Background: an optimization exercise with open tools, aiming at small area. Do not read the settings as production practice. In this exercise RTL edits were held to simulation tests only and were not proved equivalent to the original. Not every run is shown, and edits may drop behaviour that the tests do not exercise.

run_1/layer_met1.png
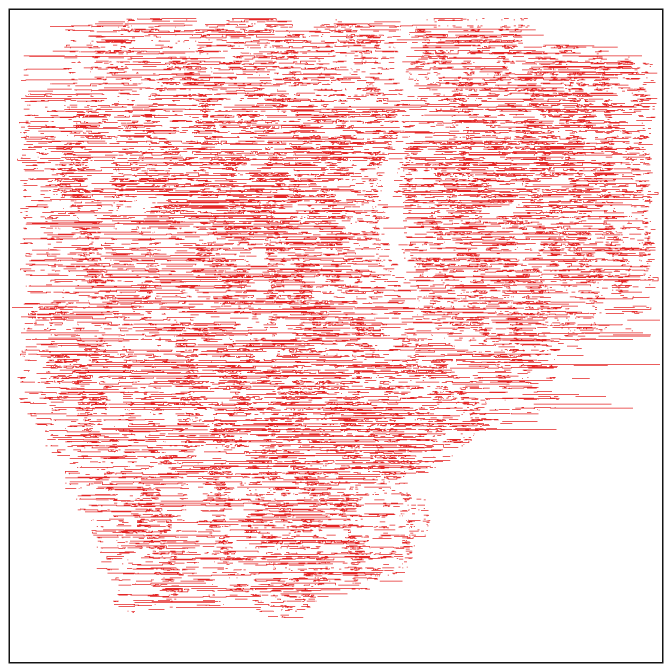
run_1/layer_met2.png
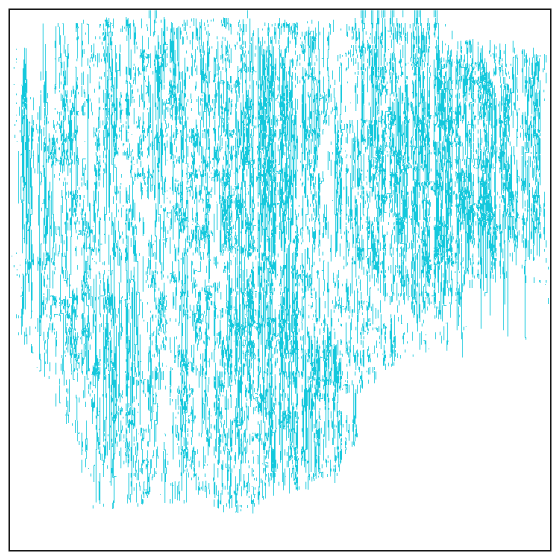
run_1/layer_met3.png
Cells faint in the background.
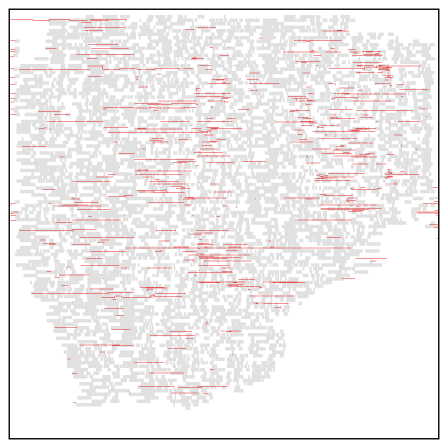
<file path="flow/run.sh">
#!/bin/bash
# synth_recipe.tcl (not shown) runs the flow's synth.tcl, then flattens the netlist and writes it again
# the make line also repeats each setting of config.mk as NAME=value (left out here)
make -C /OpenROAD-flow-scripts/flow DESIGN_CONFIG=/design/flow/config.mk WORK_HOME=/design/flow/orfs CLKGATE_MAP_FILE= SYNTH_SCRIPT=/design/flow/synth_recipe.tcl finish
</file>
<file path="flow/config.mk">
export PLATFORM = sky130hd
export DESIGN_NAME = fft16_top
export DESIGN_NICKNAME = fft16_top
export VERILOG_FILES = /design/flow/design.v
export SDC_FILE = /design/flow/constraint.sdc
export NUM_CORES = 4
export LEC_CHECK = 0
export CAP_MARGIN = 20
export CORE_MARGIN = 2
export CORE_UTILIZATION = 40
export SLEW_MARGIN = 20
</file>
<file path="flow/constraint.sdc">
create_clock -name core_clock -period 10.0 [get_ports {clk}]
set_input_delay 2.0000 -clock core_clock [delete_from_list [all_inputs] [get_ports {clk}]]
set_output_delay 2.0000 -clock core_clock [all_outputs]
set_load 0.01 [all_outputs]
</file>
<file path="flow/design.v">
`timescale 1ns / 1ps
module fft16_top(
    input clk,
    input rst,
    input [15:0] data_in,
    input [3:0] write_addr,
    input we,
    input [3:0] read_addr,
    input re,
    output [15:0] data_r,
    output [15:0] data_i
    );
    function [15:0] tr17; input [16:0] s; tr17 = {s[16], s[14:0]}; endfunction
    function [15:0] tr18; input [17:0] s; tr18 = {s[17], s[14:0]}; endfunction
    function [15:0] addsub;
        input [15:0] a, b; input sub;
        reg [16:0] s;
        begin
            s = {a[15], a} + ({b[15], b} ^ {17{sub}}) + {16'd0, sub};
            addsub = tr17(s);
        end
    endfunction
    function [15:0] add3;
        input [15:0] a, o1, o2; input c0, c1;
        reg [17:0] s;
        begin
            s = {{2{a[15]}}, a} + {{2{o1[15]}}, o1} + {{2{o2[15]}}, o2} + {17'd0, c0} + {17'd0, c1};
            add3 = tr18(s);
        end
    endfunction
    function [15:0] f180;
        input [15:0] v;
        reg [21:0] e, p;
        begin
            e = {{6{v[15]}}, v};
            p = (e << 5) + (e << 3) + (e << 2) + e;
            f180 = p[21:6];
        end
    endfunction
    reg [15:0] x [0:15];
    genvar g;
    generate for (g = 0; g < 16; g = g + 1) begin : smem
        always @(posedge clk)
            if (we && write_addr == g) x[g] <= data_in;
    end endgenerate
    wire k0 = read_addr[0], k1 = read_addr[1], k2 = read_addr[2];
    wire [15:0] A [0:7];
    generate for (g = 0; g < 8; g = g + 1) begin : st1
        assign A[g] = addsub(x[g], x[g+8], k0);
    end endgenerate
    wire [15:0] B [0:3];
    generate for (g = 0; g < 4; g = g + 1) begin : st2
        assign B[g] = addsub(A[g], A[g+4], k1);
    end endgenerate
    wire [15:0] Cr [0:1];
    wire [15:0] Ci [0:1];
    generate for (g = 0; g < 2; g = g + 1) begin : st3
        wire [15:0] a0 = A[g], a4 = A[g+4], a2 = A[g+2], a6 = A[g+6];
        wire min6 = (a6 == 16'h8000) & ~k1;
        wire min4 = (a4 == 16'h8000) & ~k1;
        wire [15:0] fb = f180(a2);
        wire [15:0] f6 = min6 ? 16'd0 : f180(a6);
        wire nb = |a2[5:0], n6 = |a6[5:0];
        reg [15:0] pr, o1, o2, pi, o3, o4;
        reg c1, c2, c3, c4;
        always @* begin
            if (!k0) begin
                pr = B[g];
                o1 = k1 ? 16'd0 : (B[g+2] ^ {16{k2}}); c1 = ~k1 & k2;
                o2 = 16'd0; c2 = 1'b0;
                pi = 16'd0;
                o3 = k1 ? (B[g+2] ^ {16{~k2}}) : 16'd0; c3 = k1 & ~k2;
                o4 = 16'd0; c4 = 1'b0;
            end else begin
                pr = a0;
                o1 = fb ^ {16{k1 ^ k2}};  c1 = k1 ? (k2 ? nb : ~nb) : k2;
                o2 = f6 ^ {16{~(k1 ^ k2)}}; c2 = k1 ? (k2 ? ~n6 : n6) : ~k2;
                pi = k1 ? a4 : (min4 ? 16'd0 : ~a4);
                o3 = f6 ^ {16{~k2}};  c3 = k2 ? n6 : ~n6;
                o4 = fb ^ {16{~k2}};  c4 = k2 ? nb : ~nb;
            end
        end
        wire ci_extra = k0 & ~k1 & ~min4;
        assign Cr[g] = add3(pr, o1, o2, c1, c2);
        wire [17:0] si = {{2{pi[15]}}, pi} + {{2{o3[15]}}, o3} + {{2{o4[15]}}, o4}
                       + {17'd0, c3} + {17'd0, c4} + {17'd0, ci_extra};
        assign Ci[g] = tr18(si);
    end endgenerate
    reg [15:0] ar4, ai4, br4, bi4;
    reg [3:0]  k4;
    always @(posedge clk)
        if (re) begin
            ar4 <= Cr[0]; ai4 <= Ci[0]; br4 <= Cr[1]; bi4 <= Ci[1];
            k4 <= read_addr;
        end
    function [47:0] prods;    
        input [15:0] v;
        reg [22:0] e, p45, p59, p49;
        begin
            e = {{7{v[15]}}, v};
            p45 = (e << 5) + (e << 3) + (e << 2) + e;
            p59 = (e << 6) - (e << 2) - e;
            p49 = (e << 5) + (e << 4) + e;
            prods = {p49[22:7], p59[21:6], p45[21:6]};
        end
    endfunction
    wire [47:0] pr_ = prods(br4), pi_ = prods(bi4);
    wire [15:0] h180r = pr_[15:0], h236r = pr_[31:16], h98r = pr_[47:32];
    wire [15:0] h180i = pi_[15:0], h236i = pi_[31:16], h98i = pi_[47:32];
    wire n6r = |br4[5:0], n7r = |br4[6:0], n6i = |bi4[5:0], n7i = |bi4[6:0];
    function [16:0] hsel;    
        input [2:0] cls; input [15:0] v, h180, h236, h98; input n6, n7;
        case (cls)
        3'd1: hsel = {1'b0, v};
        3'd2: hsel = {n6, h180};
        3'd3: hsel = {n6, h236};
        3'd4: hsel = {n7, h98};
        default: hsel = 17'd0;
        endcase
    endfunction
    reg [2:0] cr, ci;    
    reg swr, swi;        
    always @* begin
        case (k4[2:0])
        3'd0: begin cr = 1; ci = 0; swr = 0; swi = 0; end
        3'd1: begin cr = 3; ci = 4; swr = 0; swi = 1; end
        3'd2: begin cr = 2; ci = 2; swr = 0; swi = 1; end
        3'd3: begin cr = 4; ci = 3; swr = 0; swi = 1; end
        3'd4: begin cr = 0; ci = 1; swr = 0; swi = 1; end
        3'd5: begin cr = 4; ci = 3; swr = 1; swi = 1; end
        3'd6: begin cr = 2; ci = 2; swr = 1; swi = 1; end
        default: begin cr = 3; ci = 4; swr = 1; swi = 1; end
        endcase
    end
    wire q4 = k4[3];
    wire [16:0] t1 = hsel(cr, br4, h180r, h236r, h98r, n6r, n7r);   
    wire [16:0] t2 = hsel(ci, bi4, h180i, h236i, h98i, n6i, n7i);   
    wire [16:0] t3 = hsel(cr, bi4, h180i, h236i, h98i, n6i, n7i);   
    wire [16:0] t4 = hsel(ci, br4, h180r, h236r, h98r, n6r, n7r);   
    wire s1 = swr ^ q4, s2 = swi ^ ~q4, s3 = swr ^ q4, s4 = swi ^ q4;
    wire [15:0] o1 = t1[15:0] ^ {16{s1}}, o2 = t2[15:0] ^ {16{s2}};
    wire [15:0] o3 = t3[15:0] ^ {16{s3}}, o4 = t4[15:0] ^ {16{s4}};
    wire c1 = s1 ^ (swr & t1[16]), c2 = s2 ^ (swi & t2[16]);
    wire c3 = s3 ^ (swr & t3[16]), c4 = s4 ^ (swi & t4[16]);
    assign data_r = add3(ar4, o1, o2, c1, c2);
    assign data_i = add3(ai4, o3, o4, c3, c4);
endmodule
</file>
==> report_table.html, run 1 <==
<table>
<tr><th>Metric</th><th>Value</th></tr>
<tr><th colspan="2">Clocking</th></tr>
<tr><td>Latest clock arrival within the worst-skew pair</td><td>0.59 ns</td></tr>
<tr><td>Number of sinks handled by clock tree synthesis</td><td>324</td></tr>
<tr><td>TritonCTS clock tree</td><td>yes</td></tr>
<tr><td>H-tree levels</td><td>2</td></tr>
<tr><th colspan="2">Placement</th></tr>
<tr><td>Routability Congestion</td><td>0.949</td></tr>
<tr><td>Worst setup slack before clock tree synthesis</td><td>-0.0389 ns</td></tr>
<tr><td>Total of buffers placed on input and output ports</td><td>58</td></tr>
<tr><th colspan="2">Logic synthesis</th></tr>
<tr><td>Synth area leaders</td><td>sky130_fd_sc_hd__edfxtp_1, sky130_fd_sc_hd__ha_1, sky130_fd_sc_hd__fa_1</td></tr>
<tr><td>Synth top area share</td><td>0.225</td></tr>
<tr><td>Average cell area after synthesis</td><td>9.53 sq um</td></tr>
<tr><td>Instance count of the mapped netlist</td><td>4541</td></tr>
<tr><td>Share of flip-flops with an asynchronous set or reset</td><td>0</td></tr>
<tr><td>Netlist area before placement</td><td>43300 sq um</td></tr>
<tr><th colspan="2">STA</th></tr>
<tr><td>Relative max-transition margin</td><td>0.263</td></tr>
<tr><td>Setup violations, final</td><td>0</td></tr>
<tr><td>Minimum period implied by the final worst setup slack</td><td>9.62 ns</td></tr>
<tr><td>Final Hold Vio Count</td><td>0</td></tr>
<tr><td>Worst path setup slack after routing</td><td>0.382 ns</td></tr>
<tr><td>Worst Skew</td><td>0.0173 ns</td></tr>
<tr><td>F_max</td><td>0.104 GHz</td></tr>
<tr><td>Setup repair after global routing missed its margin</td><td>no</td></tr>
<tr><th colspan="2">Setup path</th></tr>
<tr><td>Critical path buffer and inverter count</td><td>2</td></tr>
<tr><td>Maximum cell stage delay along the critical path</td><td>0.66 ns</td></tr>
<tr><td>Startpoint type of the worst setup path</td><td>flip-flop</td></tr>
<tr><td>Worst Path Class, Setup</td><td>reg2out</td></tr>
<tr><th colspan="2">GRT</th></tr>
<tr><td>Combined global-route utilization of all metal layers</td><td>0.216</td></tr>
<tr><td>Maximum number of pins on one net before global-route repair</td><td>73</td></tr>
<tr><td>Total overflow reported by the global router</td><td>0</td></tr>
<tr><td>Wire length of the first global-routing pass</td><td>189 mm</td></tr>
<tr><td>Via count of the first global-routing pass</td><td>32.9k</td></tr>
<tr><th colspan="2">Run status</th></tr>
<tr><td>Result of the run</td><td>finished clean</td></tr>
<tr><th colspan="2">Final layout</th></tr>
<tr><td>Utilization after layout</td><td>0.457</td></tr>
<tr><td>Layout overhead on the synthesized area</td><td>13.1%</td></tr>
<tr><td>Leading cell type in the layout, fill and taps excluded</td><td>sky130_fd_sc_hd__ha_1</td></tr>
<tr><td>Final layout net count</td><td>5713</td></tr>
<tr><th colspan="2">Detailed routing</th></tr>
<tr><td>Via density</td><td>5.41</td></tr>
<tr><td>Metal-1 WL</td><td>57.4 mm</td></tr>
<tr><td>Number of design rule violations left after detail routing</td><td>0</td></tr>
<tr><td>Routed wl met2</td><td>54.8 mm</td></tr>
<tr><th colspan="2">Worst hold path</th></tr>
<tr><td>Class of the worst hold path</td><td>reg2reg</td></tr>
<tr><th colspan="2">Die</th></tr>
<tr><td>Ports placed on the boundary</td><td>60</td></tr>
<tr><td>Starting utilization of the core area</td><td>0.404</td></tr>
<tr><td>Die ar.</td><td>111000 sq um</td></tr>
</table>
-- layer_met1.png (at the start) --
The wires run mostly horizontal. The layer holds 47% of the routed length.

-- layer_met2.png (at the start) --
The layer holds 45% of the routed length. The wires run mostly vertical.
met2 GRT Util: 0.354
vias post-DR: 33.9k
routed wire length: 121 mm

-- layer_met3.png (at the start) --
The wires run mostly horizontal. The layer holds 4.6% of the routed length.

==> run 1: per-stage QoR <==
stage	TNS (ns)	cell area [sq um]
after detailed placement	-0.0617	47400
after CTS	0	48700
after global placement	0	47400
after floorplan	0	43300
after global routing	0	49000
final	0	49000
==> run 1: sequential cells by signal, indices dropped and copies added, names as in the netlist <==
name / flops
ar4: 16
ai4: 16
k4: 4
x: 256
bi4: 16
br4: 16
==> run 1: layer usage <==
layer | GRT usage | vias up
met5 | 0 | -
met4 | 0.0529 | 0
met3 | 0.0184 | 152
met2 | 0.354 | 848
met1 | 0.309 | 16300
li1 | - | 16600
==> run 1: worst reg2reg max path: cells and delay by family (launching register included) <==
kind | cells | cell delay [ns]
xor+xnor | 4 | 0.73
compound gates | 13 | 2.45
fa+ha+maj | 7 | 2.78
buf+inv | 4 | 0.45
flops | 1 | 0.36
mux | 1 | 0.37
simple gates | 6 | 0.91
==> run 1: final timing paths <==
check	startpoint	end	slack (ns)	depth (start not counted)
hold reg to reg	x[0][0]$_DFFE_PP_	ar4[0]$_DFFE_PP_	1.32	4
setup reg to reg	x[10][0]$_DFFE_PP_	ai4[15]$_DFFE_PP_	1.80	35
setup / recovery	bi4[6]$_DFFE_PP_	data_i[15]	0.38	21
hold / removal	x[0][0]$_DFFE_PP_	ar4[0]$_DFFE_PP_	1.32	4
==> run 1: cell usage after synthesis (34+ instances only) <==
cell and count:
sky130_fd_sc_hd__a21o_1 84, sky130_fd_sc_hd__a21oi_1 247, sky130_fd_sc_hd__nand2_1 272, sky130_fd_sc_hd__nand2b_1 46
sky130_fd_sc_hd__a221oi_1 40, sky130_fd_sc_hd__o211ai_1 40, sky130_fd_sc_hd__xnor2_1 395, sky130_fd_sc_hd__o21a_1 58
sky130_fd_sc_hd__inv_1 401, sky130_fd_sc_hd__fa_1 318, sky130_fd_sc_hd__nor2_1 349, sky130_fd_sc_hd__o21bai_1 48
sky130_fd_sc_hd__clkbuf_1 83, sky130_fd_sc_hd__nand3_1 66, sky130_fd_sc_hd__edfxtp_1 324, sky130_fd_sc_hd__nor3_1 104
sky130_fd_sc_hd__xor2_1 314, sky130_fd_sc_hd__nor2b_1 48, sky130_fd_sc_hd__o21ai_0 226, sky130_fd_sc_hd__a31oi_1 35
sky130_fd_sc_hd__or3_1 34, sky130_fd_sc_hd__ha_1 535
==> run 1: logic make-up after synthesis <==
logic type      synth area share
mux                      0.00977
flops                      0.225
buf+inv                   0.0453
xor+xnor                   0.144
fa+ha+maj                  0.302
simple gates               0.117
compound gates             0.157
==> run 1: layout make-up <==
class                      count  area, sq um
clock buffer                  41          983
clock inverter                29          360
fill                       10200        58200
inverter                     403         1510
multi-input combinational   3697        31700
sequential                   324         9730
tap                         1403         1760
timing repair buffer         367         2910
==> run 1: what timing repair did <==
action | 4_1_cts | 5_1_grt
hold endpoints to repair | 0 | 0
setup buffers | 4 | 25
endpoints found under the setup margin | 1 | 10
gates resized for setup | 0 | 5
run_1/clocks.png
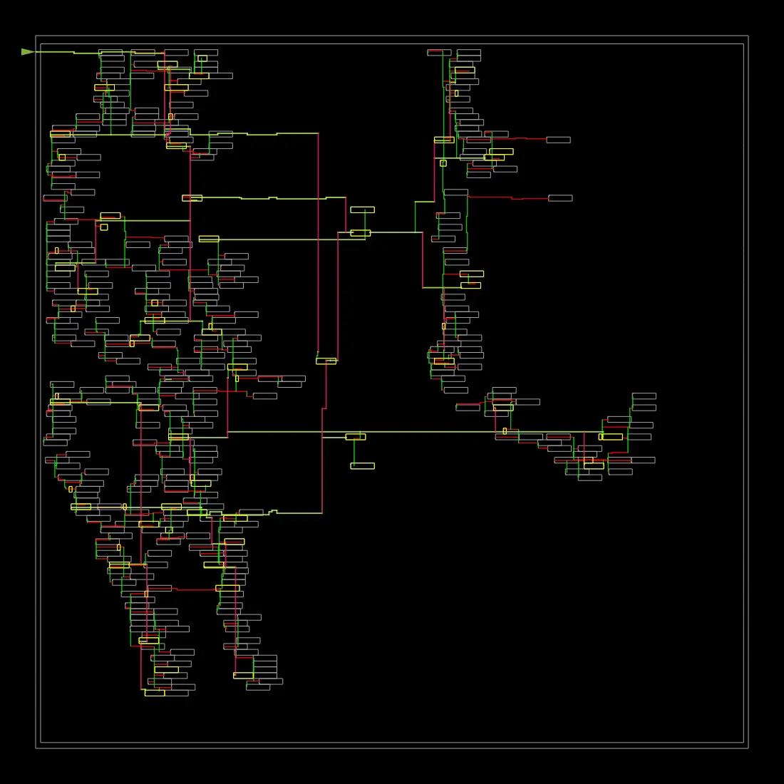

==> run 2, diff against run 1 <==
--- a/flow/config.mk
+++ b/flow/config.mk
@@ -7,2 +7,3 @@
 export LEC_CHECK = 0
+export ABC_AREA = 1
 export CAP_MARGIN = 20
run_2/clocks.png
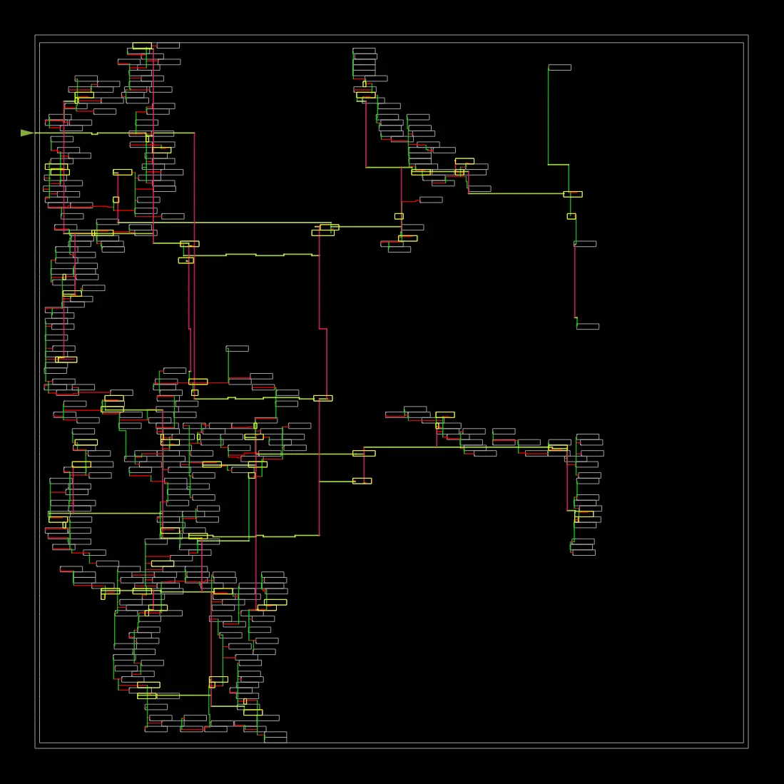
clock tree buffer count of the final layout: 48
number of sinks handled by clock tree synthesis: 324
latest clock arrival within the worst-skew pair: 0.60 ns

run_2/layer_met4.png
The bar under the picture is 100 um long. Cells faint in the background.
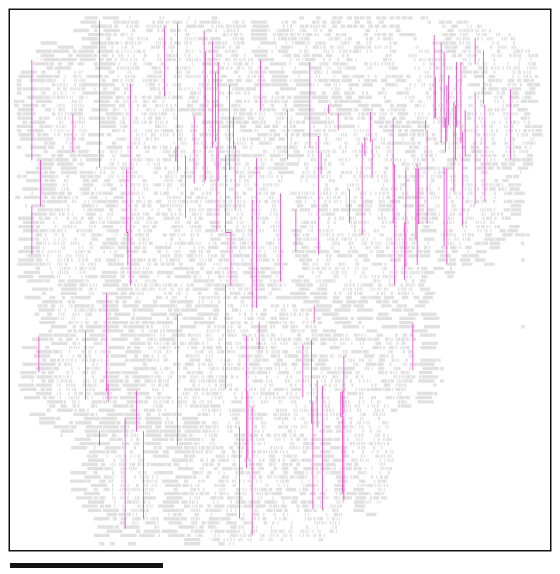
The layer holds 3.0% of the routed length. The longest straight run is 131 um.

run_2/layer_met3.png
Cells faint in the background.
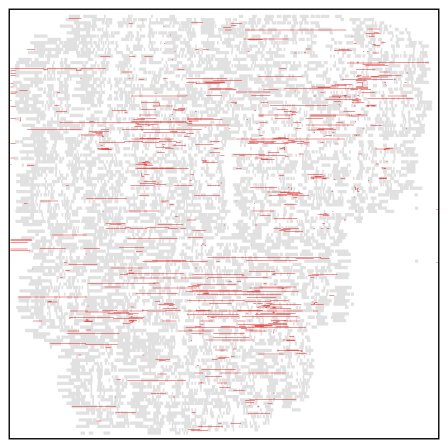
The wires run mostly horizontal. The longest straight run is 105 um. The layer carries 7020 um of wire. 433 nets have wire on it.

==> run 2 against run 1 <==
  * Non-clock buffer count decreased by 231
  * Fmax increased by 3.3%
  * Utilization decreased by 2.0 points
  * Still clean
  * Design area increased by 7.1%
  * Register-to-register slack improved by 0.50 ns
==> report_table.html, run 2 <==
<table>
<tr><th>Metric</th><th>Value</th></tr>
<tr><th colspan="2">Run status</th></tr>
<tr><td>Result of the run</td><td>finished clean</td></tr>
<tr><th colspan="2">Logic synthesis</th></tr>
<tr><td>Netlist area before placement</td><td>48400 sq um</td></tr>
<tr><td>Synth top area share</td><td>0.201</td></tr>
<tr><td>Post-synthesis compound-gate area fraction</td><td>0.120</td></tr>
<tr><td>Synth area leaders</td><td>sky130_fd_sc_hd__edfxtp_1, sky130_fd_sc_hd__ha_1, sky130_fd_sc_hd__fa_1</td></tr>
<tr><td>Instance count of the mapped netlist</td><td>6433</td></tr>
<tr><td>Simple-gate area share of the yosys netlist</td><td>0.246</td></tr>
<tr><td>Share of flip-flops with an asynchronous set or reset</td><td>0</td></tr>
<tr><td>Combinational family with the most area after synthesis</td><td>adder cells</td></tr>
<tr><td>Arithmetic-cell share of the synthesized area counting full adders, half adders and majority gates</td><td>0.270</td></tr>
<tr><td>Multiplexer fraction of the synthesized cell area</td><td>0</td></tr>
<tr><th colspan="2">Placement</th></tr>
<tr><td>Worst setup slack before clock tree synthesis</td><td>0.525 ns</td></tr>
<tr><td>Routability Congestion</td><td>0.984</td></tr>
<tr><td>Instance area at placement</td><td>51100 sq um</td></tr>
<tr><td>Total of buffers placed on input and output ports</td><td>58</td></tr>
<tr><th colspan="2">GRT</th></tr>
<tr><td>Via count of the first global-routing pass</td><td>41.0k</td></tr>
<tr><td>Busiest layer in global routing</td><td>met2</td></tr>
<tr><td>Maximum number of pins on one net before global-route repair</td><td>82</td></tr>
<tr><td>Met2 GRT Util</td><td>0.392</td></tr>
<tr><td>Met3 usage</td><td>0.0212</td></tr>
<tr><td>Wire length of the first global-routing pass</td><td>233 mm</td></tr>
<tr><th colspan="2">Detailed routing</th></tr>
<tr><td>Vias post-DR</td><td>43.0k</td></tr>
<tr><td>Number of design rule violations left after detail routing</td><td>0</td></tr>
<tr><td>Via density</td><td>5.30</td></tr>
<tr><td>Routed wire length</td><td>149 mm</td></tr>
<tr><th colspan="2">Final layout</th></tr>
<tr><td>Final layout net count</td><td>7364</td></tr>
<tr><td>Flip-flop count of the largest register after layout</td><td>256</td></tr>
<tr><td>Leading cell type in the layout, fill and taps excluded</td><td>sky130_fd_sc_hd__nand2_1</td></tr>
<tr><td>Area of all placed cells without fillers</td><td>52400 sq um</td></tr>
<tr><td>Utilization after layout</td><td>0.437</td></tr>
<tr><td>Layout overhead on the synthesized area</td><td>8.23%</td></tr>
<tr><th colspan="2">Clocking</th></tr>
<tr><td>TritonCTS clock tree</td><td>yes</td></tr>
<tr><td>Post-CTS Setup Bufs</td><td>0</td></tr>
<tr><td>H-tree levels</td><td>2</td></tr>
<tr><td>CTS resizes</td><td>0</td></tr>
<tr><th colspan="2">Worst hold path</th></tr>
<tr><td>Class of the worst hold path</td><td>reg2reg</td></tr>
<tr><th colspan="2">STA</th></tr>
<tr><td>Minimum period implied by the final worst setup slack</td><td>9.31 ns</td></tr>
<tr><td>Worst path setup slack after routing</td><td>0.689 ns</td></tr>
<tr><td>Setup TNS</td><td>0 ns</td></tr>
<tr><td>Setup violations, final</td><td>0</td></tr>
<tr><td>Final Hold Vio Count</td><td>0</td></tr>
<tr><td>Setup repair after global routing missed its margin</td><td>no</td></tr>
<tr><td>F_max</td><td>0.107 GHz</td></tr>
<tr><td>Relative max-transition margin</td><td>0.252</td></tr>
<tr><td>Worst Skew</td><td>0.0183 ns</td></tr>
<tr><th colspan="2">Setup path</th></tr>
<tr><td>Reg2reg start</td><td>x[11][0]$_DFFE_PP_</td></tr>
<tr><td>Critical path startpoint</td><td>bi4[5]$_DFFE_PP_</td></tr>
<tr><td>Startpoint type of the worst setup path</td><td>flip-flop</td></tr>
<tr><th colspan="2">Die</th></tr>
<tr><td>Ports placed on the boundary</td><td>60</td></tr>
</table>
==> run 2: layout make-up <==
type	instances	area (sq um)
Clock inverter	21	349
Multi-Input combinational cell	5154	35000
Fill cell	12200	67600
Clock buffer	48	988
Tap cell	1612	2020
Inverter	829	3110
Antenna cell	3	7.51
Timing Repair Buffer	136	1170
Sequential cell	324	9730
==> run 2: per-layer routing <==
| metal | vias to the layer above | wire length (um) | part of all wire |
|---|---|---|---|
| li1 | 21500 | - | - |
| met1 | 20300 | 69300 | 0.47 |
| met2 | 1077 | 67800 | 0.46 |
| met3 | 205 | 7020 | 0.047 |
| met4 | 0 | 4530 | 0.030 |
| met5 | - | 0 | 0 |
==> run 2: worst paths after layout <==
check | to | cells past startpoint | slack (ns)
max | data_r[11] | 23 | 0.69
min reg2reg | ar4[0]$_DFFE_PP_ | 4 | 1.33
max reg2reg | bi4[11]$_DFFE_PP_ | 30 | 2.30
min | ar4[0]$_DFFE_PP_ | 4 | 1.33
==> run 2: metrics by stage <==
stage | hold slack, ns
2_1_floorplan | 1.10
3_3_place_gp | 1.32
3_5_place_dp | 1.33
4_1_cts | 1.35
5_1_grt | 1.45
6_report | 1.33
==> run 2: worst max-delay path: stages (launching register included) <==
cell and delay (ns):
sky130_fd_sc_hd__edfxtp_1 0.84, sky130_fd_sc_hd__fa_1 0.55, sky130_fd_sc_hd__fa_1 0.37, sky130_fd_sc_hd__ha_1 0.36, sky130_fd_sc_hd__a21oi_1 0.20, sky130_fd_sc_hd__a21boi_0 0.18
sky130_fd_sc_hd__o21ai_0 0.24, sky130_fd_sc_hd__o21ai_0 0.57, sky130_fd_sc_hd__o21ai_0 0.20, sky130_fd_sc_hd__nor3_1 0.25, sky130_fd_sc_hd__nand2_1 0.08, sky130_fd_sc_hd__nand2_1 0.06
sky130_fd_sc_hd__nand2_1 0.12, sky130_fd_sc_hd__fa_1 0.51, sky130_fd_sc_hd__inv_1 0.04, sky130_fd_sc_hd__ha_1 0.34, sky130_fd_sc_hd__a21oi_1 0.16, sky130_fd_sc_hd__o21ai_0 0.11
sky130_fd_sc_hd__nand2_1 0.06, sky130_fd_sc_hd__o211ai_1 0.10, sky130_fd_sc_hd__a31oi_1 0.35, sky130_fd_sc_hd__o21ai_0 0.16, sky130_fd_sc_hd__xor2_1 0.25, sky130_fd_sc_hd__clkdlybuf4s50_1 0.58
==> run 2: logic make-up after synthesis <==
| group | Yosys count |
|---|---|
| simple gates | 2768 |
| xor+xnor | 484 |
| fa+ha+maj | 853 |
| flops | 324 |
| buf+inv | 955 |
| compound gates | 1049 |
run_2/layer_met1.png
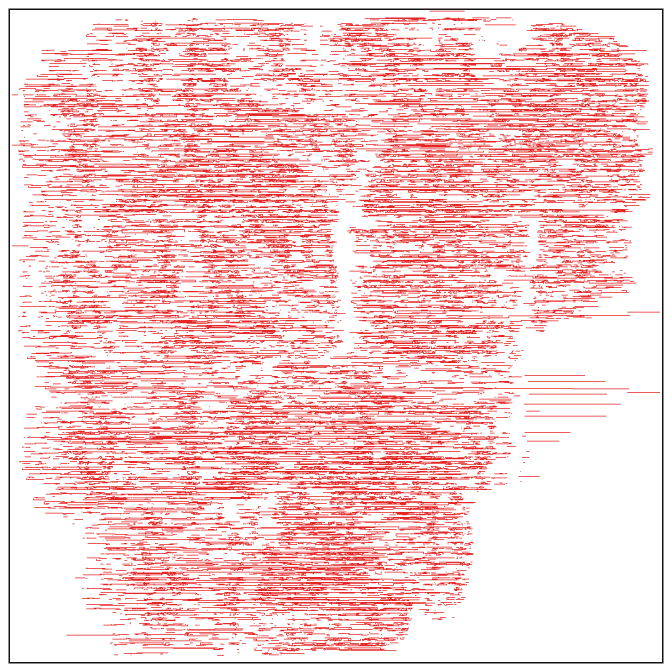

## Run 3: files that changed since run 2, shown whole
==> flow/design.v <==
`timescale 1ns / 1ps
module fft16_top(
    input clk,
    input rst,
    input [15:0] data_in,
    input [3:0] write_addr,
    input we,
    input [3:0] read_addr,
    input re,
    output [15:0] data_r,
    output [15:0] data_i
    );
    function [15:0] tr17; input [16:0] s; tr17 = {s[16], s[14:0]}; endfunction
    function [15:0] tr18; input [17:0] s; tr18 = {s[17], s[14:0]}; endfunction
    function [15:0] addsub;
        input [15:0] a, b; input sub;
        reg [16:0] s;
        begin
            s = {a[15], a} + ({b[15], b} ^ {17{sub}}) + {16'd0, sub};
            addsub = tr17(s);
        end
    endfunction
    function [15:0] add3;
        input [15:0] a, o1, o2; input c0, c1;
        reg [17:0] s;
        begin
            s = {{2{a[15]}}, a} + {{2{o1[15]}}, o1} + {{2{o2[15]}}, o2} + {17'd0, c0} + {17'd0, c1};
            add3 = tr18(s);
        end
    endfunction
    reg [15:0] x [0:15];
    genvar g;
    generate for (g = 0; g < 16; g = g + 1) begin : smem
        always @(posedge clk)
            if (we && write_addr == g) x[g] <= data_in;
    end endgenerate
    wire k0 = read_addr[0], k1 = read_addr[1], k2 = read_addr[2];
    wire [15:0] A [0:7];
    generate for (g = 0; g < 8; g = g + 1) begin : st1
        assign A[g] = addsub(x[g], x[g+8], k0);
    end endgenerate
    wire [15:0] Cr [0:1];
    wire [15:0] Ci [0:1];
    generate for (g = 0; g < 2; g = g + 1) begin : st3
        wire [15:0] a0 = A[g], a4 = A[g+4], a2 = A[g+2], a6 = A[g+6];
        wire min6 = (a6 == 16'h8000) & k0 & ~k1;
        wire min4 = (a4 == 16'h8000) & k0 & ~k1;
        wire [22:0] xs, xc, ys, yc;
        wire [22:0] xsum, ysum;
        wire [22:0] xss, xcc, yss, ycc;
        csa4x45 ux(a2, xss, xcc);
        csa4x45 uy(a6, yss, ycc);
        assign xs = k0 ? xss : {a2[15], a2, 6'b111111};
        assign xc = k0 ? xcc : {{a6[15], a6} ^ {17{k1}}, 5'b0, k1};
        assign ys = k0 ? yss : {a0[15], a0, 6'b111111};
        assign yc = k0 ? ycc : {{a4[15], a4} ^ {17{k1}}, 5'b0, k1};
        assign xsum = xs + xc;
        assign ysum = ys + yc;
        wire [15:0] xo = {k0 ? xsum[21] : xsum[22], xsum[20:6]};
        wire [15:0] yo = {k0 ? ysum[21] : ysum[22], ysum[20:6]} & {16{~min6}};
        wire nb = |a2[5:0], n6 = |a6[5:0] & ~min6;
        reg [15:0] pr, o1, o2, pi, o3, o4;
        reg c1, c2, c3, c4;
        always @* begin
            if (!k0) begin
                pr = yo;
                o1 = k1 ? 16'd0 : (xo ^ {16{k2}}); c1 = ~k1 & k2;
                o2 = 16'd0; c2 = 1'b0;
                pi = 16'd0;
                o3 = 16'd0; c3 = 1'b0;
                o4 = k1 ? (xo ^ {16{~k2}}) : 16'd0; c4 = k1 & ~k2;
            end else begin
                pr = a0;
                o1 = xo ^ {16{k1 ^ k2}};  c1 = k1 ? (k2 ? nb : ~nb) : k2;
                o2 = yo ^ {16{~(k1 ^ k2)}}; c2 = k1 ? (k2 ? ~n6 : n6) : ~k2;
                pi = k1 ? a4 : (min4 ? 16'd0 : ~a4);
                o3 = yo ^ {16{~k2}};  c3 = k2 ? n6 : ~n6;
                o4 = xo ^ {16{~k2}};  c4 = k2 ? nb : ~nb;
            end
        end
        wire ci_extra = k0 & ~k1 & ~min4;
        assign Cr[g] = add3(pr, o1, o2, c1, c2);
        wire [17:0] si = {{2{pi[15]}}, pi} + {{2{o3[15]}}, o3} + {{2{o4[15]}}, o4}
                       + {17'd0, c3} + {17'd0, c4} + {17'd0, ci_extra};
        assign Ci[g] = tr18(si);
    end endgenerate
    reg [15:0] ar4, ai4, br4, bi4;
    reg [3:0]  k4;
    always @(posedge clk)
        if (re) begin
            ar4 <= Cr[0]; ai4 <= Ci[0]; br4 <= Cr[1]; bi4 <= Ci[1];
            k4 <= read_addr;
        end
    wire odd4 = k4[0];
    wire [24:0] uar_s, uar_c, ubr_s, ubr_c, uai_s, uai_c, ubi_s, ubi_c;
    prodA pa_r(br4, odd4, uar_s, uar_c);
    prodA pa_i(bi4, odd4, uai_s, uai_c);
    prodB pb_r(br4, ubr_s, ubr_c);
    prodB pb_i(bi4, ubi_s, ubi_c);
    wire [24:0] uar = uar_s + uar_c, uai = uai_s + uai_c;
    wire [24:0] ubr = ubr_s + ubr_c, ubi = ubi_s + ubi_c;
    wire [15:0] har = uar[23:8], hai = uai[23:8], hbr = ubr[23:8], hbi = ubi[23:8];
    wire n6r = |br4[5:0], n7r = |br4[6:0], n6i = |bi4[5:0], n7i = |bi4[6:0];
    function [16:0] hsel;    
        input [1:0] cls; input [15:0] v, ha, hb; input n6, n7;
        case (cls)
        2'd1: hsel = {1'b0, v};
        2'd2: hsel = {n6, ha};
        2'd3: hsel = {n7, hb};
        default: hsel = 17'd0;
        endcase
    endfunction
    reg [1:0] cr, ci;    
    reg swr, swi;        
    always @* begin
        case (k4[2:0])
        3'd0: begin cr = 1; ci = 0; swr = 0; swi = 0; end
        3'd1: begin cr = 2; ci = 3; swr = 0; swi = 1; end
        3'd2: begin cr = 2; ci = 2; swr = 0; swi = 1; end
        3'd3: begin cr = 3; ci = 2; swr = 0; swi = 1; end
        3'd4: begin cr = 0; ci = 1; swr = 0; swi = 1; end
        3'd5: begin cr = 3; ci = 2; swr = 1; swi = 1; end
        3'd6: begin cr = 2; ci = 2; swr = 1; swi = 1; end
        default: begin cr = 2; ci = 3; swr = 1; swi = 1; end
        endcase
    end
    wire q4 = k4[3];
    wire [16:0] t1 = hsel(cr, br4, har, hbr, n6r, n7r);   
    wire [16:0] t2 = hsel(ci, bi4, hai, hbi, n6i, n7i);   
    wire [16:0] t3 = hsel(cr, bi4, hai, hbi, n6i, n7i);   
    wire [16:0] t4 = hsel(ci, br4, har, hbr, n6r, n7r);   
    wire s1 = swr ^ q4, s2 = swi ^ ~q4, s3 = swr ^ q4, s4 = swi ^ q4;
    wire [15:0] o1 = t1[15:0] ^ {16{s1}}, o2 = t2[15:0] ^ {16{s2}};
    wire [15:0] o3 = t3[15:0] ^ {16{s3}}, o4 = t4[15:0] ^ {16{s4}};
    wire c1 = s1 ^ (swr & t1[16]), c2 = s2 ^ (swi & t2[16]);
    wire c3 = s3 ^ (swr & t3[16]), c4 = s4 ^ (swi & t4[16]);
    assign data_r = add3(ar4, o1, o2, c1, c2);
    assign data_i = add3(ai4, o3, o4, c3, c4);
endmodule
module csa32 #(parameter W = 25) (input [W-1:0] x, y, z, output [W-1:0] s, c);
    assign s = x ^ y ^ z;
    assign c = {(x[W-2:0] & y[W-2:0]) | (z[W-2:0] & (x[W-2:0] | y[W-2:0])), 1'b0};
endmodule
module csa4x45 (input [15:0] v, output [22:0] s, output [22:0] c);
    wire [22:0] e = {{7{v[15]}}, v};
    wire [22:0] s1, c1;
    csa32 #(23) l1 (e << 5, e << 3, e << 2, s1, c1);
    csa32 #(23) l2 (s1, c1, e, s, c);
endmodule
module prodA (input [15:0] v, input odd, output [24:0] s, output [24:0] c);
    wire [24:0] e = {{9{v[15]}}, v};
    wire [24:0] ne = ~e;
    wire [24:0] r1 = {e[16:0], odd ? 8'd20 : 8'd80};
    wire [24:0] r3 = odd ? (ne << 2) : (e << 2);
    wire [24:0] r4 = odd ? 25'd0 : (ne << 6);
    wire [24:0] s1, c1;
    csa32 #(25) l1 (r1, ne << 4, r3, s1, c1);
    csa32 #(25) l2 (s1, c1, r4, s, c);
endmodule
module prodB (input [15:0] v, output [24:0] s, output [24:0] c);
    wire [24:0] e = {{9{v[15]}}, v};
    wire [24:0] ne = ~e;
    csa32 #(25) l1 ({e[17:0], 7'd32}, ne << 5, e << 1, s, c);
endmodule
==> flow/config.mk <==
export PLATFORM = sky130hd
export DESIGN_NAME = fft16_top
export DESIGN_NICKNAME = fft16_top
export VERILOG_FILES = /design/flow/design.v
export SDC_FILE = /design/flow/constraint.sdc
export NUM_CORES = 4
export LEC_CHECK = 0
export CAP_MARGIN = 20
export CORE_MARGIN = 2
export CORE_UTILIZATION = 40
export GPL_ROUTABILITY_DRIVEN = 0
export GPL_TIMING_DRIVEN = 0
export SLEW_MARGIN = 20
run_3/layer_met1.png
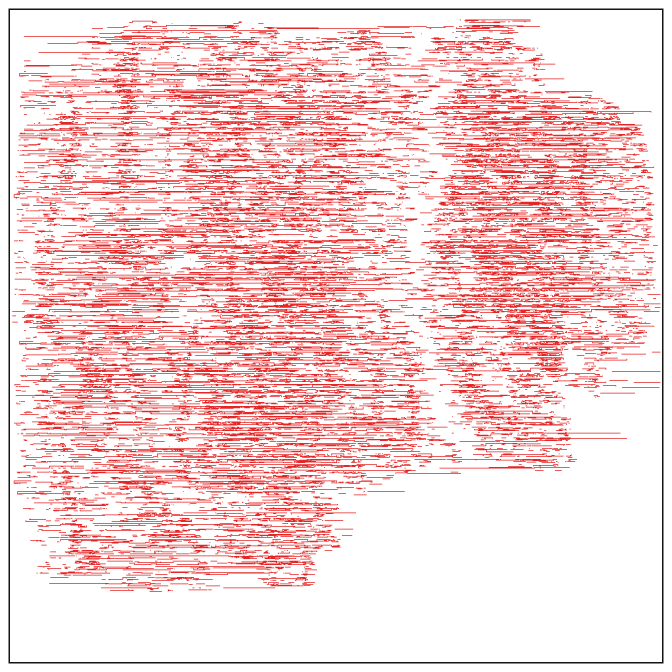
The layer carries 58.0 mm of wire. 5282 nets have wire on it. The layer holds 42% of the routed length. The longest straight run is 64.9 um. The wires run mostly horizontal.

run_3/clocks.png
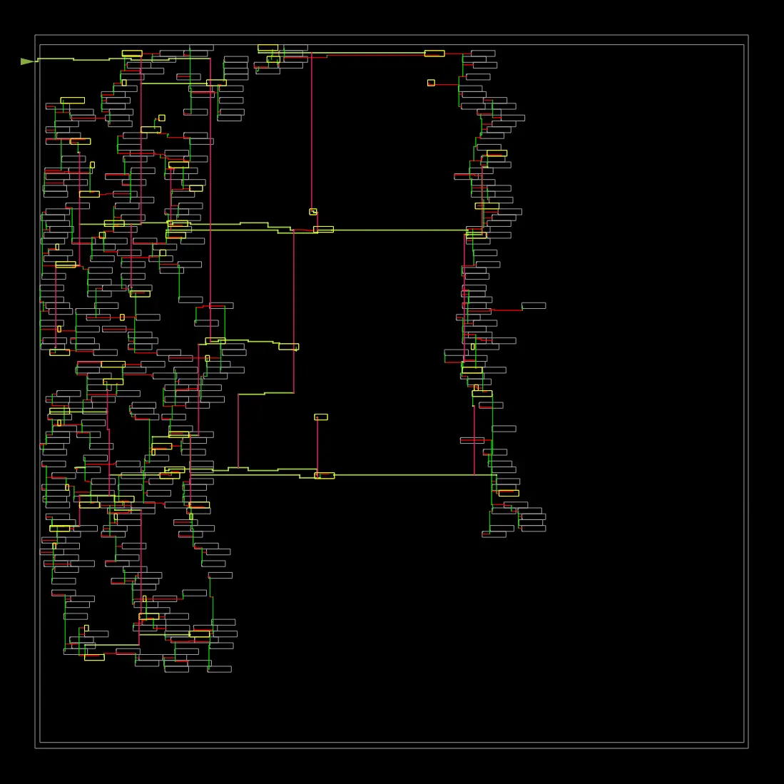
Worst Skew: 0.0335 ns
number of sequential storage elements: 324
latest clock arrival within the worst-skew pair: 0.59 ns

==> run 3 against run 2 <==
  * Synthesized cell count is 29% lower
  * The layout now fails its checks (setup timing)
  * Global-route usage rose by 1.3 points
  * Area after synthesis decreased by 12%
  * Design area fell by 6.3%
  * Setup slack got worse by 0.76 ns
  * Hold slack got worse by 0.0067 ns
  * Fmax is 7.5% lower
  * Flip-flop and latch count is the same
  * Final cell count shrank 24%
  * Critical path depth up 5
==> report_table.html, run 3 <==
<table>
<tr><th>Metric</th><th>Value</th></tr>
<tr><th colspan="2">Run status</th></tr>
<tr><td>Layout check faults</td><td>setup timing</td></tr>
<tr><td>Result of the run</td><td>failed layout checks</td></tr>
<tr><th colspan="2">STA</th></tr>
<tr><td>Setup repair after global routing missed its margin</td><td>yes</td></tr>
<tr><td>Worst slack on hold paths</td><td>1.33 ns</td></tr>
<tr><td>Setup violations, final</td><td>1</td></tr>
<tr><td>Worst path setup slack after routing</td><td>-0.0658 ns</td></tr>
<tr><td>F_max</td><td>0.0993 GHz</td></tr>
<tr><th colspan="2">Detailed routing</th></tr>
<tr><td>Detail Route met3 WL</td><td>9.44 mm</td></tr>
<tr><td>Via density</td><td>5.66</td></tr>
<tr><td>Routed wl met2</td><td>63.0 mm</td></tr>
<tr><th colspan="2">Setup path</th></tr>
<tr><td>Number of gates on the worst path with buffers counted</td><td>28</td></tr>
<tr><td>Cell class contributing the biggest share of worst-path delay</td><td>adder cells</td></tr>
<tr><td>Critical path buffer and inverter count</td><td>6</td></tr>
<tr><th colspan="2">Clocking</th></tr>
<tr><td>H-tree levels</td><td>2</td></tr>
<tr><td>TritonCTS clock tree</td><td>yes</td></tr>
<tr><th colspan="2">Logic synthesis</th></tr>
<tr><td>Netlist area before placement</td><td>42700 sq um</td></tr>
<tr><td>Most instantiated library cell after synthesis</td><td>sky130_fd_sc_hd__ha_1</td></tr>
<tr><td>Synth top area share</td><td>0.228</td></tr>
<tr><td>Instance count of the mapped netlist</td><td>4596</td></tr>
<tr><td>List of most frequent post-synthesis cells</td><td>sky130_fd_sc_hd__ha_1, sky130_fd_sc_hd__xnor2_1, sky130_fd_sc_hd__inv_1, sky130_fd_sc_hd__nor2_1, sky130_fd_sc_hd__edfxtp_1</td></tr>
<tr><th colspan="2">GRT</th></tr>
<tr><td>Via count of the first global-routing pass</td><td>34.0k</td></tr>
<tr><td>Wire length of the first global-routing pass</td><td>207 mm</td></tr>
<tr><th colspan="2">Final layout</th></tr>
<tr><td>Number of inserted filler cells in the final layout</td><td>10.1k</td></tr>
<tr><th colspan="2">Worst hold path</th></tr>
<tr><td>Number of stages on the worst hold path</td><td>4</td></tr>
</table>
run_3/layer_met2.png
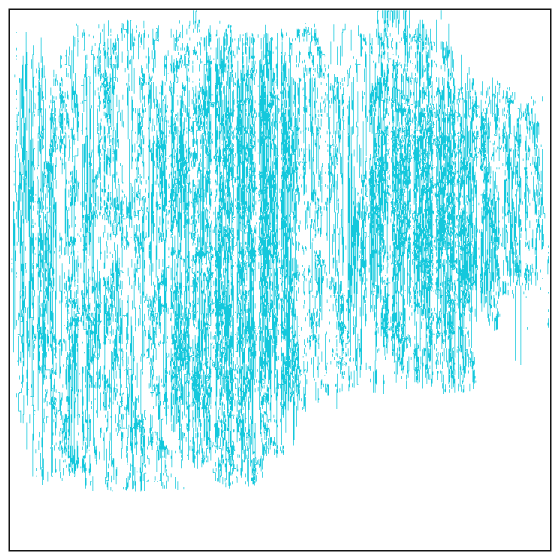
4587 nets have wire on it. The layer holds 45% of the routed length. The layer carries 63.0 mm of wire. The longest straight run is 117 um.
met2 GRT Util: 0.410
routed wire length: 139 mm
vias post-DR: 35.1k

run 3: changes by cell type after synthesis, sizes merged, moves of 43 or more:
cell / previous run / this run
a21oi: 475 / 266
inv: 827 / 392
xor2: 389 / 278
a22oi: 2 / 45
nor2: 438 / 378
nand4: 83 / 10
o21ai: 356 / 262
nand3: 497 / 67
xnor2: 95 / 421
mux2i: 0 / 63
clkbuf: 57 / 101
fa: 318 / 274
nand3b: 52 / 8
nand2: 1569 / 322
run 3: worst paths after layout:
kind	start	endpoint	slack [ns]
max reg2reg	x[14][0]$_DFFE_PP_	ai4[15]$_DFFE_PP_	2.01
max	k4[0]$_DFFE_PP_	data_i[12]	-0.07
min reg2reg	x[1][0]$_DFFE_PP_	br4[0]$_DFFE_PP_	1.33
min	x[1][0]$_DFFE_PP_	br4[0]$_DFFE_PP_	1.33
run 3: layer usage:
layer / vias to the layer above / GRT usage
li1: 16500 / -
met1: 16900 / 0.323
met2: 1405 / 0.410
met3: 357 / 0.0311
met4: 0 / 0.126
met5: - / 0
run 3: logic make-up (layout without fill, tap and decap cells):
family,count (synthesis),in the layout,synth area share
fa+ha+maj,781,781,0.276
simple gates,1078,1078,0.115
compound gates,1056,1056,0.161
mux,98,98,0.0241
buf+inv,555,774,0.0491
xor+xnor,704,704,0.146
flops,324,324,0.228
run 3: metrics by stage:
stage,cell area (sq um),setup WS [ns],setup TNS [ns],cells
after global routing,49100,-0.195,-0.549,6206
after CTS,47700,-0.0901,-0.261,6154
after detailed placement,45400,-3.75,-178.75,6062
final,49100,-0.0658,-0.0658,6206
after global placement,45100,-3.64,-196.92,6045
after floorplan,42800,-0.0622,-0.0622,4596
run 3: area by class of cell:
class                   instances  area, sq um  area share
plain buffers                 156          816      0.0166
clock buffers                  38          908      0.0185
clock inverters                25          239     0.00487
inverters                     395         1500      0.0305
multi-input cells            3717        32700       0.666
flip-flops and latches        324         9730       0.198
well taps                    1391         1740      0.0354
repair buffers                160         1460      0.0297
run 3: what timing repair did:
item | in CTS | in global routing
resized for setup | 200 | 216
setup endpoints to repair | 91 | 43
gates cloned | 0 | 0
buffers inserted | 33 | 51
pin swaps | 34 | 75
hold buffers | 0 | 0
run 3: worst register-to-register path, delay by kind of cell (launching register included):
kind                       cells  cell delay (ns)
adders and majority gates      7             2.87
AOI/OAI and AO/OA             11             2.14
muxes                          3             1.09
and+or+nand+nor                3             0.47
xor gates and xnor gates       2             0.40
buffers and inverters          3             0.38
DFF                            1             0.36
run_3/layer_met4.png
The bar under the picture is 100 um long. Cells faint in the background.
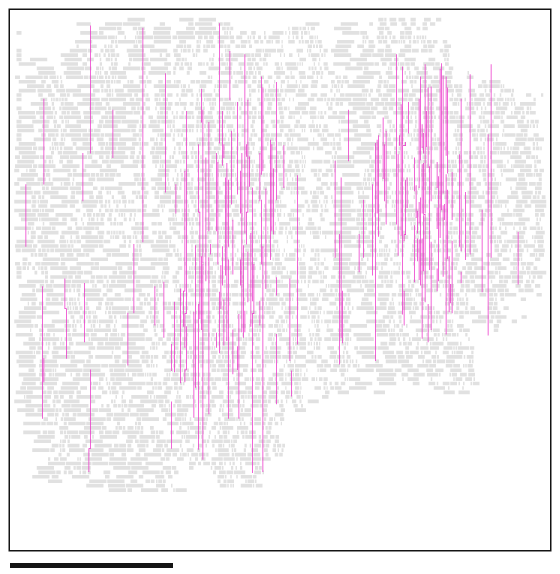

==> run 4, diff against run 3 <==
--- a/flow/config.mk
+++ b/flow/config.mk
@@ -10,4 +10,2 @@
 export CORE_UTILIZATION = 40
-export GPL_ROUTABILITY_DRIVEN = 0
-export GPL_TIMING_DRIVEN = 0
 export SLEW_MARGIN = 20
run_4/layer_met4.png
The bar under the picture is 100 um long. Cells faint in the background.
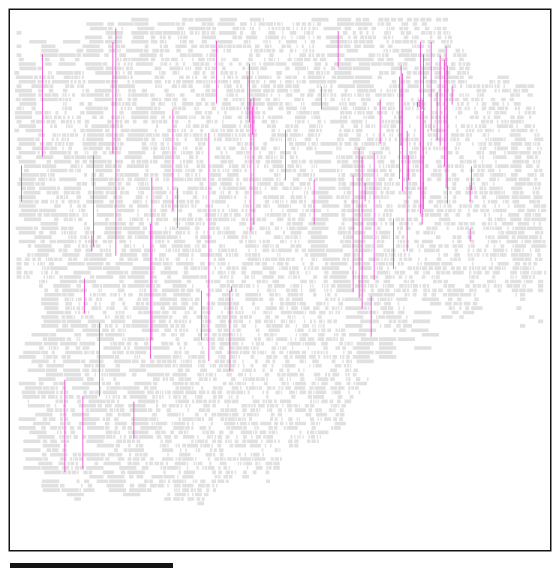
46 nets have wire on it. The wires run mostly vertical. The layer holds 2.4% of the routed length.

run_4/clocks.png
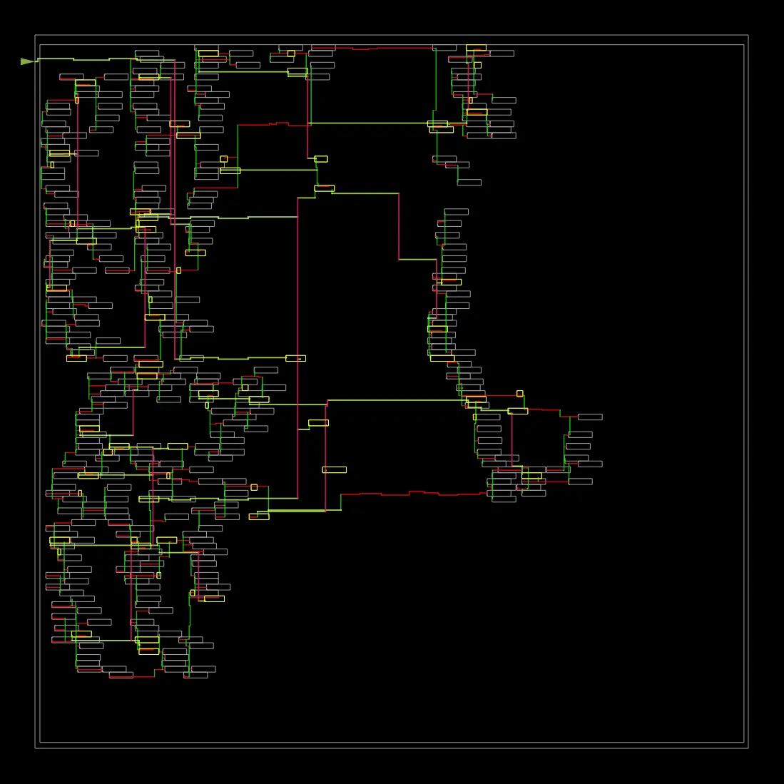
Worst Skew: 0.0245 ns

run_4/layer_met2.png
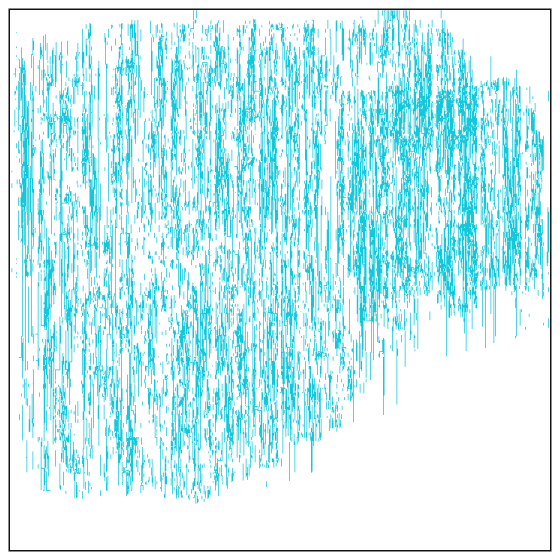
4502 nets have wire on it. The wires run mostly vertical. The longest straight run is 97.0 um. The layer carries 53.0 mm of wire.

==> run 4 against run 3 <==
  * Now clean on timing, DRC and antenna
  * Area after synthesis stayed put
  * Non-clock buffer count is 23 lower
  * Clock skew is 0.0090 ns lower
  * Setup slack better by 0.41 ns
  * Fmax is 4.2% higher
  * Hold slack better by 0.043 ns
  * Critical path type unchanged
==> report_table.html, run 4 <==
<table>
<tr><th>Metric</th><th>Value</th></tr>
<tr><th colspan="2">Logic synthesis</th></tr>
<tr><td>Instance count of the mapped netlist</td><td>4596</td></tr>
<tr><td>Share of flip-flops with an asynchronous set or reset</td><td>0</td></tr>
<tr><td>List of most frequent post-synthesis cells</td><td>sky130_fd_sc_hd__ha_1, sky130_fd_sc_hd__xnor2_1, sky130_fd_sc_hd__inv_1, sky130_fd_sc_hd__nor2_1, sky130_fd_sc_hd__edfxtp_1</td></tr>
<tr><td>Synth area leaders</td><td>sky130_fd_sc_hd__edfxtp_1, sky130_fd_sc_hd__ha_1, sky130_fd_sc_hd__fa_1</td></tr>
<tr><td>Most instantiated library cell after synthesis</td><td>sky130_fd_sc_hd__ha_1</td></tr>
<tr><td>Synth top area share</td><td>0.228</td></tr>
<tr><td>Netlist area before placement</td><td>42700 sq um</td></tr>
<tr><th colspan="2">Setup path</th></tr>
<tr><td>Worst Path Class, Setup</td><td>reg2out</td></tr>
<tr><td>Reg2Reg Capture Point</td><td>bi4[15]$_DFFE_PP_</td></tr>
<tr><td>Setup slack of the most critical reg-to-reg path</td><td>1.79 ns</td></tr>
<tr><td>Startpoint type of the worst setup path</td><td>flip-flop</td></tr>
<tr><td>Cell class contributing the biggest share of worst-path delay</td><td>adder cells</td></tr>
<tr><td>Number of cell instances on the worst register-to-register path</td><td>31</td></tr>
<tr><td>Reg2reg start</td><td>x[11][1]$_DFFE_PP_</td></tr>
<tr><th colspan="2">Run status</th></tr>
<tr><td>Result of the run</td><td>finished clean</td></tr>
<tr><th colspan="2">Final layout</th></tr>
<tr><td>Leading cell type in the layout, fill and taps excluded</td><td>sky130_fd_sc_hd__ha_1</td></tr>
<tr><td>Multi-input logic area</td><td>31200 sq um</td></tr>
<tr><td>Area of all placed cells without fillers</td><td>48000 sq um</td></tr>
<tr><td>Final layout net count</td><td>5573</td></tr>
<tr><td>Register cell area after layout</td><td>9730 sq um</td></tr>
<tr><td>Flip-flop count of the largest register after layout</td><td>256</td></tr>
<tr><td>Number of inserted filler cells in the final layout</td><td>10.2k</td></tr>
<tr><td>Most flops, register</td><td>x</td></tr>
<tr><th colspan="2">Detailed routing</th></tr>
<tr><td>Number of design rule violations left after detail routing</td><td>0</td></tr>
<tr><td>Via density</td><td>5.38</td></tr>
<tr><th colspan="2">GRT</th></tr>
<tr><td>Maximum number of pins on one net before global-route repair</td><td>97</td></tr>
<tr><td>Combined global-route utilization of all metal layers</td><td>0.211</td></tr>
<tr><td>Total overflow reported by the global router</td><td>0</td></tr>
<tr><td>Via count of the first global-routing pass</td><td>32.4k</td></tr>
<tr><th colspan="2">Worst hold path</th></tr>
<tr><td>Launch instance of the worst min-delay path</td><td>x[1][0]$_DFFE_PP_</td></tr>
<tr><td>Number of stages on the worst hold path</td><td>4</td></tr>
<tr><td>Worst min-delay path endpoint</td><td>br4[0]$_DFFE_PP_</td></tr>
<tr><th colspan="2">STA</th></tr>
<tr><td>F_max</td><td>0.104 GHz</td></tr>
<tr><td>Final Hold Vio Count</td><td>0</td></tr>
<tr><td>Setup violations, final</td><td>0</td></tr>
<tr><td>Minimum period implied by the final worst setup slack</td><td>9.66 ns</td></tr>
<tr><td>Worst slack on hold paths</td><td>1.37 ns</td></tr>
<tr><td>Setup repair after global routing missed its margin</td><td>yes</td></tr>
<tr><th colspan="2">Die</th></tr>
<tr><td>Starting utilization of the core area</td><td>0.404</td></tr>
<tr><td>Ports placed on the boundary</td><td>60</td></tr>
<tr><td>Die ar.</td><td>110000 sq um</td></tr>
<tr><th colspan="2">Placement</th></tr>
<tr><td>Instance area at placement</td><td>46300 sq um</td></tr>
<tr><td>Routability Congestion</td><td>0.923</td></tr>
<tr><td>Total of buffers placed on input and output ports</td><td>58</td></tr>
<tr><td>Worst setup slack before clock tree synthesis</td><td>-0.0851 ns</td></tr>
<tr><th colspan="2">Clocking</th></tr>
<tr><td>Number of sinks handled by clock tree synthesis</td><td>324</td></tr>
<tr><td>H-tree levels</td><td>2</td></tr>
<tr><td>Latest clock arrival within the worst-skew pair</td><td>0.59 ns</td></tr>
</table>
[run 4: cell count changes in the layout (fill, tap and decap cells not counted), sizes merged]
cell           previous run  this run
buf                     164       239
bufinv                    3         5
clkbuf                  134        45
clkdlybuf4s15             3         0
clkdlybuf4s50            44        50
clkinv                   20        13
dlymetal6s2s              9         4
inv                     393       398
[run 4: timing repair]
| action | in CTS | in global routing |
|---|---|---|
| setup buffers | 1 | 7 |
| pin swaps | 1 | 8 |
| resized for setup | 13 | 35 |
| hold buffers | 0 | 0 |
| setup endpoints to repair | 12 | 14 |
[run 4: per-layer routing]
layer,vias to the layer above,track usage,routed length [um]
met5,-,0,0
met4,0,0.0509,2800
met3,134,0.0165,4670
met2,710,0.348,53000
met1,16000,0.299,55700
li1,16400,-,-
[run 4: cell families (layout without fill, tap and decap cells)]
| logic type | after synthesis | in the layout | share of synthesized area |
|---|---|---|---|
| AOI/OAI and AO/OA | 1056 | 1056 | 0.161 |
| xor gates and xnor gates | 704 | 704 | 0.146 |
| DFF | 324 | 324 | 0.228 |
| buffers and inverters | 555 | 758 | 0.0491 |
| muxes | 98 | 98 | 0.0241 |
| and+or+nand+nor | 1078 | 1078 | 0.115 |
| adders and majority gates | 781 | 781 | 0.276 |
[run 4: worst max path at each step]
stage | start | endpoint | slack, ns | cells after the start
after detailed placement | read_addr[0] | ai4[15]$_DFFE_PP_ | -0.09 | 33
final | k4[0]$_DFFE_PP_ | data_r[11] | 0.34 | 27
after global routing | k4[0]$_DFFE_PP_ | data_i[11] | -0.05 | 27
after CTS | k4[0]$_DFFE_PP_ | data_r[14] | 0.01 | 30
after global placement | read_addr[0] | ai4[15]$_DFFE_PP_ | -0.05 | 31
after floorplan | read_addr[0] | bi4[15]$_DFFE_PP_ | -0.06 | 34
[run 4: layout make-up]
type                            instances  share of cell area
Sequential cell                       324               0.203
Inverter                              395              0.0310
Timing Repair Buffer                  293              0.0507
Multi-Input combinational cell       3717               0.651
Clock buffer                           45              0.0217
Clock inverter                         25             0.00639
Tap cell                             1391              0.0363
[run 4: worst register-to-register path: cells and delay by family, from the launching register on]
kind	cells	cell delay [ns]
XOR/XNOR	3	0.58
adder cells (fa/ha/maj)	7	2.74
buffers and inverters	3	0.50
multiplexers	1	0.36
AND/OR/NAND/NOR	5	0.55
flip-flops	1	0.38
AO/OA/AOI/OAI	12	2.84
[run 4: per-stage QoR]
| stage | setup TNS (ns) | utilization | instances |
|---|---|---|---|
| 2_1_floorplan | -0.0622 | - | 4596 |
| 3_3_place_gp | -0.0520 | 0.438 | 6112 |
| 3_5_place_dp | -0.0855 | 0.438 | 6112 |
| 6_report | 0 | 0.454 | 6190 |
| 5_1_grt | -0.0618 | 0.454 | 6190 |
| 4_1_cts | 0 | 0.451 | 6183 |
==> run 5, diff against run 4 <==
--- a/flow/config.mk
+++ b/flow/config.mk
@@ -7,5 +7,5 @@
 export LEC_CHECK = 0
-export CAP_MARGIN = 20
+export CAP_MARGIN = 5
 export CORE_MARGIN = 2
 export CORE_UTILIZATION = 40
-export SLEW_MARGIN = 20
+export SLEW_MARGIN = 5
run_5/layer_met1.png
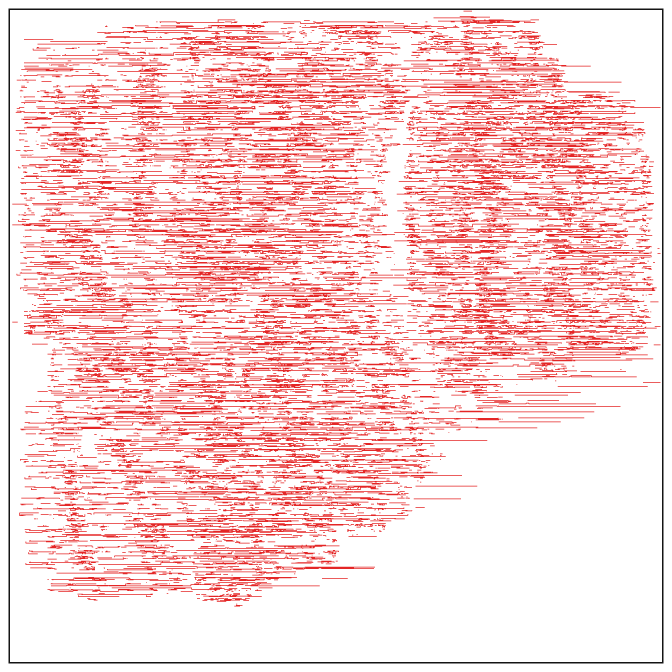
The layer holds 48% of the routed length. The longest straight run is 101 um. 5218 nets have wire on it.
routed wire length: 116 mm
vias post-DR: 33.3k
met1 usage: 0.299

run_5/layer_met3.png
Cells faint in the background.
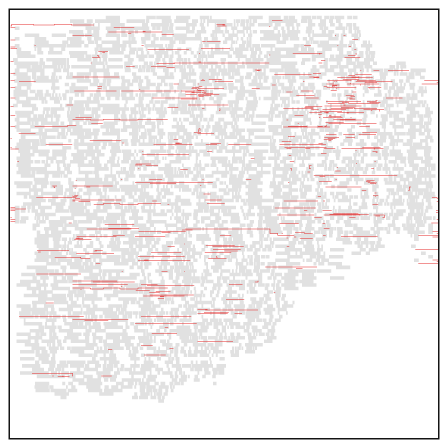
The wires run mostly horizontal. The layer carries 4670 um of wire.

==> run 5 against run 4 <==
  * Utilization unchanged
  * Non-clock buffer count unchanged
  * Die area unchanged
  * First-iteration DRC count unchanged
==> report_table.html, run 5 <==
<table>
<tr><th>Metric</th><th>Value</th></tr>
<tr><th colspan="2">Run status</th></tr>
<tr><td>Result of the run</td><td>finished clean</td></tr>
<tr><th colspan="2">Logic synthesis</th></tr>
<tr><td>Netlist area before placement</td><td>42700 sq um</td></tr>
<tr><td>Simple-gate area share of the yosys netlist</td><td>0.115</td></tr>
<tr><td>Post-synthesis compound-gate area fraction</td><td>0.161</td></tr>
<tr><td>Instance count of the mapped netlist</td><td>4596</td></tr>
<tr><td>Synth area leaders</td><td>sky130_fd_sc_hd__edfxtp_1, sky130_fd_sc_hd__ha_1, sky130_fd_sc_hd__fa_1</td></tr>
<tr><td>Combinational family with the most area after synthesis</td><td>adder cells</td></tr>
<tr><td>Arithmetic-cell share of the synthesized area counting full adders, half adders and majority gates</td><td>0.276</td></tr>
<tr><td>Xor-xnor portion of the synthesized cell area</td><td>0.146</td></tr>
<tr><td>Number of library cell types mapped by synthesis</td><td>98</td></tr>
<tr><td>Average cell area after synthesis</td><td>9.30 sq um</td></tr>
<tr><td>Most instantiated library cell after synthesis</td><td>sky130_fd_sc_hd__ha_1</td></tr>
<tr><td>Synth top area share</td><td>0.228</td></tr>
<tr><td>List of most frequent post-synthesis cells</td><td>sky130_fd_sc_hd__ha_1, sky130_fd_sc_hd__xnor2_1, sky130_fd_sc_hd__inv_1, sky130_fd_sc_hd__nor2_1, sky130_fd_sc_hd__edfxtp_1</td></tr>
<tr><td>Multiplexer fraction of the synthesized cell area</td><td>0.0241</td></tr>
<tr><th colspan="2">Setup path</th></tr>
<tr><td>Cell with the largest stage delay on the worst path</td><td>sky130_fd_sc_hd__clkdlybuf4s50_1</td></tr>
<tr><td>Setup slack of the most critical reg-to-reg path</td><td>1.79 ns</td></tr>
<tr><td>Critical path buffer and inverter count</td><td>6</td></tr>
<tr><td>Startpoint type of the worst setup path</td><td>flip-flop</td></tr>
<tr><td>Worst Path Class, Setup</td><td>reg2out</td></tr>
<tr><td>Cell class contributing the biggest share of worst-path delay</td><td>adder cells</td></tr>
<tr><td>Maximum cell stage delay along the critical path</td><td>0.58 ns</td></tr>
<tr><th colspan="2">GRT</th></tr>
<tr><td>Wire length of the first global-routing pass</td><td>182 mm</td></tr>
<tr><td>Total overflow reported by the global router</td><td>0</td></tr>
<tr><td>Combined global-route utilization of all metal layers</td><td>0.211</td></tr>
<tr><td>Maximum number of pins on one net before global-route repair</td><td>97</td></tr>
<tr><th colspan="2">Final layout</th></tr>
<tr><td>Most flops, register</td><td>x</td></tr>
<tr><td>Utilization after layout</td><td>0.454</td></tr>
<tr><td>Flip-flop count of the largest register after layout</td><td>256</td></tr>
<tr><td>Register cell area after layout</td><td>9730 sq um</td></tr>
<tr><td>Area of all placed cells without fillers</td><td>48000 sq um</td></tr>
<tr><td>Layout overhead on the synthesized area</td><td>12.2%</td></tr>
<tr><td>Diodes inserted</td><td>0</td></tr>
<tr><td>Final layout net count</td><td>5573</td></tr>
<tr><td>Multi-input logic area</td><td>31200 sq um</td></tr>
<tr><td>Leading cell type in the layout, fill and taps excluded</td><td>sky130_fd_sc_hd__ha_1</td></tr>
<tr><th colspan="2">Detailed routing</th></tr>
<tr><td>Number of design rule violations left after detail routing</td><td>0</td></tr>
<tr><td>Length of the first detailed-routing pass in iterations</td><td>5</td></tr>
<tr><td>Via density</td><td>5.38</td></tr>
<tr><th colspan="2">STA</th></tr>
<tr><td>Final Hold Vio Count</td><td>0</td></tr>
<tr><td>Setup repair after global routing missed its margin</td><td>yes</td></tr>
<tr><td>Crit share post-route</td><td>0.966</td></tr>
<tr><td>Setup violations, final</td><td>0</td></tr>
<tr><td>F_max</td><td>0.104 GHz</td></tr>
<tr><td>Minimum period implied by the final worst setup slack</td><td>9.66 ns</td></tr>
<tr><td>Worst slack on hold paths</td><td>1.37 ns</td></tr>
<tr><th colspan="2">Placement</th></tr>
<tr><td>Count of placed standard cells including taps</td><td>6112</td></tr>
<tr><td>Instance area at placement</td><td>46300 sq um</td></tr>
<tr><td>Routability Congestion</td><td>0.923</td></tr>
<tr><td>Total of buffers placed on input and output ports</td><td>58</td></tr>
<tr><th colspan="2">Die</th></tr>
<tr><td>Starting utilization of the core area</td><td>0.404</td></tr>
<tr><td>Ports placed on the boundary</td><td>60</td></tr>
<tr><td>Die ar.</td><td>110000 sq um</td></tr>
<tr><th colspan="2">Clocking</th></tr>
<tr><td>H-tree levels</td><td>2</td></tr>
<tr><td>Clock transition at the register clock pins on the worst setup and hold paths after CTS</td><td>0.06 ns</td></tr>
<tr><td>Latest clock arrival within the worst-skew pair</td><td>0.59 ns</td></tr>
<tr><td>Number of sinks handled by clock tree synthesis</td><td>324</td></tr>
<tr><td>TritonCTS clock tree</td><td>yes</td></tr>
<tr><th colspan="2">Worst hold path</th></tr>
<tr><td>Class of the worst hold path</td><td>reg2reg</td></tr>
</table>
==> run 5: layout make-up <==
| class | instances | share of cell area |
|---|---|---|
| Clock buffer | 45 | 0.0217 |
| Clock inverter | 25 | 0.00639 |
| Inverter | 395 | 0.0310 |
| Multi-Input combinational cell | 3717 | 0.651 |
| Sequential cell | 324 | 0.203 |
| Tap cell | 1391 | 0.0363 |
| Timing Repair Buffer | 293 | 0.0507 |
==> run 5: kinds of logic after synthesis <==
kind of cell	after synthesis
AND/OR/NAND/NOR	1078
XOR/XNOR	704
AO/OA/AOI/OAI	1056
flip-flops	324
multiplexers	98
buffers and inverters	555
adder cells (fa/ha/maj)	781
==> run 5: what timing repair did <==
action / 4_1_cts / 5_1_grt
pin swaps: 1 / 8
endpoints found under the setup margin: 12 / 14
buffers inserted: 1 / 7
resized for setup: 13 / 35
gates cloned: 0 / 0
==> run 5: per-stage QoR <==
step	setup WS, ns	TNS, ns
final	0.341	0
after global routing	-0.0510	-0.0618
after CTS	0.0142	0
after detailed placement	-0.0851	-0.0855
after global placement	-0.0520	-0.0520
after floorplan	-0.0622	-0.0622
==> run 5: metal layers <==
metal  track usage  routed length [um]
met5             0                   0
met4        0.0509                2800
met3        0.0165                4670
met2         0.348               53000
met1         0.299               55700
==> run 5: worst min-delay path, delay by kind of cell (launching register included) <==
kind                     cells  cell delay, ns
AO/OA/AOI/OAI                1            0.21
XOR/XNOR                     1            0.17
adder cells (fa/ha/maj)      2            0.47
flip-flops                   1            0.36
==> run 5: final timing paths <==
kind | start | cells after the start | end
setup / recovery | k4[0]$_DFFE_PP_ | 27 | data_r[11]
hold / removal | x[1][0]$_DFFE_PP_ | 4 | br4[0]$_DFFE_PP_
setup reg to reg | x[11][1]$_DFFE_PP_ | 31 | bi4[15]$_DFFE_PP_
hold reg to reg | x[1][0]$_DFFE_PP_ | 4 | br4[0]$_DFFE_PP_
==> run 6, diff against run 5 <==
--- a/flow/config.mk
+++ b/flow/config.mk
@@ -7,5 +7,6 @@
 export LEC_CHECK = 0
-export CAP_MARGIN = 5
+export CAP_MARGIN = 20
 export CORE_MARGIN = 2
-export CORE_UTILIZATION = 40
-export SLEW_MARGIN = 5
+export CORE_UTILIZATION = 60
+export CTS_BUF_LIST = sky130_fd_sc_hd__clkbuf_4 sky130_fd_sc_hd__clkbuf_8
+export SLEW_MARGIN = 20
run_6/layer_met3.png
Cells faint in the background.
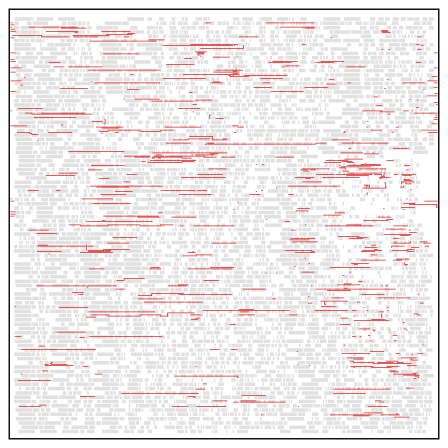
The longest straight run is 70.6 um. 346 nets have wire on it. The wires run mostly horizontal.

run_6/layer_met2.png
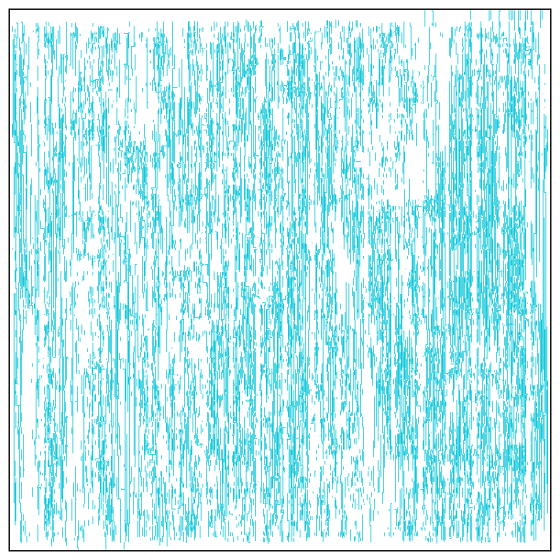
The longest straight run is 112 um. The wires run mostly vertical.

==> run 6 against run 5 <==
  * Fmax shrank 0.83%
  * First-iteration DRC count up 0.99%
  * Highest routed layer unchanged
  * Hold slack lost 0.11 ns
  * Clock-buffer cell count grew 22
  * Final cell count shrank 6.4%
  * Area after synthesis is the same
  * Design area shrank 0.87%
  * Wire length decreased by 0.26%
  * Register-to-register slack worse by 0.05 ns
  * Still clean
  * Die area fell by 33%
==> report_table.html, run 6 <==
<table>
<tr><th>Metric</th><th>Value</th></tr>
<tr><th colspan="2">Logic synthesis</th></tr>
<tr><td>Average cell area after synthesis</td><td>9.30 sq um</td></tr>
<tr><td>Synth top area share</td><td>0.228</td></tr>
<tr><td>Share of flip-flops with an asynchronous set or reset</td><td>0</td></tr>
<tr><td>Instance count of the mapped netlist</td><td>4596</td></tr>
<tr><td>Synth area leaders</td><td>sky130_fd_sc_hd__edfxtp_1, sky130_fd_sc_hd__ha_1, sky130_fd_sc_hd__fa_1</td></tr>
<tr><td>Most instantiated library cell after synthesis</td><td>sky130_fd_sc_hd__ha_1</td></tr>
<tr><th colspan="2">Worst hold path</th></tr>
<tr><td>Class of the worst hold path</td><td>reg2reg</td></tr>
<tr><td>Worst min-delay path endpoint</td><td>br4[0]$_DFFE_PP_</td></tr>
<tr><td>Number of stages on the worst hold path</td><td>4</td></tr>
<tr><th colspan="2">Die</th></tr>
<tr><td>Starting utilization of the core area</td><td>0.608</td></tr>
<tr><td>Ports placed on the boundary</td><td>60</td></tr>
<tr><td>Die ar.</td><td>73400 sq um</td></tr>
<tr><th colspan="2">Final layout</th></tr>
<tr><td>Multi-input logic area</td><td>31400 sq um</td></tr>
<tr><td>Flip-flop count of the largest register after layout</td><td>256</td></tr>
<tr><td>Leading cell type in the layout, fill and taps excluded</td><td>sky130_fd_sc_hd__ha_1</td></tr>
<tr><td>Final layout net count</td><td>5614</td></tr>
<tr><td>Layout overhead on the synthesized area</td><td>11.2%</td></tr>
<tr><th colspan="2">Clocking</th></tr>
<tr><td>H-tree levels</td><td>2</td></tr>
<tr><td>Number of sinks handled by clock tree synthesis</td><td>324</td></tr>
<tr><td>Cts hold-fix bufs</td><td>0</td></tr>
<tr><td>Latest clock arrival within the worst-skew pair</td><td>0.67 ns</td></tr>
<tr><td>TritonCTS clock tree</td><td>yes</td></tr>
<tr><th colspan="2">Detailed routing</th></tr>
<tr><td>Via density</td><td>5.82</td></tr>
<tr><td>Length of the first detailed-routing pass in iterations</td><td>5</td></tr>
<tr><td>Number of design rule violations left after detail routing</td><td>0</td></tr>
<tr><th colspan="2">GRT</th></tr>
<tr><td>Via count of the first global-routing pass</td><td>32.5k</td></tr>
<tr><td>Wire length of the first global-routing pass</td><td>180 mm</td></tr>
<tr><td>Maximum number of pins on one net before global-route repair</td><td>88</td></tr>
<tr><td>Total overflow reported by the global router</td><td>0</td></tr>
<tr><th colspan="2">Setup path</th></tr>
<tr><td>Maximum cell stage delay along the critical path</td><td>0.57 ns</td></tr>
<tr><td>Cell with the largest stage delay on the worst path</td><td>sky130_fd_sc_hd__clkdlybuf4s50_1</td></tr>
<tr><td>Reg2reg start</td><td>x[15][0]$_DFFE_PP_</td></tr>
<tr><td>Setup slack of the most critical reg-to-reg path</td><td>1.74 ns</td></tr>
<tr><td>Number of cell instances on the worst register-to-register path</td><td>33</td></tr>
<tr><td>Worst Path Class, Setup</td><td>reg2out</td></tr>
<tr><th colspan="2">Placement</th></tr>
<tr><td>Total of buffers placed on input and output ports</td><td>58</td></tr>
<tr><td>Instance area at placement</td><td>45900 sq um</td></tr>
<tr><th colspan="2">STA</th></tr>
<tr><td>Crit share post-route</td><td>0.974</td></tr>
<tr><td>Worst Skew</td><td>0.0518 ns</td></tr>
<tr><td>Relative max-transition margin</td><td>0.307</td></tr>
<tr><td>Final Hold Vio Count</td><td>0</td></tr>
<tr><td>F_max</td><td>0.103 GHz</td></tr>
<tr><th colspan="2">Run status</th></tr>
<tr><td>Result of the run</td><td>finished clean</td></tr>
</table>
run_6/layer_met4.png
The bar under the picture is 100 um long. Cells faint in the background.
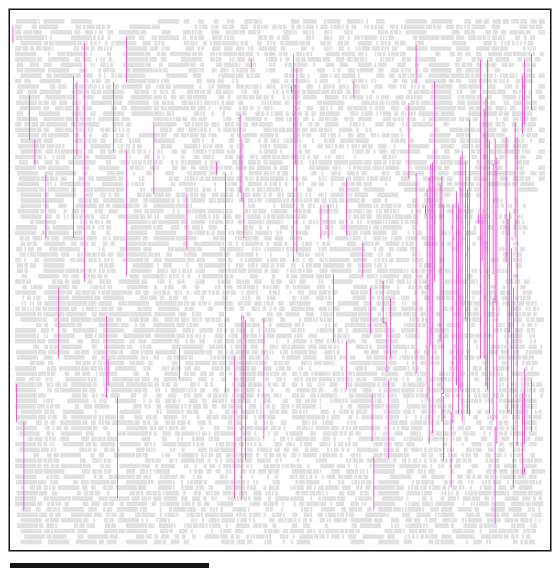
75 nets have wire on it. The longest straight run is 165 um. The layer carries 5770 um of wire. The layer holds 5.0% of the routed length.
routed wire length: 116 mm
vias post-DR: 33.7k

run 6: cell counts after synthesis:
No cell type changed its count.
run 6: worst max-delay path: cells and delay by family (launching register included):
kind	cells	cell delay [ns]
AO/OA/AOI/OAI	10	1.49
XOR/XNOR	3	0.42
adder cells (fa/ha/maj)	6	2.46
buffers and inverters	8	1.48
flip-flops	1	0.43
AND/OR/NAND/NOR	4	0.77
run 6: metrics by stage:
stage,setup TNS [ns],cells,hold slack (ns),utilization,worst slack (ns)
6_report,0,5794,1.25,0.677,0.260
3_5_place_dp,-0.638,5687,1.23,0.653,-0.325
4_1_cts,0,5783,1.26,0.671,0.00258
3_3_place_gp,-0.280,5687,1.20,0.653,-0.254
2_1_floorplan,-0.0622,4596,1.02,-,-0.0622
5_1_grt,-0.0704,5794,1.39,0.677,-0.0546
run 6: worst max-delay path by stage:
stage,start,to
detailed placement,read_addr[0],ai4[15]$_DFFE_PP_
floorplan,read_addr[0],bi4[15]$_DFFE_PP_
global placement,read_addr[0],ai4[15]$_DFFE_PP_
finish,k4[0]$_DFFE_PP_,data_i[10]
global route,k4[0]$_DFFE_PP_,data_i[15]
CTS,k4[0]$_DFFE_PP_,data_r[14]
run 6: layout make-up:
| type | count | area share |
|---|---|---|
| Inverter | 395 | 0.0313 |
| Sequential cell | 324 | 0.205 |
| Tap cell | 940 | 0.0247 |
| Clock inverter | 28 | 0.00571 |
| Multi-Input combinational cell | 3717 | 0.661 |
| Timing Repair Buffer | 322 | 0.0552 |
| Antenna cell | 1 | 0.0000526 |
| Clock buffer | 67 | 0.0174 |
run 6: timing repair:
action                     4_1_cts  5_1_grt
resized for setup               34       56
setup endpoints to repair       10       18
setup buffers                    1        9
gates cloned                     0        1
pin swaps                        4       14
run 6: logic make-up (layout without fill, tap and decap cells):
family                   Yosys count  count (layout)  share of synthesized area
AO/OA/AOI/OAI                   1056            1056                      0.161
XOR/XNOR                         704             704                      0.146
adder cells (fa/ha/maj)          781             781                      0.276
buffers and inverters            555             812                     0.0491
flip-flops                       324             324                      0.228
multiplexers                      98              98                     0.0241
other                              0               1                          0
AND/OR/NAND/NOR                 1078            1078                      0.115
run 6: per-layer routing:
layer / vias to the layer above / wire length, um / track usage
li1: 16500 / - / -
met1: 16100 / 51300 / 0.420
met2: 915 / 53500 / 0.522
met3: 208 / 5250 / 0.0241
met4: 0 / 5770 / 0.136
met5: - / 0 / 0
run_6/clocks.png
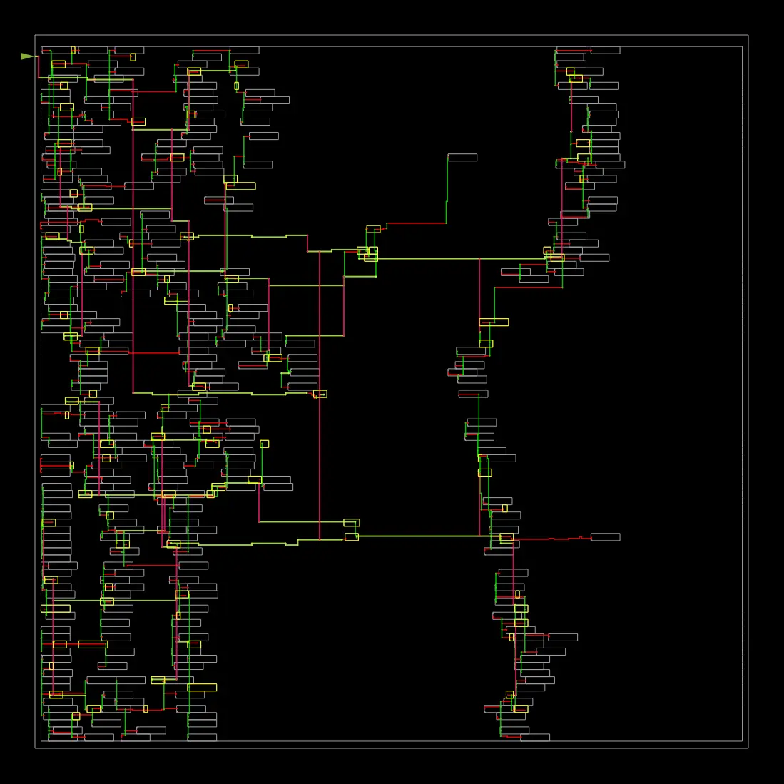

==> run 7, diff against run 6 <==
==> flow/flow/run.sh (new file) <==
#!/bin/bash
set -euo pipefail
here="$(pwd)"
rm -rf "$here/orfs_scripts"
cp -r "$FLOW_HOME/scripts" "$here/orfs_scripts"
cp "$here/flow/abc.script" "$here/orfs_scripts/abc_speed.script"
export SCRIPTS_DIR="$here/orfs_scripts"
bash standard.sh > "$here/standard.log" 2>&1
==> flow/flow/abc.script (new file) <==
strash
dch
map -a
topo
stime -c
buffer -c
upsize -c
dnsize -c
==> flow/standard.sh (new file) <==
#!/bin/bash
# synth_recipe.tcl (not shown) runs the flow's synth.tcl, then flattens the netlist and writes it again
# the make line also repeats each setting of config.mk as NAME=value (left out here)
make -C /OpenROAD-flow-scripts/flow DESIGN_CONFIG=/design/flow/config.mk WORK_HOME=/design/flow/orfs CLKGATE_MAP_FILE= SYNTH_SCRIPT=/design/flow/synth_recipe.tcl "${@:-finish}"
--- a/flow/config.mk
+++ b/flow/config.mk
@@ -9,4 +9,3 @@
 export CORE_MARGIN = 2
-export CORE_UTILIZATION = 60
-export CTS_BUF_LIST = sky130_fd_sc_hd__clkbuf_4 sky130_fd_sc_hd__clkbuf_8
+export CORE_UTILIZATION = 40
 export SLEW_MARGIN = 20
removed: flow/run.sh
run_7/clocks.png
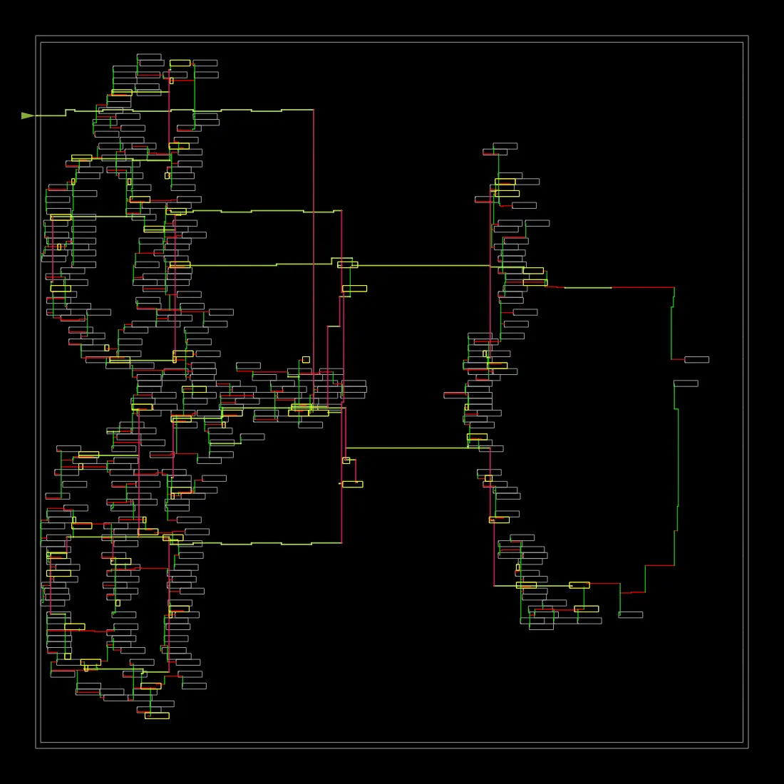
number of CTS-inserted buffers: 38
Worst Skew: 0.0282 ns

run_7/layer_met2.png
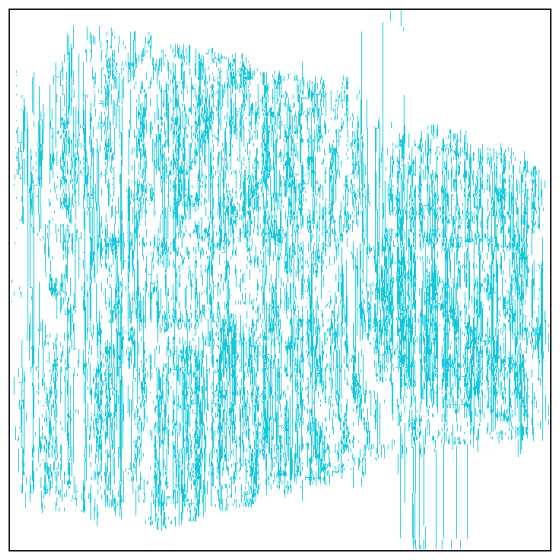
The layer carries 51.8 mm of wire. The longest straight run is 139 um.
routed wire length: 114 mm
vias post-DR: 33.1k
met2 GRT Util: 0.348

==> run 7 against run 6 <==
  * Still clean
  * Critical path depth down 3
  * Synthesized cell count increased by 5.1%
  * Setup slack improved by 0.21 ns
  * Design area down 2.5%
  * First-iteration DRC count up 2.4%
==> report_table.html, run 7 <==
<table>
<tr><th>Metric</th><th>Value</th></tr>
<tr><th colspan="2">Run status</th></tr>
<tr><td>Result of the run</td><td>finished clean</td></tr>
<tr><th colspan="2">STA</th></tr>
<tr><td>Final Hold Vio Count</td><td>0</td></tr>
<tr><td>Setup repair after global routing missed its margin</td><td>yes</td></tr>
<tr><td>F_max</td><td>0.105 GHz</td></tr>
<tr><td>Relative max-transition margin</td><td>0.353</td></tr>
<tr><td>Crit share post-route</td><td>0.953</td></tr>
<tr><td>Setup TNS</td><td>0 ns</td></tr>
<tr><td>Minimum period implied by the final worst setup slack</td><td>9.53 ns</td></tr>
<tr><th colspan="2">Final layout</th></tr>
<tr><td>Layout overhead on the synthesized area</td><td>11.3%</td></tr>
<tr><td>Most flops, register</td><td>x</td></tr>
<tr><td>Diodes inserted</td><td>0</td></tr>
<tr><td>Flip-flop count of the largest register after layout</td><td>256</td></tr>
<tr><td>Leading cell type in the layout, fill and taps excluded</td><td>sky130_fd_sc_hd__inv_1</td></tr>
<tr><td>Area of all placed cells without fillers</td><td>46300 sq um</td></tr>
<tr><th colspan="2">Clocking</th></tr>
<tr><td>H-tree levels</td><td>2</td></tr>
<tr><td>Clock transition at the register clock pins on the worst setup and hold paths after CTS</td><td>0.06 ns</td></tr>
<tr><td>Latest clock arrival within the worst-skew pair</td><td>0.59 ns</td></tr>
<tr><td>Cts hold-fix bufs</td><td>0</td></tr>
<tr><td>TritonCTS clock tree</td><td>yes</td></tr>
<tr><td>Number of sinks handled by clock tree synthesis</td><td>324</td></tr>
<tr><th colspan="2">Detailed routing</th></tr>
<tr><td>Via density</td><td>5.18</td></tr>
<tr><td>Number of nets still failing antenna checks after routing</td><td>0</td></tr>
<tr><td>Average wire per cell in the routed design</td><td>17.8 um</td></tr>
<tr><td>Length of the first detailed-routing pass in iterations</td><td>5</td></tr>
<tr><th colspan="2">GRT</th></tr>
<tr><td>Wire length of the first global-routing pass</td><td>180 mm</td></tr>
<tr><td>Via count of the first global-routing pass</td><td>32.3k</td></tr>
<tr><td>Maximum number of pins on one net before global-route repair</td><td>182</td></tr>
<tr><td>Combined global-route utilization of all metal layers</td><td>0.213</td></tr>
<tr><td>Total overflow reported by the global router</td><td>0</td></tr>
<tr><th colspan="2">Setup path</th></tr>
<tr><td>Maximum cell stage delay along the critical path</td><td>0.58 ns</td></tr>
<tr><td>Setup slack of the most critical reg-to-reg path</td><td>1.96 ns</td></tr>
<tr><td>Crit-path most repeated cell</td><td>sky130_fd_sc_hd__fa_1</td></tr>
<tr><td>Cell with the largest stage delay on the worst path</td><td>sky130_fd_sc_hd__clkdlybuf4s50_1</td></tr>
<tr><td>Startpoint type of the worst setup path</td><td>flip-flop</td></tr>
<tr><th colspan="2">Logic synthesis</th></tr>
<tr><td>Average cell area after synthesis</td><td>8.63 sq um</td></tr>
<tr><td>Share of flip-flops with an asynchronous set or reset</td><td>0</td></tr>
<tr><td>Multiplexer fraction of the synthesized cell area</td><td>0.00192</td></tr>
<tr><td>Netlist area before placement</td><td>41700 sq um</td></tr>
<tr><td>Synth area leaders</td><td>sky130_fd_sc_hd__edfxtp_1, sky130_fd_sc_hd__ha_1, sky130_fd_sc_hd__fa_1</td></tr>
<tr><td>Synth top area share</td><td>0.234</td></tr>
<tr><td>Simple-gate area share of the yosys netlist</td><td>0.119</td></tr>
<tr><td>Arithmetic-cell share of the synthesized area counting full adders, half adders and majority gates</td><td>0.282</td></tr>
<tr><td>Most instantiated library cell after synthesis</td><td>sky130_fd_sc_hd__inv_1</td></tr>
<tr><td>Number of library cell types mapped by synthesis</td><td>76</td></tr>
<tr><td>List of most frequent post-synthesis cells</td><td>sky130_fd_sc_hd__inv_1, sky130_fd_sc_hd__xor2_1, sky130_fd_sc_hd__ha_1, sky130_fd_sc_hd__nand2_1, sky130_fd_sc_hd__a21oi_1</td></tr>
<tr><td>Combinational family with the most area after synthesis</td><td>adder cells</td></tr>
<tr><th colspan="2">Die</th></tr>
<tr><td>Ports placed on the boundary</td><td>60</td></tr>
<tr><td>Starting utilization of the core area</td><td>0.403</td></tr>
<tr><th colspan="2">Worst hold path</th></tr>
<tr><td>Class of the worst hold path</td><td>reg2reg</td></tr>
<tr><th colspan="2">Placement</th></tr>
<tr><td>Instance area at placement</td><td>45000 sq um</td></tr>
<tr><td>Routability Congestion</td><td>0.946</td></tr>
<tr><td>Total of buffers placed on input and output ports</td><td>58</td></tr>
</table>
run_7/layer_met4.png
The bar under the picture is 100 um long. Cells faint in the background.
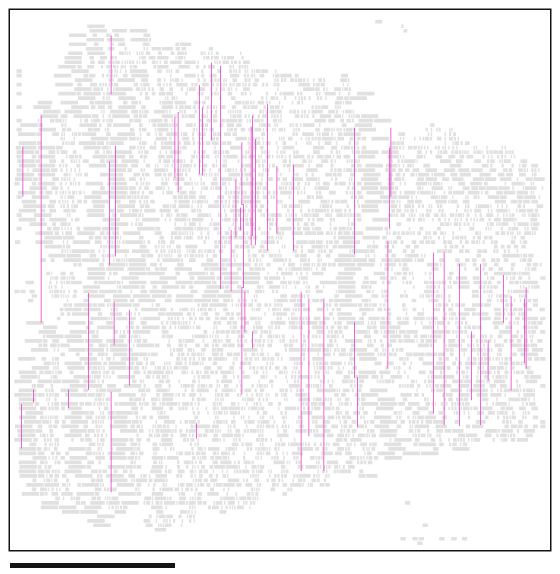
The longest straight run is 135 um. The layer holds 2.5% of the routed length. The wires run mostly vertical. 38 nets have wire on it. The layer carries 2820 um of wire.

-- run 7: cell types whose count changed after synthesis, moves of 55 or more --
cell,delta
sky130_fd_sc_hd__xor2_1,+249
sky130_fd_sc_hd__inv_1,+249
sky130_fd_sc_hd__xnor2_1,-327
sky130_fd_sc_hd__a21oi_1,+226
sky130_fd_sc_hd__nand2_1,+176
sky130_fd_sc_hd__mux2i_1,-55
-- run 7: critical path: cells and delay by family, from the launching register on --
family / cells / cell delay, ns
buf+inv: 5 / 1.16
fa+ha+maj: 7 / 3.01
flops: 1 / 0.42
simple gates: 4 / 0.40
xor+xnor: 3 / 0.55
compound gates: 9 / 1.42
-- run 7: logic make-up (layout without fill, tap and decap cells) --
logic type	count (synthesis)	after routing
flip-flops	324	324
multiplexers	8	8
XOR/XNOR	625	625
buffers and inverters	794	982
AND/OR/NAND/NOR	1176	1176
adder cells (fa/ha/maj)	774	774
AO/OA/AOI/OAI	1128	1128
-- run 7: worst paths after layout --
path                                          from                 to  cells past startpoint
worst min-delay path            x[5][14]$_DFFE_PP_   bi4[0]$_DFFE_PP_                      6
worst max-delay path               k4[0]$_DFFE_PP_         data_i[14]                     28
worst max register to register  x[10][0]$_DFFE_PP_  ai4[15]$_DFFE_PP_                     38
worst min register to register  x[5][14]$_DFFE_PP_   bi4[0]$_DFFE_PP_                      6
-- run 7: cell type report --
class / instances / area [sq um]
Sequential cell: 324 / 9730
Clock buffer: 48 / 988
Timing Repair Buffer: 264 / 2180
Fill cell: 10200 / 57000
Inverter: 651 / 2460
Multi-Input combinational cell: 3711 / 29000
Tap cell: 1380 / 1730
Clock inverter: 19 / 279
-- run 7: per-layer routing --
metal,up-vias,routed length (um),track usage
met2,769,51800,0.348
met3,110,5080,0.0188
li1,16700,-,-
met4,0,2820,0.0539
met1,15600,54300,0.303
met5,-,0,0
-- run 7: metrics by stage --
| stage | std cells | hold slack (ns) | worst slack [ns] |
|---|---|---|---|
| 6_report | 6397 | 1.33 | 0.467 |
| 5_1_grt | 6397 | 1.43 | -0.0189 |
| 4_1_cts | 6386 | 1.35 | 0.0138 |
| 3_5_place_dp | 6319 | 1.31 | 0.0106 |
| 3_3_place_gp | 6319 | 1.30 | 0.0616 |
| 2_1_floorplan | 4829 | 1.01 | 0.0851 |
-- run 7: what timing repair did --
item                       4_1_cts  5_1_grt
pin swaps                        0        1
gates resized for setup          2       12
setup buffers                    0       10
setup endpoints to repair        1        3
run_7/layer_met1.png
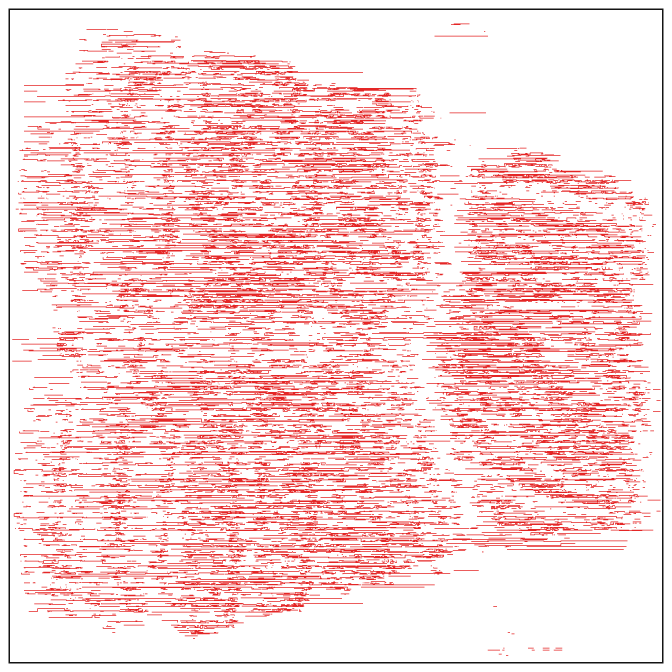

==> run 8, diff against run 7 <==
==> flow/flow/abc.script (replaced) <==
strash
dc2
dch -f
amap
topo
stime -c
buffer -c
upsize -c
dnsize -c
--- a/flow/config.mk
+++ b/flow/config.mk
@@ -10,2 +10,4 @@
 export CORE_UTILIZATION = 40
+export CTS_CLUSTER_DIAMETER = 80
+export CTS_CLUSTER_SIZE = 30
 export SLEW_MARGIN = 20
run_8/layer_met1.png
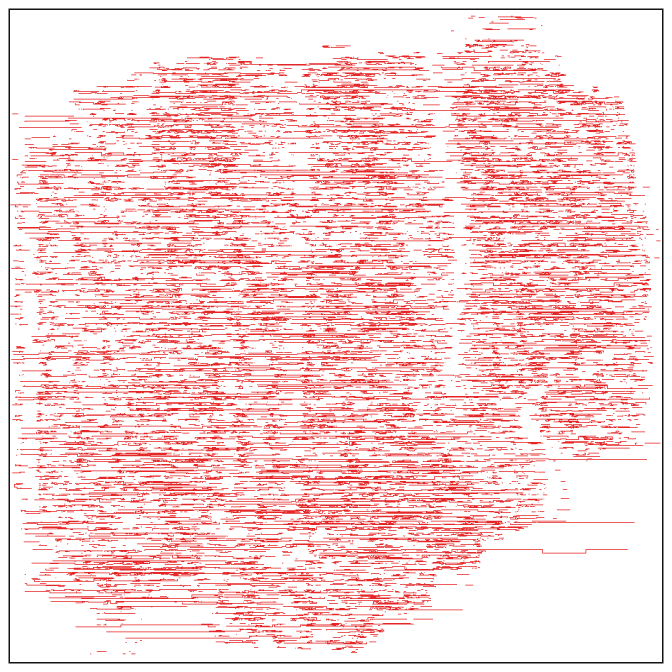
The layer carries 50.9 mm of wire. The wires run mostly horizontal. The layer holds 44% of the routed length. 5771 nets have wire on it.

run_8/layer_met4.png
The bar under the picture is 100 um long. Cells faint in the background.
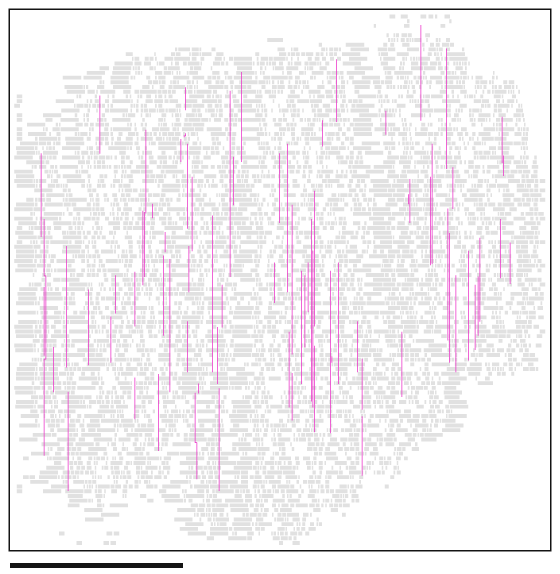
The layer holds 2.9% of the routed length. The longest straight run is 107 um. 63 nets have wire on it. The layer carries 3410 um of wire. The wires run mostly vertical.

run_8/layer_met3.png
Cells faint in the background.
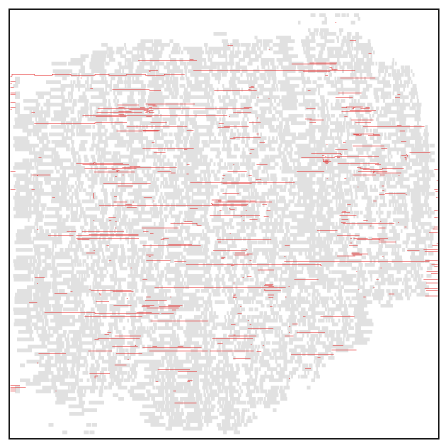
The longest straight run is 118 um. The layer carries 4660 um of wire.
routed wire length: 117 mm
met3 usage: 0.0175
vias post-DR: 34.6k

==> run 8 against run 7 <==
  * Now fails the layout checks on setup timing
  * Critical path depth rose by 19
  * Clock-buffer cell count fell by 24
  * Final cell count rose by 2.4%
  * Fmax fell by 6.9%
  * Hold slack improved by 0.041 ns
  * Sequential share of layout area fell by 1.5 points
  * Setup slack got worse by 0.71 ns
  * Utilization rose by 8.0 points
  * Highest routed layer unchanged
==> report_table.html, run 8 <==
<table>
<tr><th>Metric</th><th>Value</th></tr>
<tr><th colspan="2">Placement</th></tr>
<tr><td>Instance area at placement</td><td>46700 sq um</td></tr>
<tr><td>Count of placed standard cells including taps</td><td>6431</td></tr>
<tr><th colspan="2">STA</th></tr>
<tr><td>F_max</td><td>0.0976 GHz</td></tr>
<tr><td>Relative max-transition margin</td><td>0.259</td></tr>
<tr><td>Setup violations, final</td><td>4</td></tr>
<tr><td>Setup repair after global routing missed its margin</td><td>yes</td></tr>
<tr><td>Worst path setup slack after routing</td><td>-0.241 ns</td></tr>
<tr><th colspan="2">GRT</th></tr>
<tr><td>Combined global-route utilization of all metal layers</td><td>0.233</td></tr>
<tr><td>Via count of the first global-routing pass</td><td>33.9k</td></tr>
<tr><th colspan="2">Clocking</th></tr>
<tr><td>Cts hold-fix bufs</td><td>0</td></tr>
<tr><td>Number of sinks handled by clock tree synthesis</td><td>324</td></tr>
<tr><td>Clock transition at the register clock pins on the worst setup and hold paths after CTS</td><td>0.10 ns</td></tr>
<tr><td>Latest clock arrival within the worst-skew pair</td><td>0.60 ns</td></tr>
<tr><td>TritonCTS clock tree</td><td>yes</td></tr>
<tr><td>Number of CTS-inserted buffers</td><td>22</td></tr>
<tr><th colspan="2">Logic synthesis</th></tr>
<tr><td>Number of library cell types mapped by synthesis</td><td>63</td></tr>
<tr><td>Synth area leaders</td><td>sky130_fd_sc_hd__edfxtp_1, sky130_fd_sc_hd__ha_1, sky130_fd_sc_hd__fa_1</td></tr>
<tr><td>Instance count of the mapped netlist</td><td>4396</td></tr>
<tr><td>Synth top area share</td><td>0.256</td></tr>
<tr><td>Average cell area after synthesis</td><td>8.66 sq um</td></tr>
<tr><td>Most instantiated library cell after synthesis</td><td>sky130_fd_sc_hd__nor2_1</td></tr>
<tr><td>Share of flip-flops with an asynchronous set or reset</td><td>0</td></tr>
<tr><th colspan="2">Setup path</th></tr>
<tr><td>Cell with the largest stage delay on the worst path</td><td>sky130_fd_sc_hd__fa_1</td></tr>
<tr><td>Maximum cell stage delay along the critical path</td><td>0.48 ns</td></tr>
<tr><td>Number of cell instances on the worst register-to-register path</td><td>45</td></tr>
<tr><td>Startpoint type of the worst setup path</td><td>primary input</td></tr>
<tr><th colspan="2">Detailed routing</th></tr>
<tr><td>Metal-1 WL</td><td>50.9 mm</td></tr>
<tr><td>Number of design rule violations left after detail routing</td><td>0</td></tr>
<tr><td>Via density</td><td>5.28</td></tr>
<tr><td>Average wire per cell in the routed design</td><td>17.8 um</td></tr>
<tr><td>Length of the first detailed-routing pass in iterations</td><td>8</td></tr>
<tr><th colspan="2">Die</th></tr>
<tr><td>Ports placed on the boundary</td><td>60</td></tr>
<tr><td>Die ar.</td><td>97600 sq um</td></tr>
<tr><td>Starting utilization of the core area</td><td>0.402</td></tr>
<tr><th colspan="2">Run status</th></tr>
<tr><td>Result of the run</td><td>failed layout checks</td></tr>
<tr><td>Layout check faults</td><td>setup timing</td></tr>
<tr><th colspan="2">Worst hold path</th></tr>
<tr><td>Class of the worst hold path</td><td>reg2reg</td></tr>
<tr><th colspan="2">Final layout</th></tr>
<tr><td>Register cell area after layout</td><td>9730 sq um</td></tr>
<tr><td>Final layout net count</td><td>6072</td></tr>
</table>
## run 8: cell count changes after synthesis, moves of 70 or more
cell and delta:
sky130_fd_sc_hd__xor2_1 -525, sky130_fd_sc_hd__nor2_1 +303, sky130_fd_sc_hd__nand2_1 -242, sky130_fd_sc_hd__o21ai_0 -130
sky130_fd_sc_hd__o22ai_1 +108, sky130_fd_sc_hd__o21a_1 +105, sky130_fd_sc_hd__nand3_1 -103, sky130_fd_sc_hd__xnor2_1 -92
sky130_fd_sc_hd__a21o_1 +72, sky130_fd_sc_hd__nand2b_1 +70
## run 8: stage by stage
step	setup TNS, ns	setup WS, ns
2_1_floorplan	-1.21	-0.451
3_5_place_dp	-11.44	-1.14
3_3_place_gp	-9.58	-1.01
6_report	-0.402	-0.241
5_1_grt	-3.64	-0.662
4_1_cts	-0.440	-0.173
## run 8: area by class of cell
class,instances,area share
clock buffer,24,0.0116
sequential,324,0.195
inverter,591,0.0445
multi-input combinational,3324,0.553
timing repair buffer,1007,0.159
tap,1265,0.0317
clock inverter,16,0.00581
## run 8: cell families after synthesis
kind of cell,after synthesis,synth area share
AOI/OAI and AO/OA,1361,0.231
xor gates and xnor gates,2,0.000460
adders and majority gates,774,0.308
DFF,324,0.256
buffers and inverters,748,0.0738
and+or+nand+nor,1187,0.131
## run 8: timing repair
action | CTS | global route
endpoints found under the setup margin | 19 | 30
pin swaps | 42 | 243
gates cloned | 3 | 1
resized for setup | 92 | 372
setup buffers | 14 | 67
## run 8: routing by layer
layer / track usage / vias to the layer above
met5: 0 / -
met1: 0.299 / 16400
li1: - / 17300
met3: 0.0175 / 164
met4: 0.0667 / 0
met2: 0.420 / 700
## run 8: worst paths after layout
path | slack (ns) | startpoint | end
max | -0.24 | read_addr[0] | bi4[15]$_DFFE_PP_
min | 1.38 | x[1][0]$_DFFE_PP_ | br4[0]$_DFFE_PP_
max reg2reg | 0.91 | x[15][1]$_DFFE_PP_ | bi4[15]$_DFFE_PP_
min reg2reg | 1.38 | x[1][0]$_DFFE_PP_ | br4[0]$_DFFE_PP_
## run 8: critical path: cells and delay by family
family	cells	cell delay [ns]
and+or+nand+nor	11	1.42
adders and majority gates	7	2.47
AOI/OAI and AO/OA	21	3.73
buffers and inverters	8	0.96
run_8/layer_met2.png
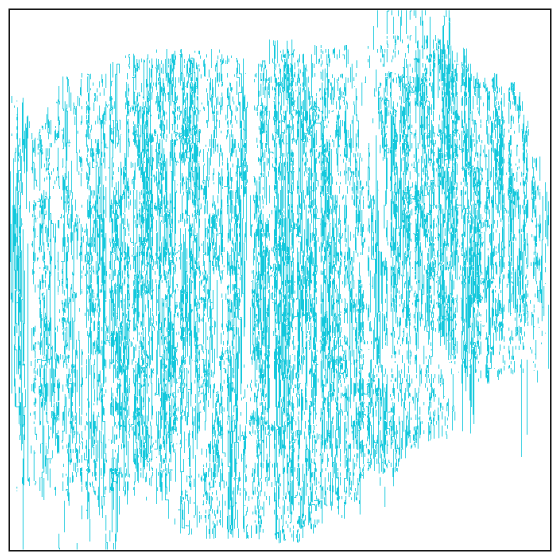

==> run 9, diff against run 8 <==
--- a/flow/design.v
+++ b/flow/design.v
@@ -47,11 +47,9 @@
         wire min4 = (a4 == 16'h8000) & k0 & ~k1;
-        wire [22:0] xs, xc, ys, yc;
-        wire [22:0] xsum, ysum;
-        wire [22:0] xss, xcc, yss, ycc;
-        csa4x45 ux(a2, xss, xcc);
-        csa4x45 uy(a6, yss, ycc);
-        assign xs = k0 ? xss : {a2[15], a2, 6'b111111};
-        assign xc = k0 ? xcc : {{a6[15], a6} ^ {17{k1}}, 5'b0, k1};
-        assign ys = k0 ? yss : {a0[15], a0, 6'b111111};
-        assign yc = k0 ? ycc : {{a4[15], a4} ^ {17{k1}}, 5'b0, k1};
+        wire [17:0] x3 = {a2[15], a2, 1'b0} + {{2{a2[15]}}, a2};
+        wire [17:0] y3 = {a6[15], a6, 1'b0} + {{2{a6[15]}}, a6};
+        wire [22:0] xs, xc, ys, yc, xsum, ysum;
+        assign xs = k0 ? {{1{x3[17]}}, x3, 4'b0001} : {a2[15], a2, 6'b111111};
+        assign xc = k0 ? ~{{5{x3[17]}}, x3} : {{a6[15], a6} ^ {17{k1}}, 5'b0, k1};
+        assign ys = k0 ? {{1{y3[17]}}, y3, 4'b0001} : {a0[15], a0, 6'b111111};
+        assign yc = k0 ? ~{{5{y3[17]}}, y3} : {{a4[15], a4} ^ {17{k1}}, 5'b0, k1};
         assign xsum = xs + xc;
@@ -143,8 +141,2 @@
 endmodule
-module csa4x45 (input [15:0] v, output [22:0] s, output [22:0] c);
-    wire [22:0] e = {{7{v[15]}}, v};
-    wire [22:0] s1, c1;
-    csa32 #(23) l1 (e << 5, e << 3, e << 2, s1, c1);
-    csa32 #(23) l2 (s1, c1, e, s, c);
-endmodule
 module prodA (input [15:0] v, input odd, output [24:0] s, output [24:0] c);
--- a/flow/config.mk
+++ b/flow/config.mk
@@ -10,4 +10,2 @@
 export CORE_UTILIZATION = 40
-export CTS_CLUSTER_DIAMETER = 80
-export CTS_CLUSTER_SIZE = 30
 export SLEW_MARGIN = 20
run_9/layer_met2.png
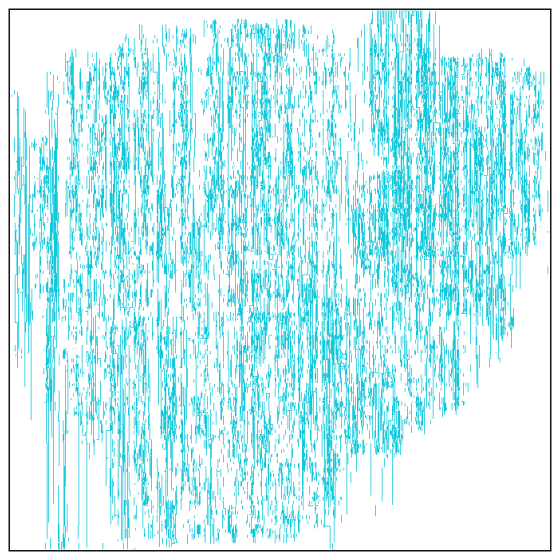
5005 nets have wire on it. The layer holds 47% of the routed length.
vias post-DR: 34.6k
routed wire length: 111 mm

run_9/layer_met4.png
The bar under the picture is 100 um long. Cells faint in the background.
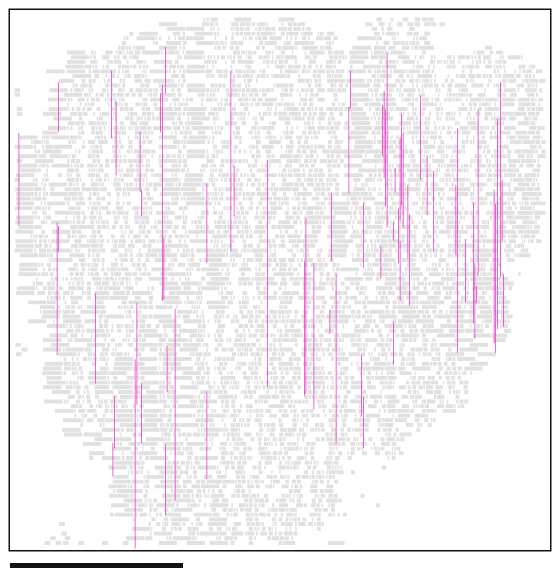
The layer holds 3.2% of the routed length. The wires run mostly vertical.

==> run 9 against run 8 <==
  * The layout still fails its checks (setup timing)
  * Via count increased by 0.19%
  * Clock-buffer cell count increased by 20
  * Critical endpoint unchanged
  * Hold slack got worse by 0.22 ns
  * Final cell count increased by 0.98%
  * Utilization decreased by 0.38 points
  * Highest routed layer is now met5
  * Wire length decreased by 4.8%
  * Synthesized cell count increased by 3.3%
  * Flip-flop and latch count unchanged
  * Global-route usage decreased by 0.96 points
  * Non-clock buffer count decreased by 90
==> report_table.html, run 9 <==
<table>
<tr><th>Metric</th><th>Value</th></tr>
<tr><th colspan="2">STA</th></tr>
<tr><td>Setup TNS</td><td>-0.340 ns</td></tr>
<tr><td>Crit share post-route</td><td>1.02</td></tr>
<tr><td>Setup repair after global routing missed its margin</td><td>yes</td></tr>
<tr><td>Worst path setup slack after routing</td><td>-0.197 ns</td></tr>
<tr><td>Final Hold Vio Count</td><td>0</td></tr>
<tr><td>Minimum period implied by the final worst setup slack</td><td>10.20 ns</td></tr>
<tr><td>Setup violations, final</td><td>2</td></tr>
<tr><td>F_max</td><td>0.0981 GHz</td></tr>
<tr><td>Relative max-transition margin</td><td>0.261</td></tr>
<tr><th colspan="2">Clocking</th></tr>
<tr><td>Latest clock arrival within the worst-skew pair</td><td>0.59 ns</td></tr>
<tr><td>Cts hold-fix bufs</td><td>0</td></tr>
<tr><td>H-tree levels</td><td>2</td></tr>
<tr><td>Number of sinks handled by clock tree synthesis</td><td>324</td></tr>
<tr><td>TritonCTS clock tree</td><td>yes</td></tr>
<tr><td>Clock transition at the register clock pins on the worst setup and hold paths after CTS</td><td>0.06 ns</td></tr>
<tr><th colspan="2">Logic synthesis</th></tr>
<tr><td>List of most frequent post-synthesis cells</td><td>sky130_fd_sc_hd__nor2_1, sky130_fd_sc_hd__inv_1, sky130_fd_sc_hd__ha_1, sky130_fd_sc_hd__a21oi_1</td></tr>
<tr><td>Most instantiated library cell after synthesis</td><td>sky130_fd_sc_hd__nor2_1</td></tr>
<tr><td>Share of flip-flops with an asynchronous set or reset</td><td>0</td></tr>
<tr><td>Number of library cell types mapped by synthesis</td><td>67</td></tr>
<tr><td>Synth top area share</td><td>0.257</td></tr>
<tr><td>Average cell area after synthesis</td><td>8.33 sq um</td></tr>
<tr><td>Synth area leaders</td><td>sky130_fd_sc_hd__edfxtp_1, sky130_fd_sc_hd__ha_1, sky130_fd_sc_hd__fa_1</td></tr>
<tr><th colspan="2">Die</th></tr>
<tr><td>Number of cell rows</td><td>112</td></tr>
<tr><td>Starting utilization of the core area</td><td>0.405</td></tr>
<tr><td>Die ar.</td><td>97000 sq um</td></tr>
<tr><td>Ports placed on the boundary</td><td>60</td></tr>
<tr><th colspan="2">Final layout</th></tr>
<tr><td>Fraction of layout instances using a drive strength above 1</td><td>0.249</td></tr>
<tr><td>Number of inserted filler cells in the final layout</td><td>8591</td></tr>
<tr><td>Flip-flop count of the largest register after layout</td><td>256</td></tr>
<tr><td>Layout overhead on the synthesized area</td><td>29.7%</td></tr>
<tr><td>Leading cell type in the layout, fill and taps excluded</td><td>sky130_fd_sc_hd__buf_4</td></tr>
<tr><td>Final layout net count</td><td>6088</td></tr>
<tr><th colspan="2">Setup path</th></tr>
<tr><td>Crit-path most repeated cell</td><td>sky130_fd_sc_hd__nand2_1</td></tr>
<tr><td>Startpoint type of the worst setup path</td><td>primary input</td></tr>
<tr><td>Cell with the largest stage delay on the worst path</td><td>sky130_fd_sc_hd__fa_1</td></tr>
<tr><td>Worst Path Class, Setup</td><td>in2reg</td></tr>
<tr><td>Maximum cell stage delay along the critical path</td><td>0.59 ns</td></tr>
<tr><td>Cell class contributing the biggest share of worst-path delay</td><td>simple AND/OR/NAND/NOR gates</td></tr>
<tr><td>Critical path buffer and inverter count</td><td>9</td></tr>
<tr><th colspan="2">GRT</th></tr>
<tr><td>Total overflow reported by the global router</td><td>0</td></tr>
<tr><td>Wire length of the first global-routing pass</td><td>174 mm</td></tr>
<tr><td>Combined global-route utilization of all metal layers</td><td>0.224</td></tr>
<tr><td>Maximum number of pins on one net before global-route repair</td><td>75</td></tr>
<tr><th colspan="2">Detailed routing</th></tr>
<tr><td>Average wire per cell in the routed design</td><td>16.8 um</td></tr>
<tr><td>Number of nets still failing antenna checks after routing</td><td>0</td></tr>
<tr><td>Via density</td><td>5.23</td></tr>
<tr><td>Number of design rule violations left after detail routing</td><td>0</td></tr>
<tr><td>Length of the first detailed-routing pass in iterations</td><td>8</td></tr>
<tr><th colspan="2">Job</th></tr>
<tr><td>Maxcap violations</td><td>0</td></tr>
<tr><th colspan="2">Run status</th></tr>
<tr><td>Result of the run</td><td>failed layout checks</td></tr>
<tr><td>Layout check faults</td><td>setup timing</td></tr>
<tr><th colspan="2">Placement</th></tr>
<tr><td>Total of buffers placed on input and output ports</td><td>58</td></tr>
<tr><td>Worst setup slack before clock tree synthesis</td><td>-0.991 ns</td></tr>
<tr><td>Routability Congestion</td><td>0.918</td></tr>
</table>
run_9/clocks.png
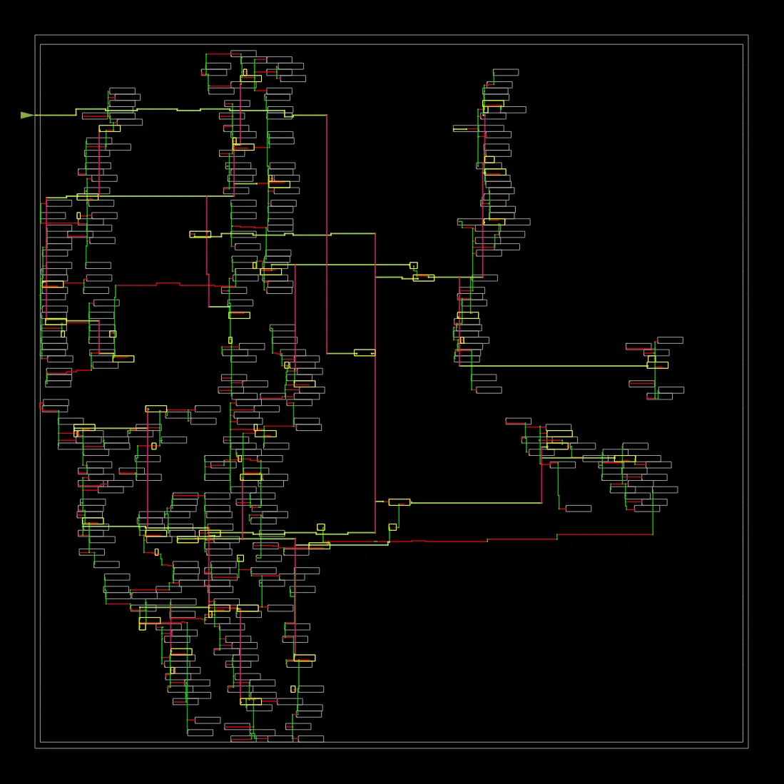
Worst Skew: 0.0384 ns
number of CTS-inserted buffers: 37
clock tree buffer count of the final layout: 44

## run 9: cell count changes after synthesis, sizes merged, moves of 25 or more
cell    before  now
fa         274  202
o21bai      41   66
o21ai      195  266
o22ai      146  120
nand2      250  324
a222oi      34    7
o21a       123  154
inv        586  617
## run 9: final timing paths
path	start	to	slack, ns	cells past startpoint
hold reg to reg	x[0][0]$_DFFE_PP_	ar4[0]$_DFFE_PP_	1.15	4
setup / recovery	read_addr[0]	bi4[15]$_DFFE_PP_	-0.20	58
setup reg to reg	x[11][0]$_DFFE_PP_	bi4[15]$_DFFE_PP_	1.09	56
hold / removal	x[0][0]$_DFFE_PP_	ar4[0]$_DFFE_PP_	1.15	4
## run 9: metal layers
metal	wire length (um)	vias to the layer above	track usage
met1	51400	16200	0.303
met3	4220	152	0.0210
met5	20	-	0
met4	3570	2	0.0670
met2	51800	636	0.378
li1	-	17700	-
## run 9: what timing repair did
| item | in CTS | in global routing |
|---|---|---|
| endpoints found under the hold margin | 0 | 0 |
| pin swaps | 29 | 128 |
| resized for setup | 96 | 317 |
| setup buffers | 17 | 48 |
| endpoints found under the setup margin | 12 | 29 |
| cloned | 0 | 0 |
## run 9: kinds of logic after synthesis
group	synth area share
buffers and inverters	0.0778
and+or+nand+nor	0.141
xor gates and xnor gates	0.000232
adders and majority gates	0.280
AOI/OAI and AO/OA	0.244
DFF	0.257
## run 9: through the flow
step / instance area, sq um / utilization / cells / hold WS, ns
final: 49000 / 0.525 / 6615 / 1.15
after CTS: 47400 / 0.508 / 6568 / 1.14
after detailed placement: 45900 / 0.491 / 6487 / 1.13
after global placement: 45900 / 0.491 / 6487 / 1.12
after global routing: 49000 / 0.525 / 6615 / 1.22
after floorplan: 38400 / - / 4539 / 0.961
## run 9: worst reg2reg max path, delay by kind of cell, from the launching register on
kind | cells | cell delay, ns
flip-flops | 1 | 0.43
AO/OA/AOI/OAI | 16 | 2.57
adder cells (fa/ha/maj) | 6 | 2.22
buffers and inverters | 6 | 0.44
AND/OR/NAND/NOR | 28 | 3.09
## run 9: final cells by class
cell class	instances	area [sq um]	area share
diodes	1	2.50	0.0000510
clock buffers	44	952	0.0194
clock inverters	20	145	0.00296
inverters	620	2340	0.0477
multi-input cells	3435	27100	0.553
flip-flops and latches	324	9730	0.198
well taps	1254	1570	0.0320
repair buffers	917	7160	0.146

==> screenshots <==
The metal 3 layer.
Cells faint in the background.
image #1
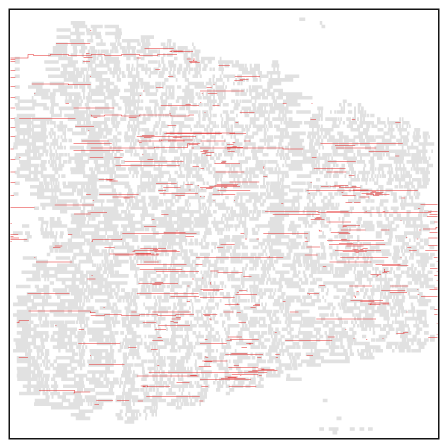
image #2
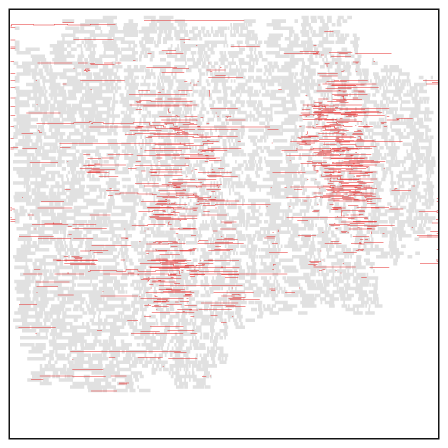
image #3
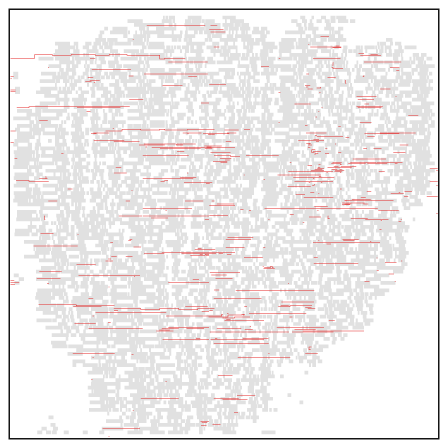
run 9: image #3
run 3: image #2
run 7: image #1

Key to image #3:
The longest straight run is 82.1 um. The layer holds 3.8% of the routed length. The wires run mostly horizontal. The layer carries 4220 um of wire. 247 nets have wire on it.

## afterwards: timing with drivers on the ports
How much do the figures lean on ideal ports? The routed layouts below were timed once more, with nothing changed but the port constraints. Step 1 assumes that a clkbuf_16 drives the clock port and a buf_2 every other input. Step 2 times the ports against the registers' clock, not the clock port: input delays grow and output delays shrink by t, the midpoint of the rising clock arrivals with the driver on. Three values: ideal ports, drivers, drivers and shift; two values: the first two.
| run | t, ns | slack for setup (ns) | clock arrival spread, ns | worst register clock-pin slew, ns | cell pins on the clock port's net |
|---|---|---|---|---|---|
| run 1 | 0.654 | 0.382 / 0.311 / -0.039 | 0.020 / 0.020 | 0.07 / 0.07 | 1 |
| run 2 | 0.665 | 0.689 / 0.620 / 0.444 | 0.020 / 0.021 | 0.07 / 0.07 | 1 |
| run 3 | 0.633 | -0.066 / -0.130 / -0.513 | 0.037 / 0.037 | 0.07 / 0.07 | 1 |
| run 4 | 0.641 | 0.341 / 0.276 / -0.137 | 0.025 / 0.025 | 0.08 / 0.08 | 1 |
| run 5 | 0.641 | 0.341 / 0.276 / -0.137 | 0.025 / 0.025 | 0.08 / 0.08 | 1 |
| run 6 | 0.697 | 0.260 / 0.200 / -0.147 | 0.056 / 0.056 | 0.08 / 0.08 | 1 |
| run 7 | 0.645 | 0.467 / 0.397 / 0.076 | 0.028 / 0.029 | 0.07 / 0.07 | 1 |
| run 8 | 0.643 | -0.241 / -0.423 / -1.065 | 0.037 / 0.037 | 0.11 / 0.11 | 1 |
| run 9 | 0.636 | -0.197 / -0.191 / -0.827 | 0.039 / 0.038 | 0.08 / 0.08 | 1 |
Met with ideal ports but missed after step 2: setup timing in run 1, run 4, run 5 and run 6. For run 8, which loses most, drivers alone change the setup slack by -0.182 ns; drivers and shift together by -0.824 ns.
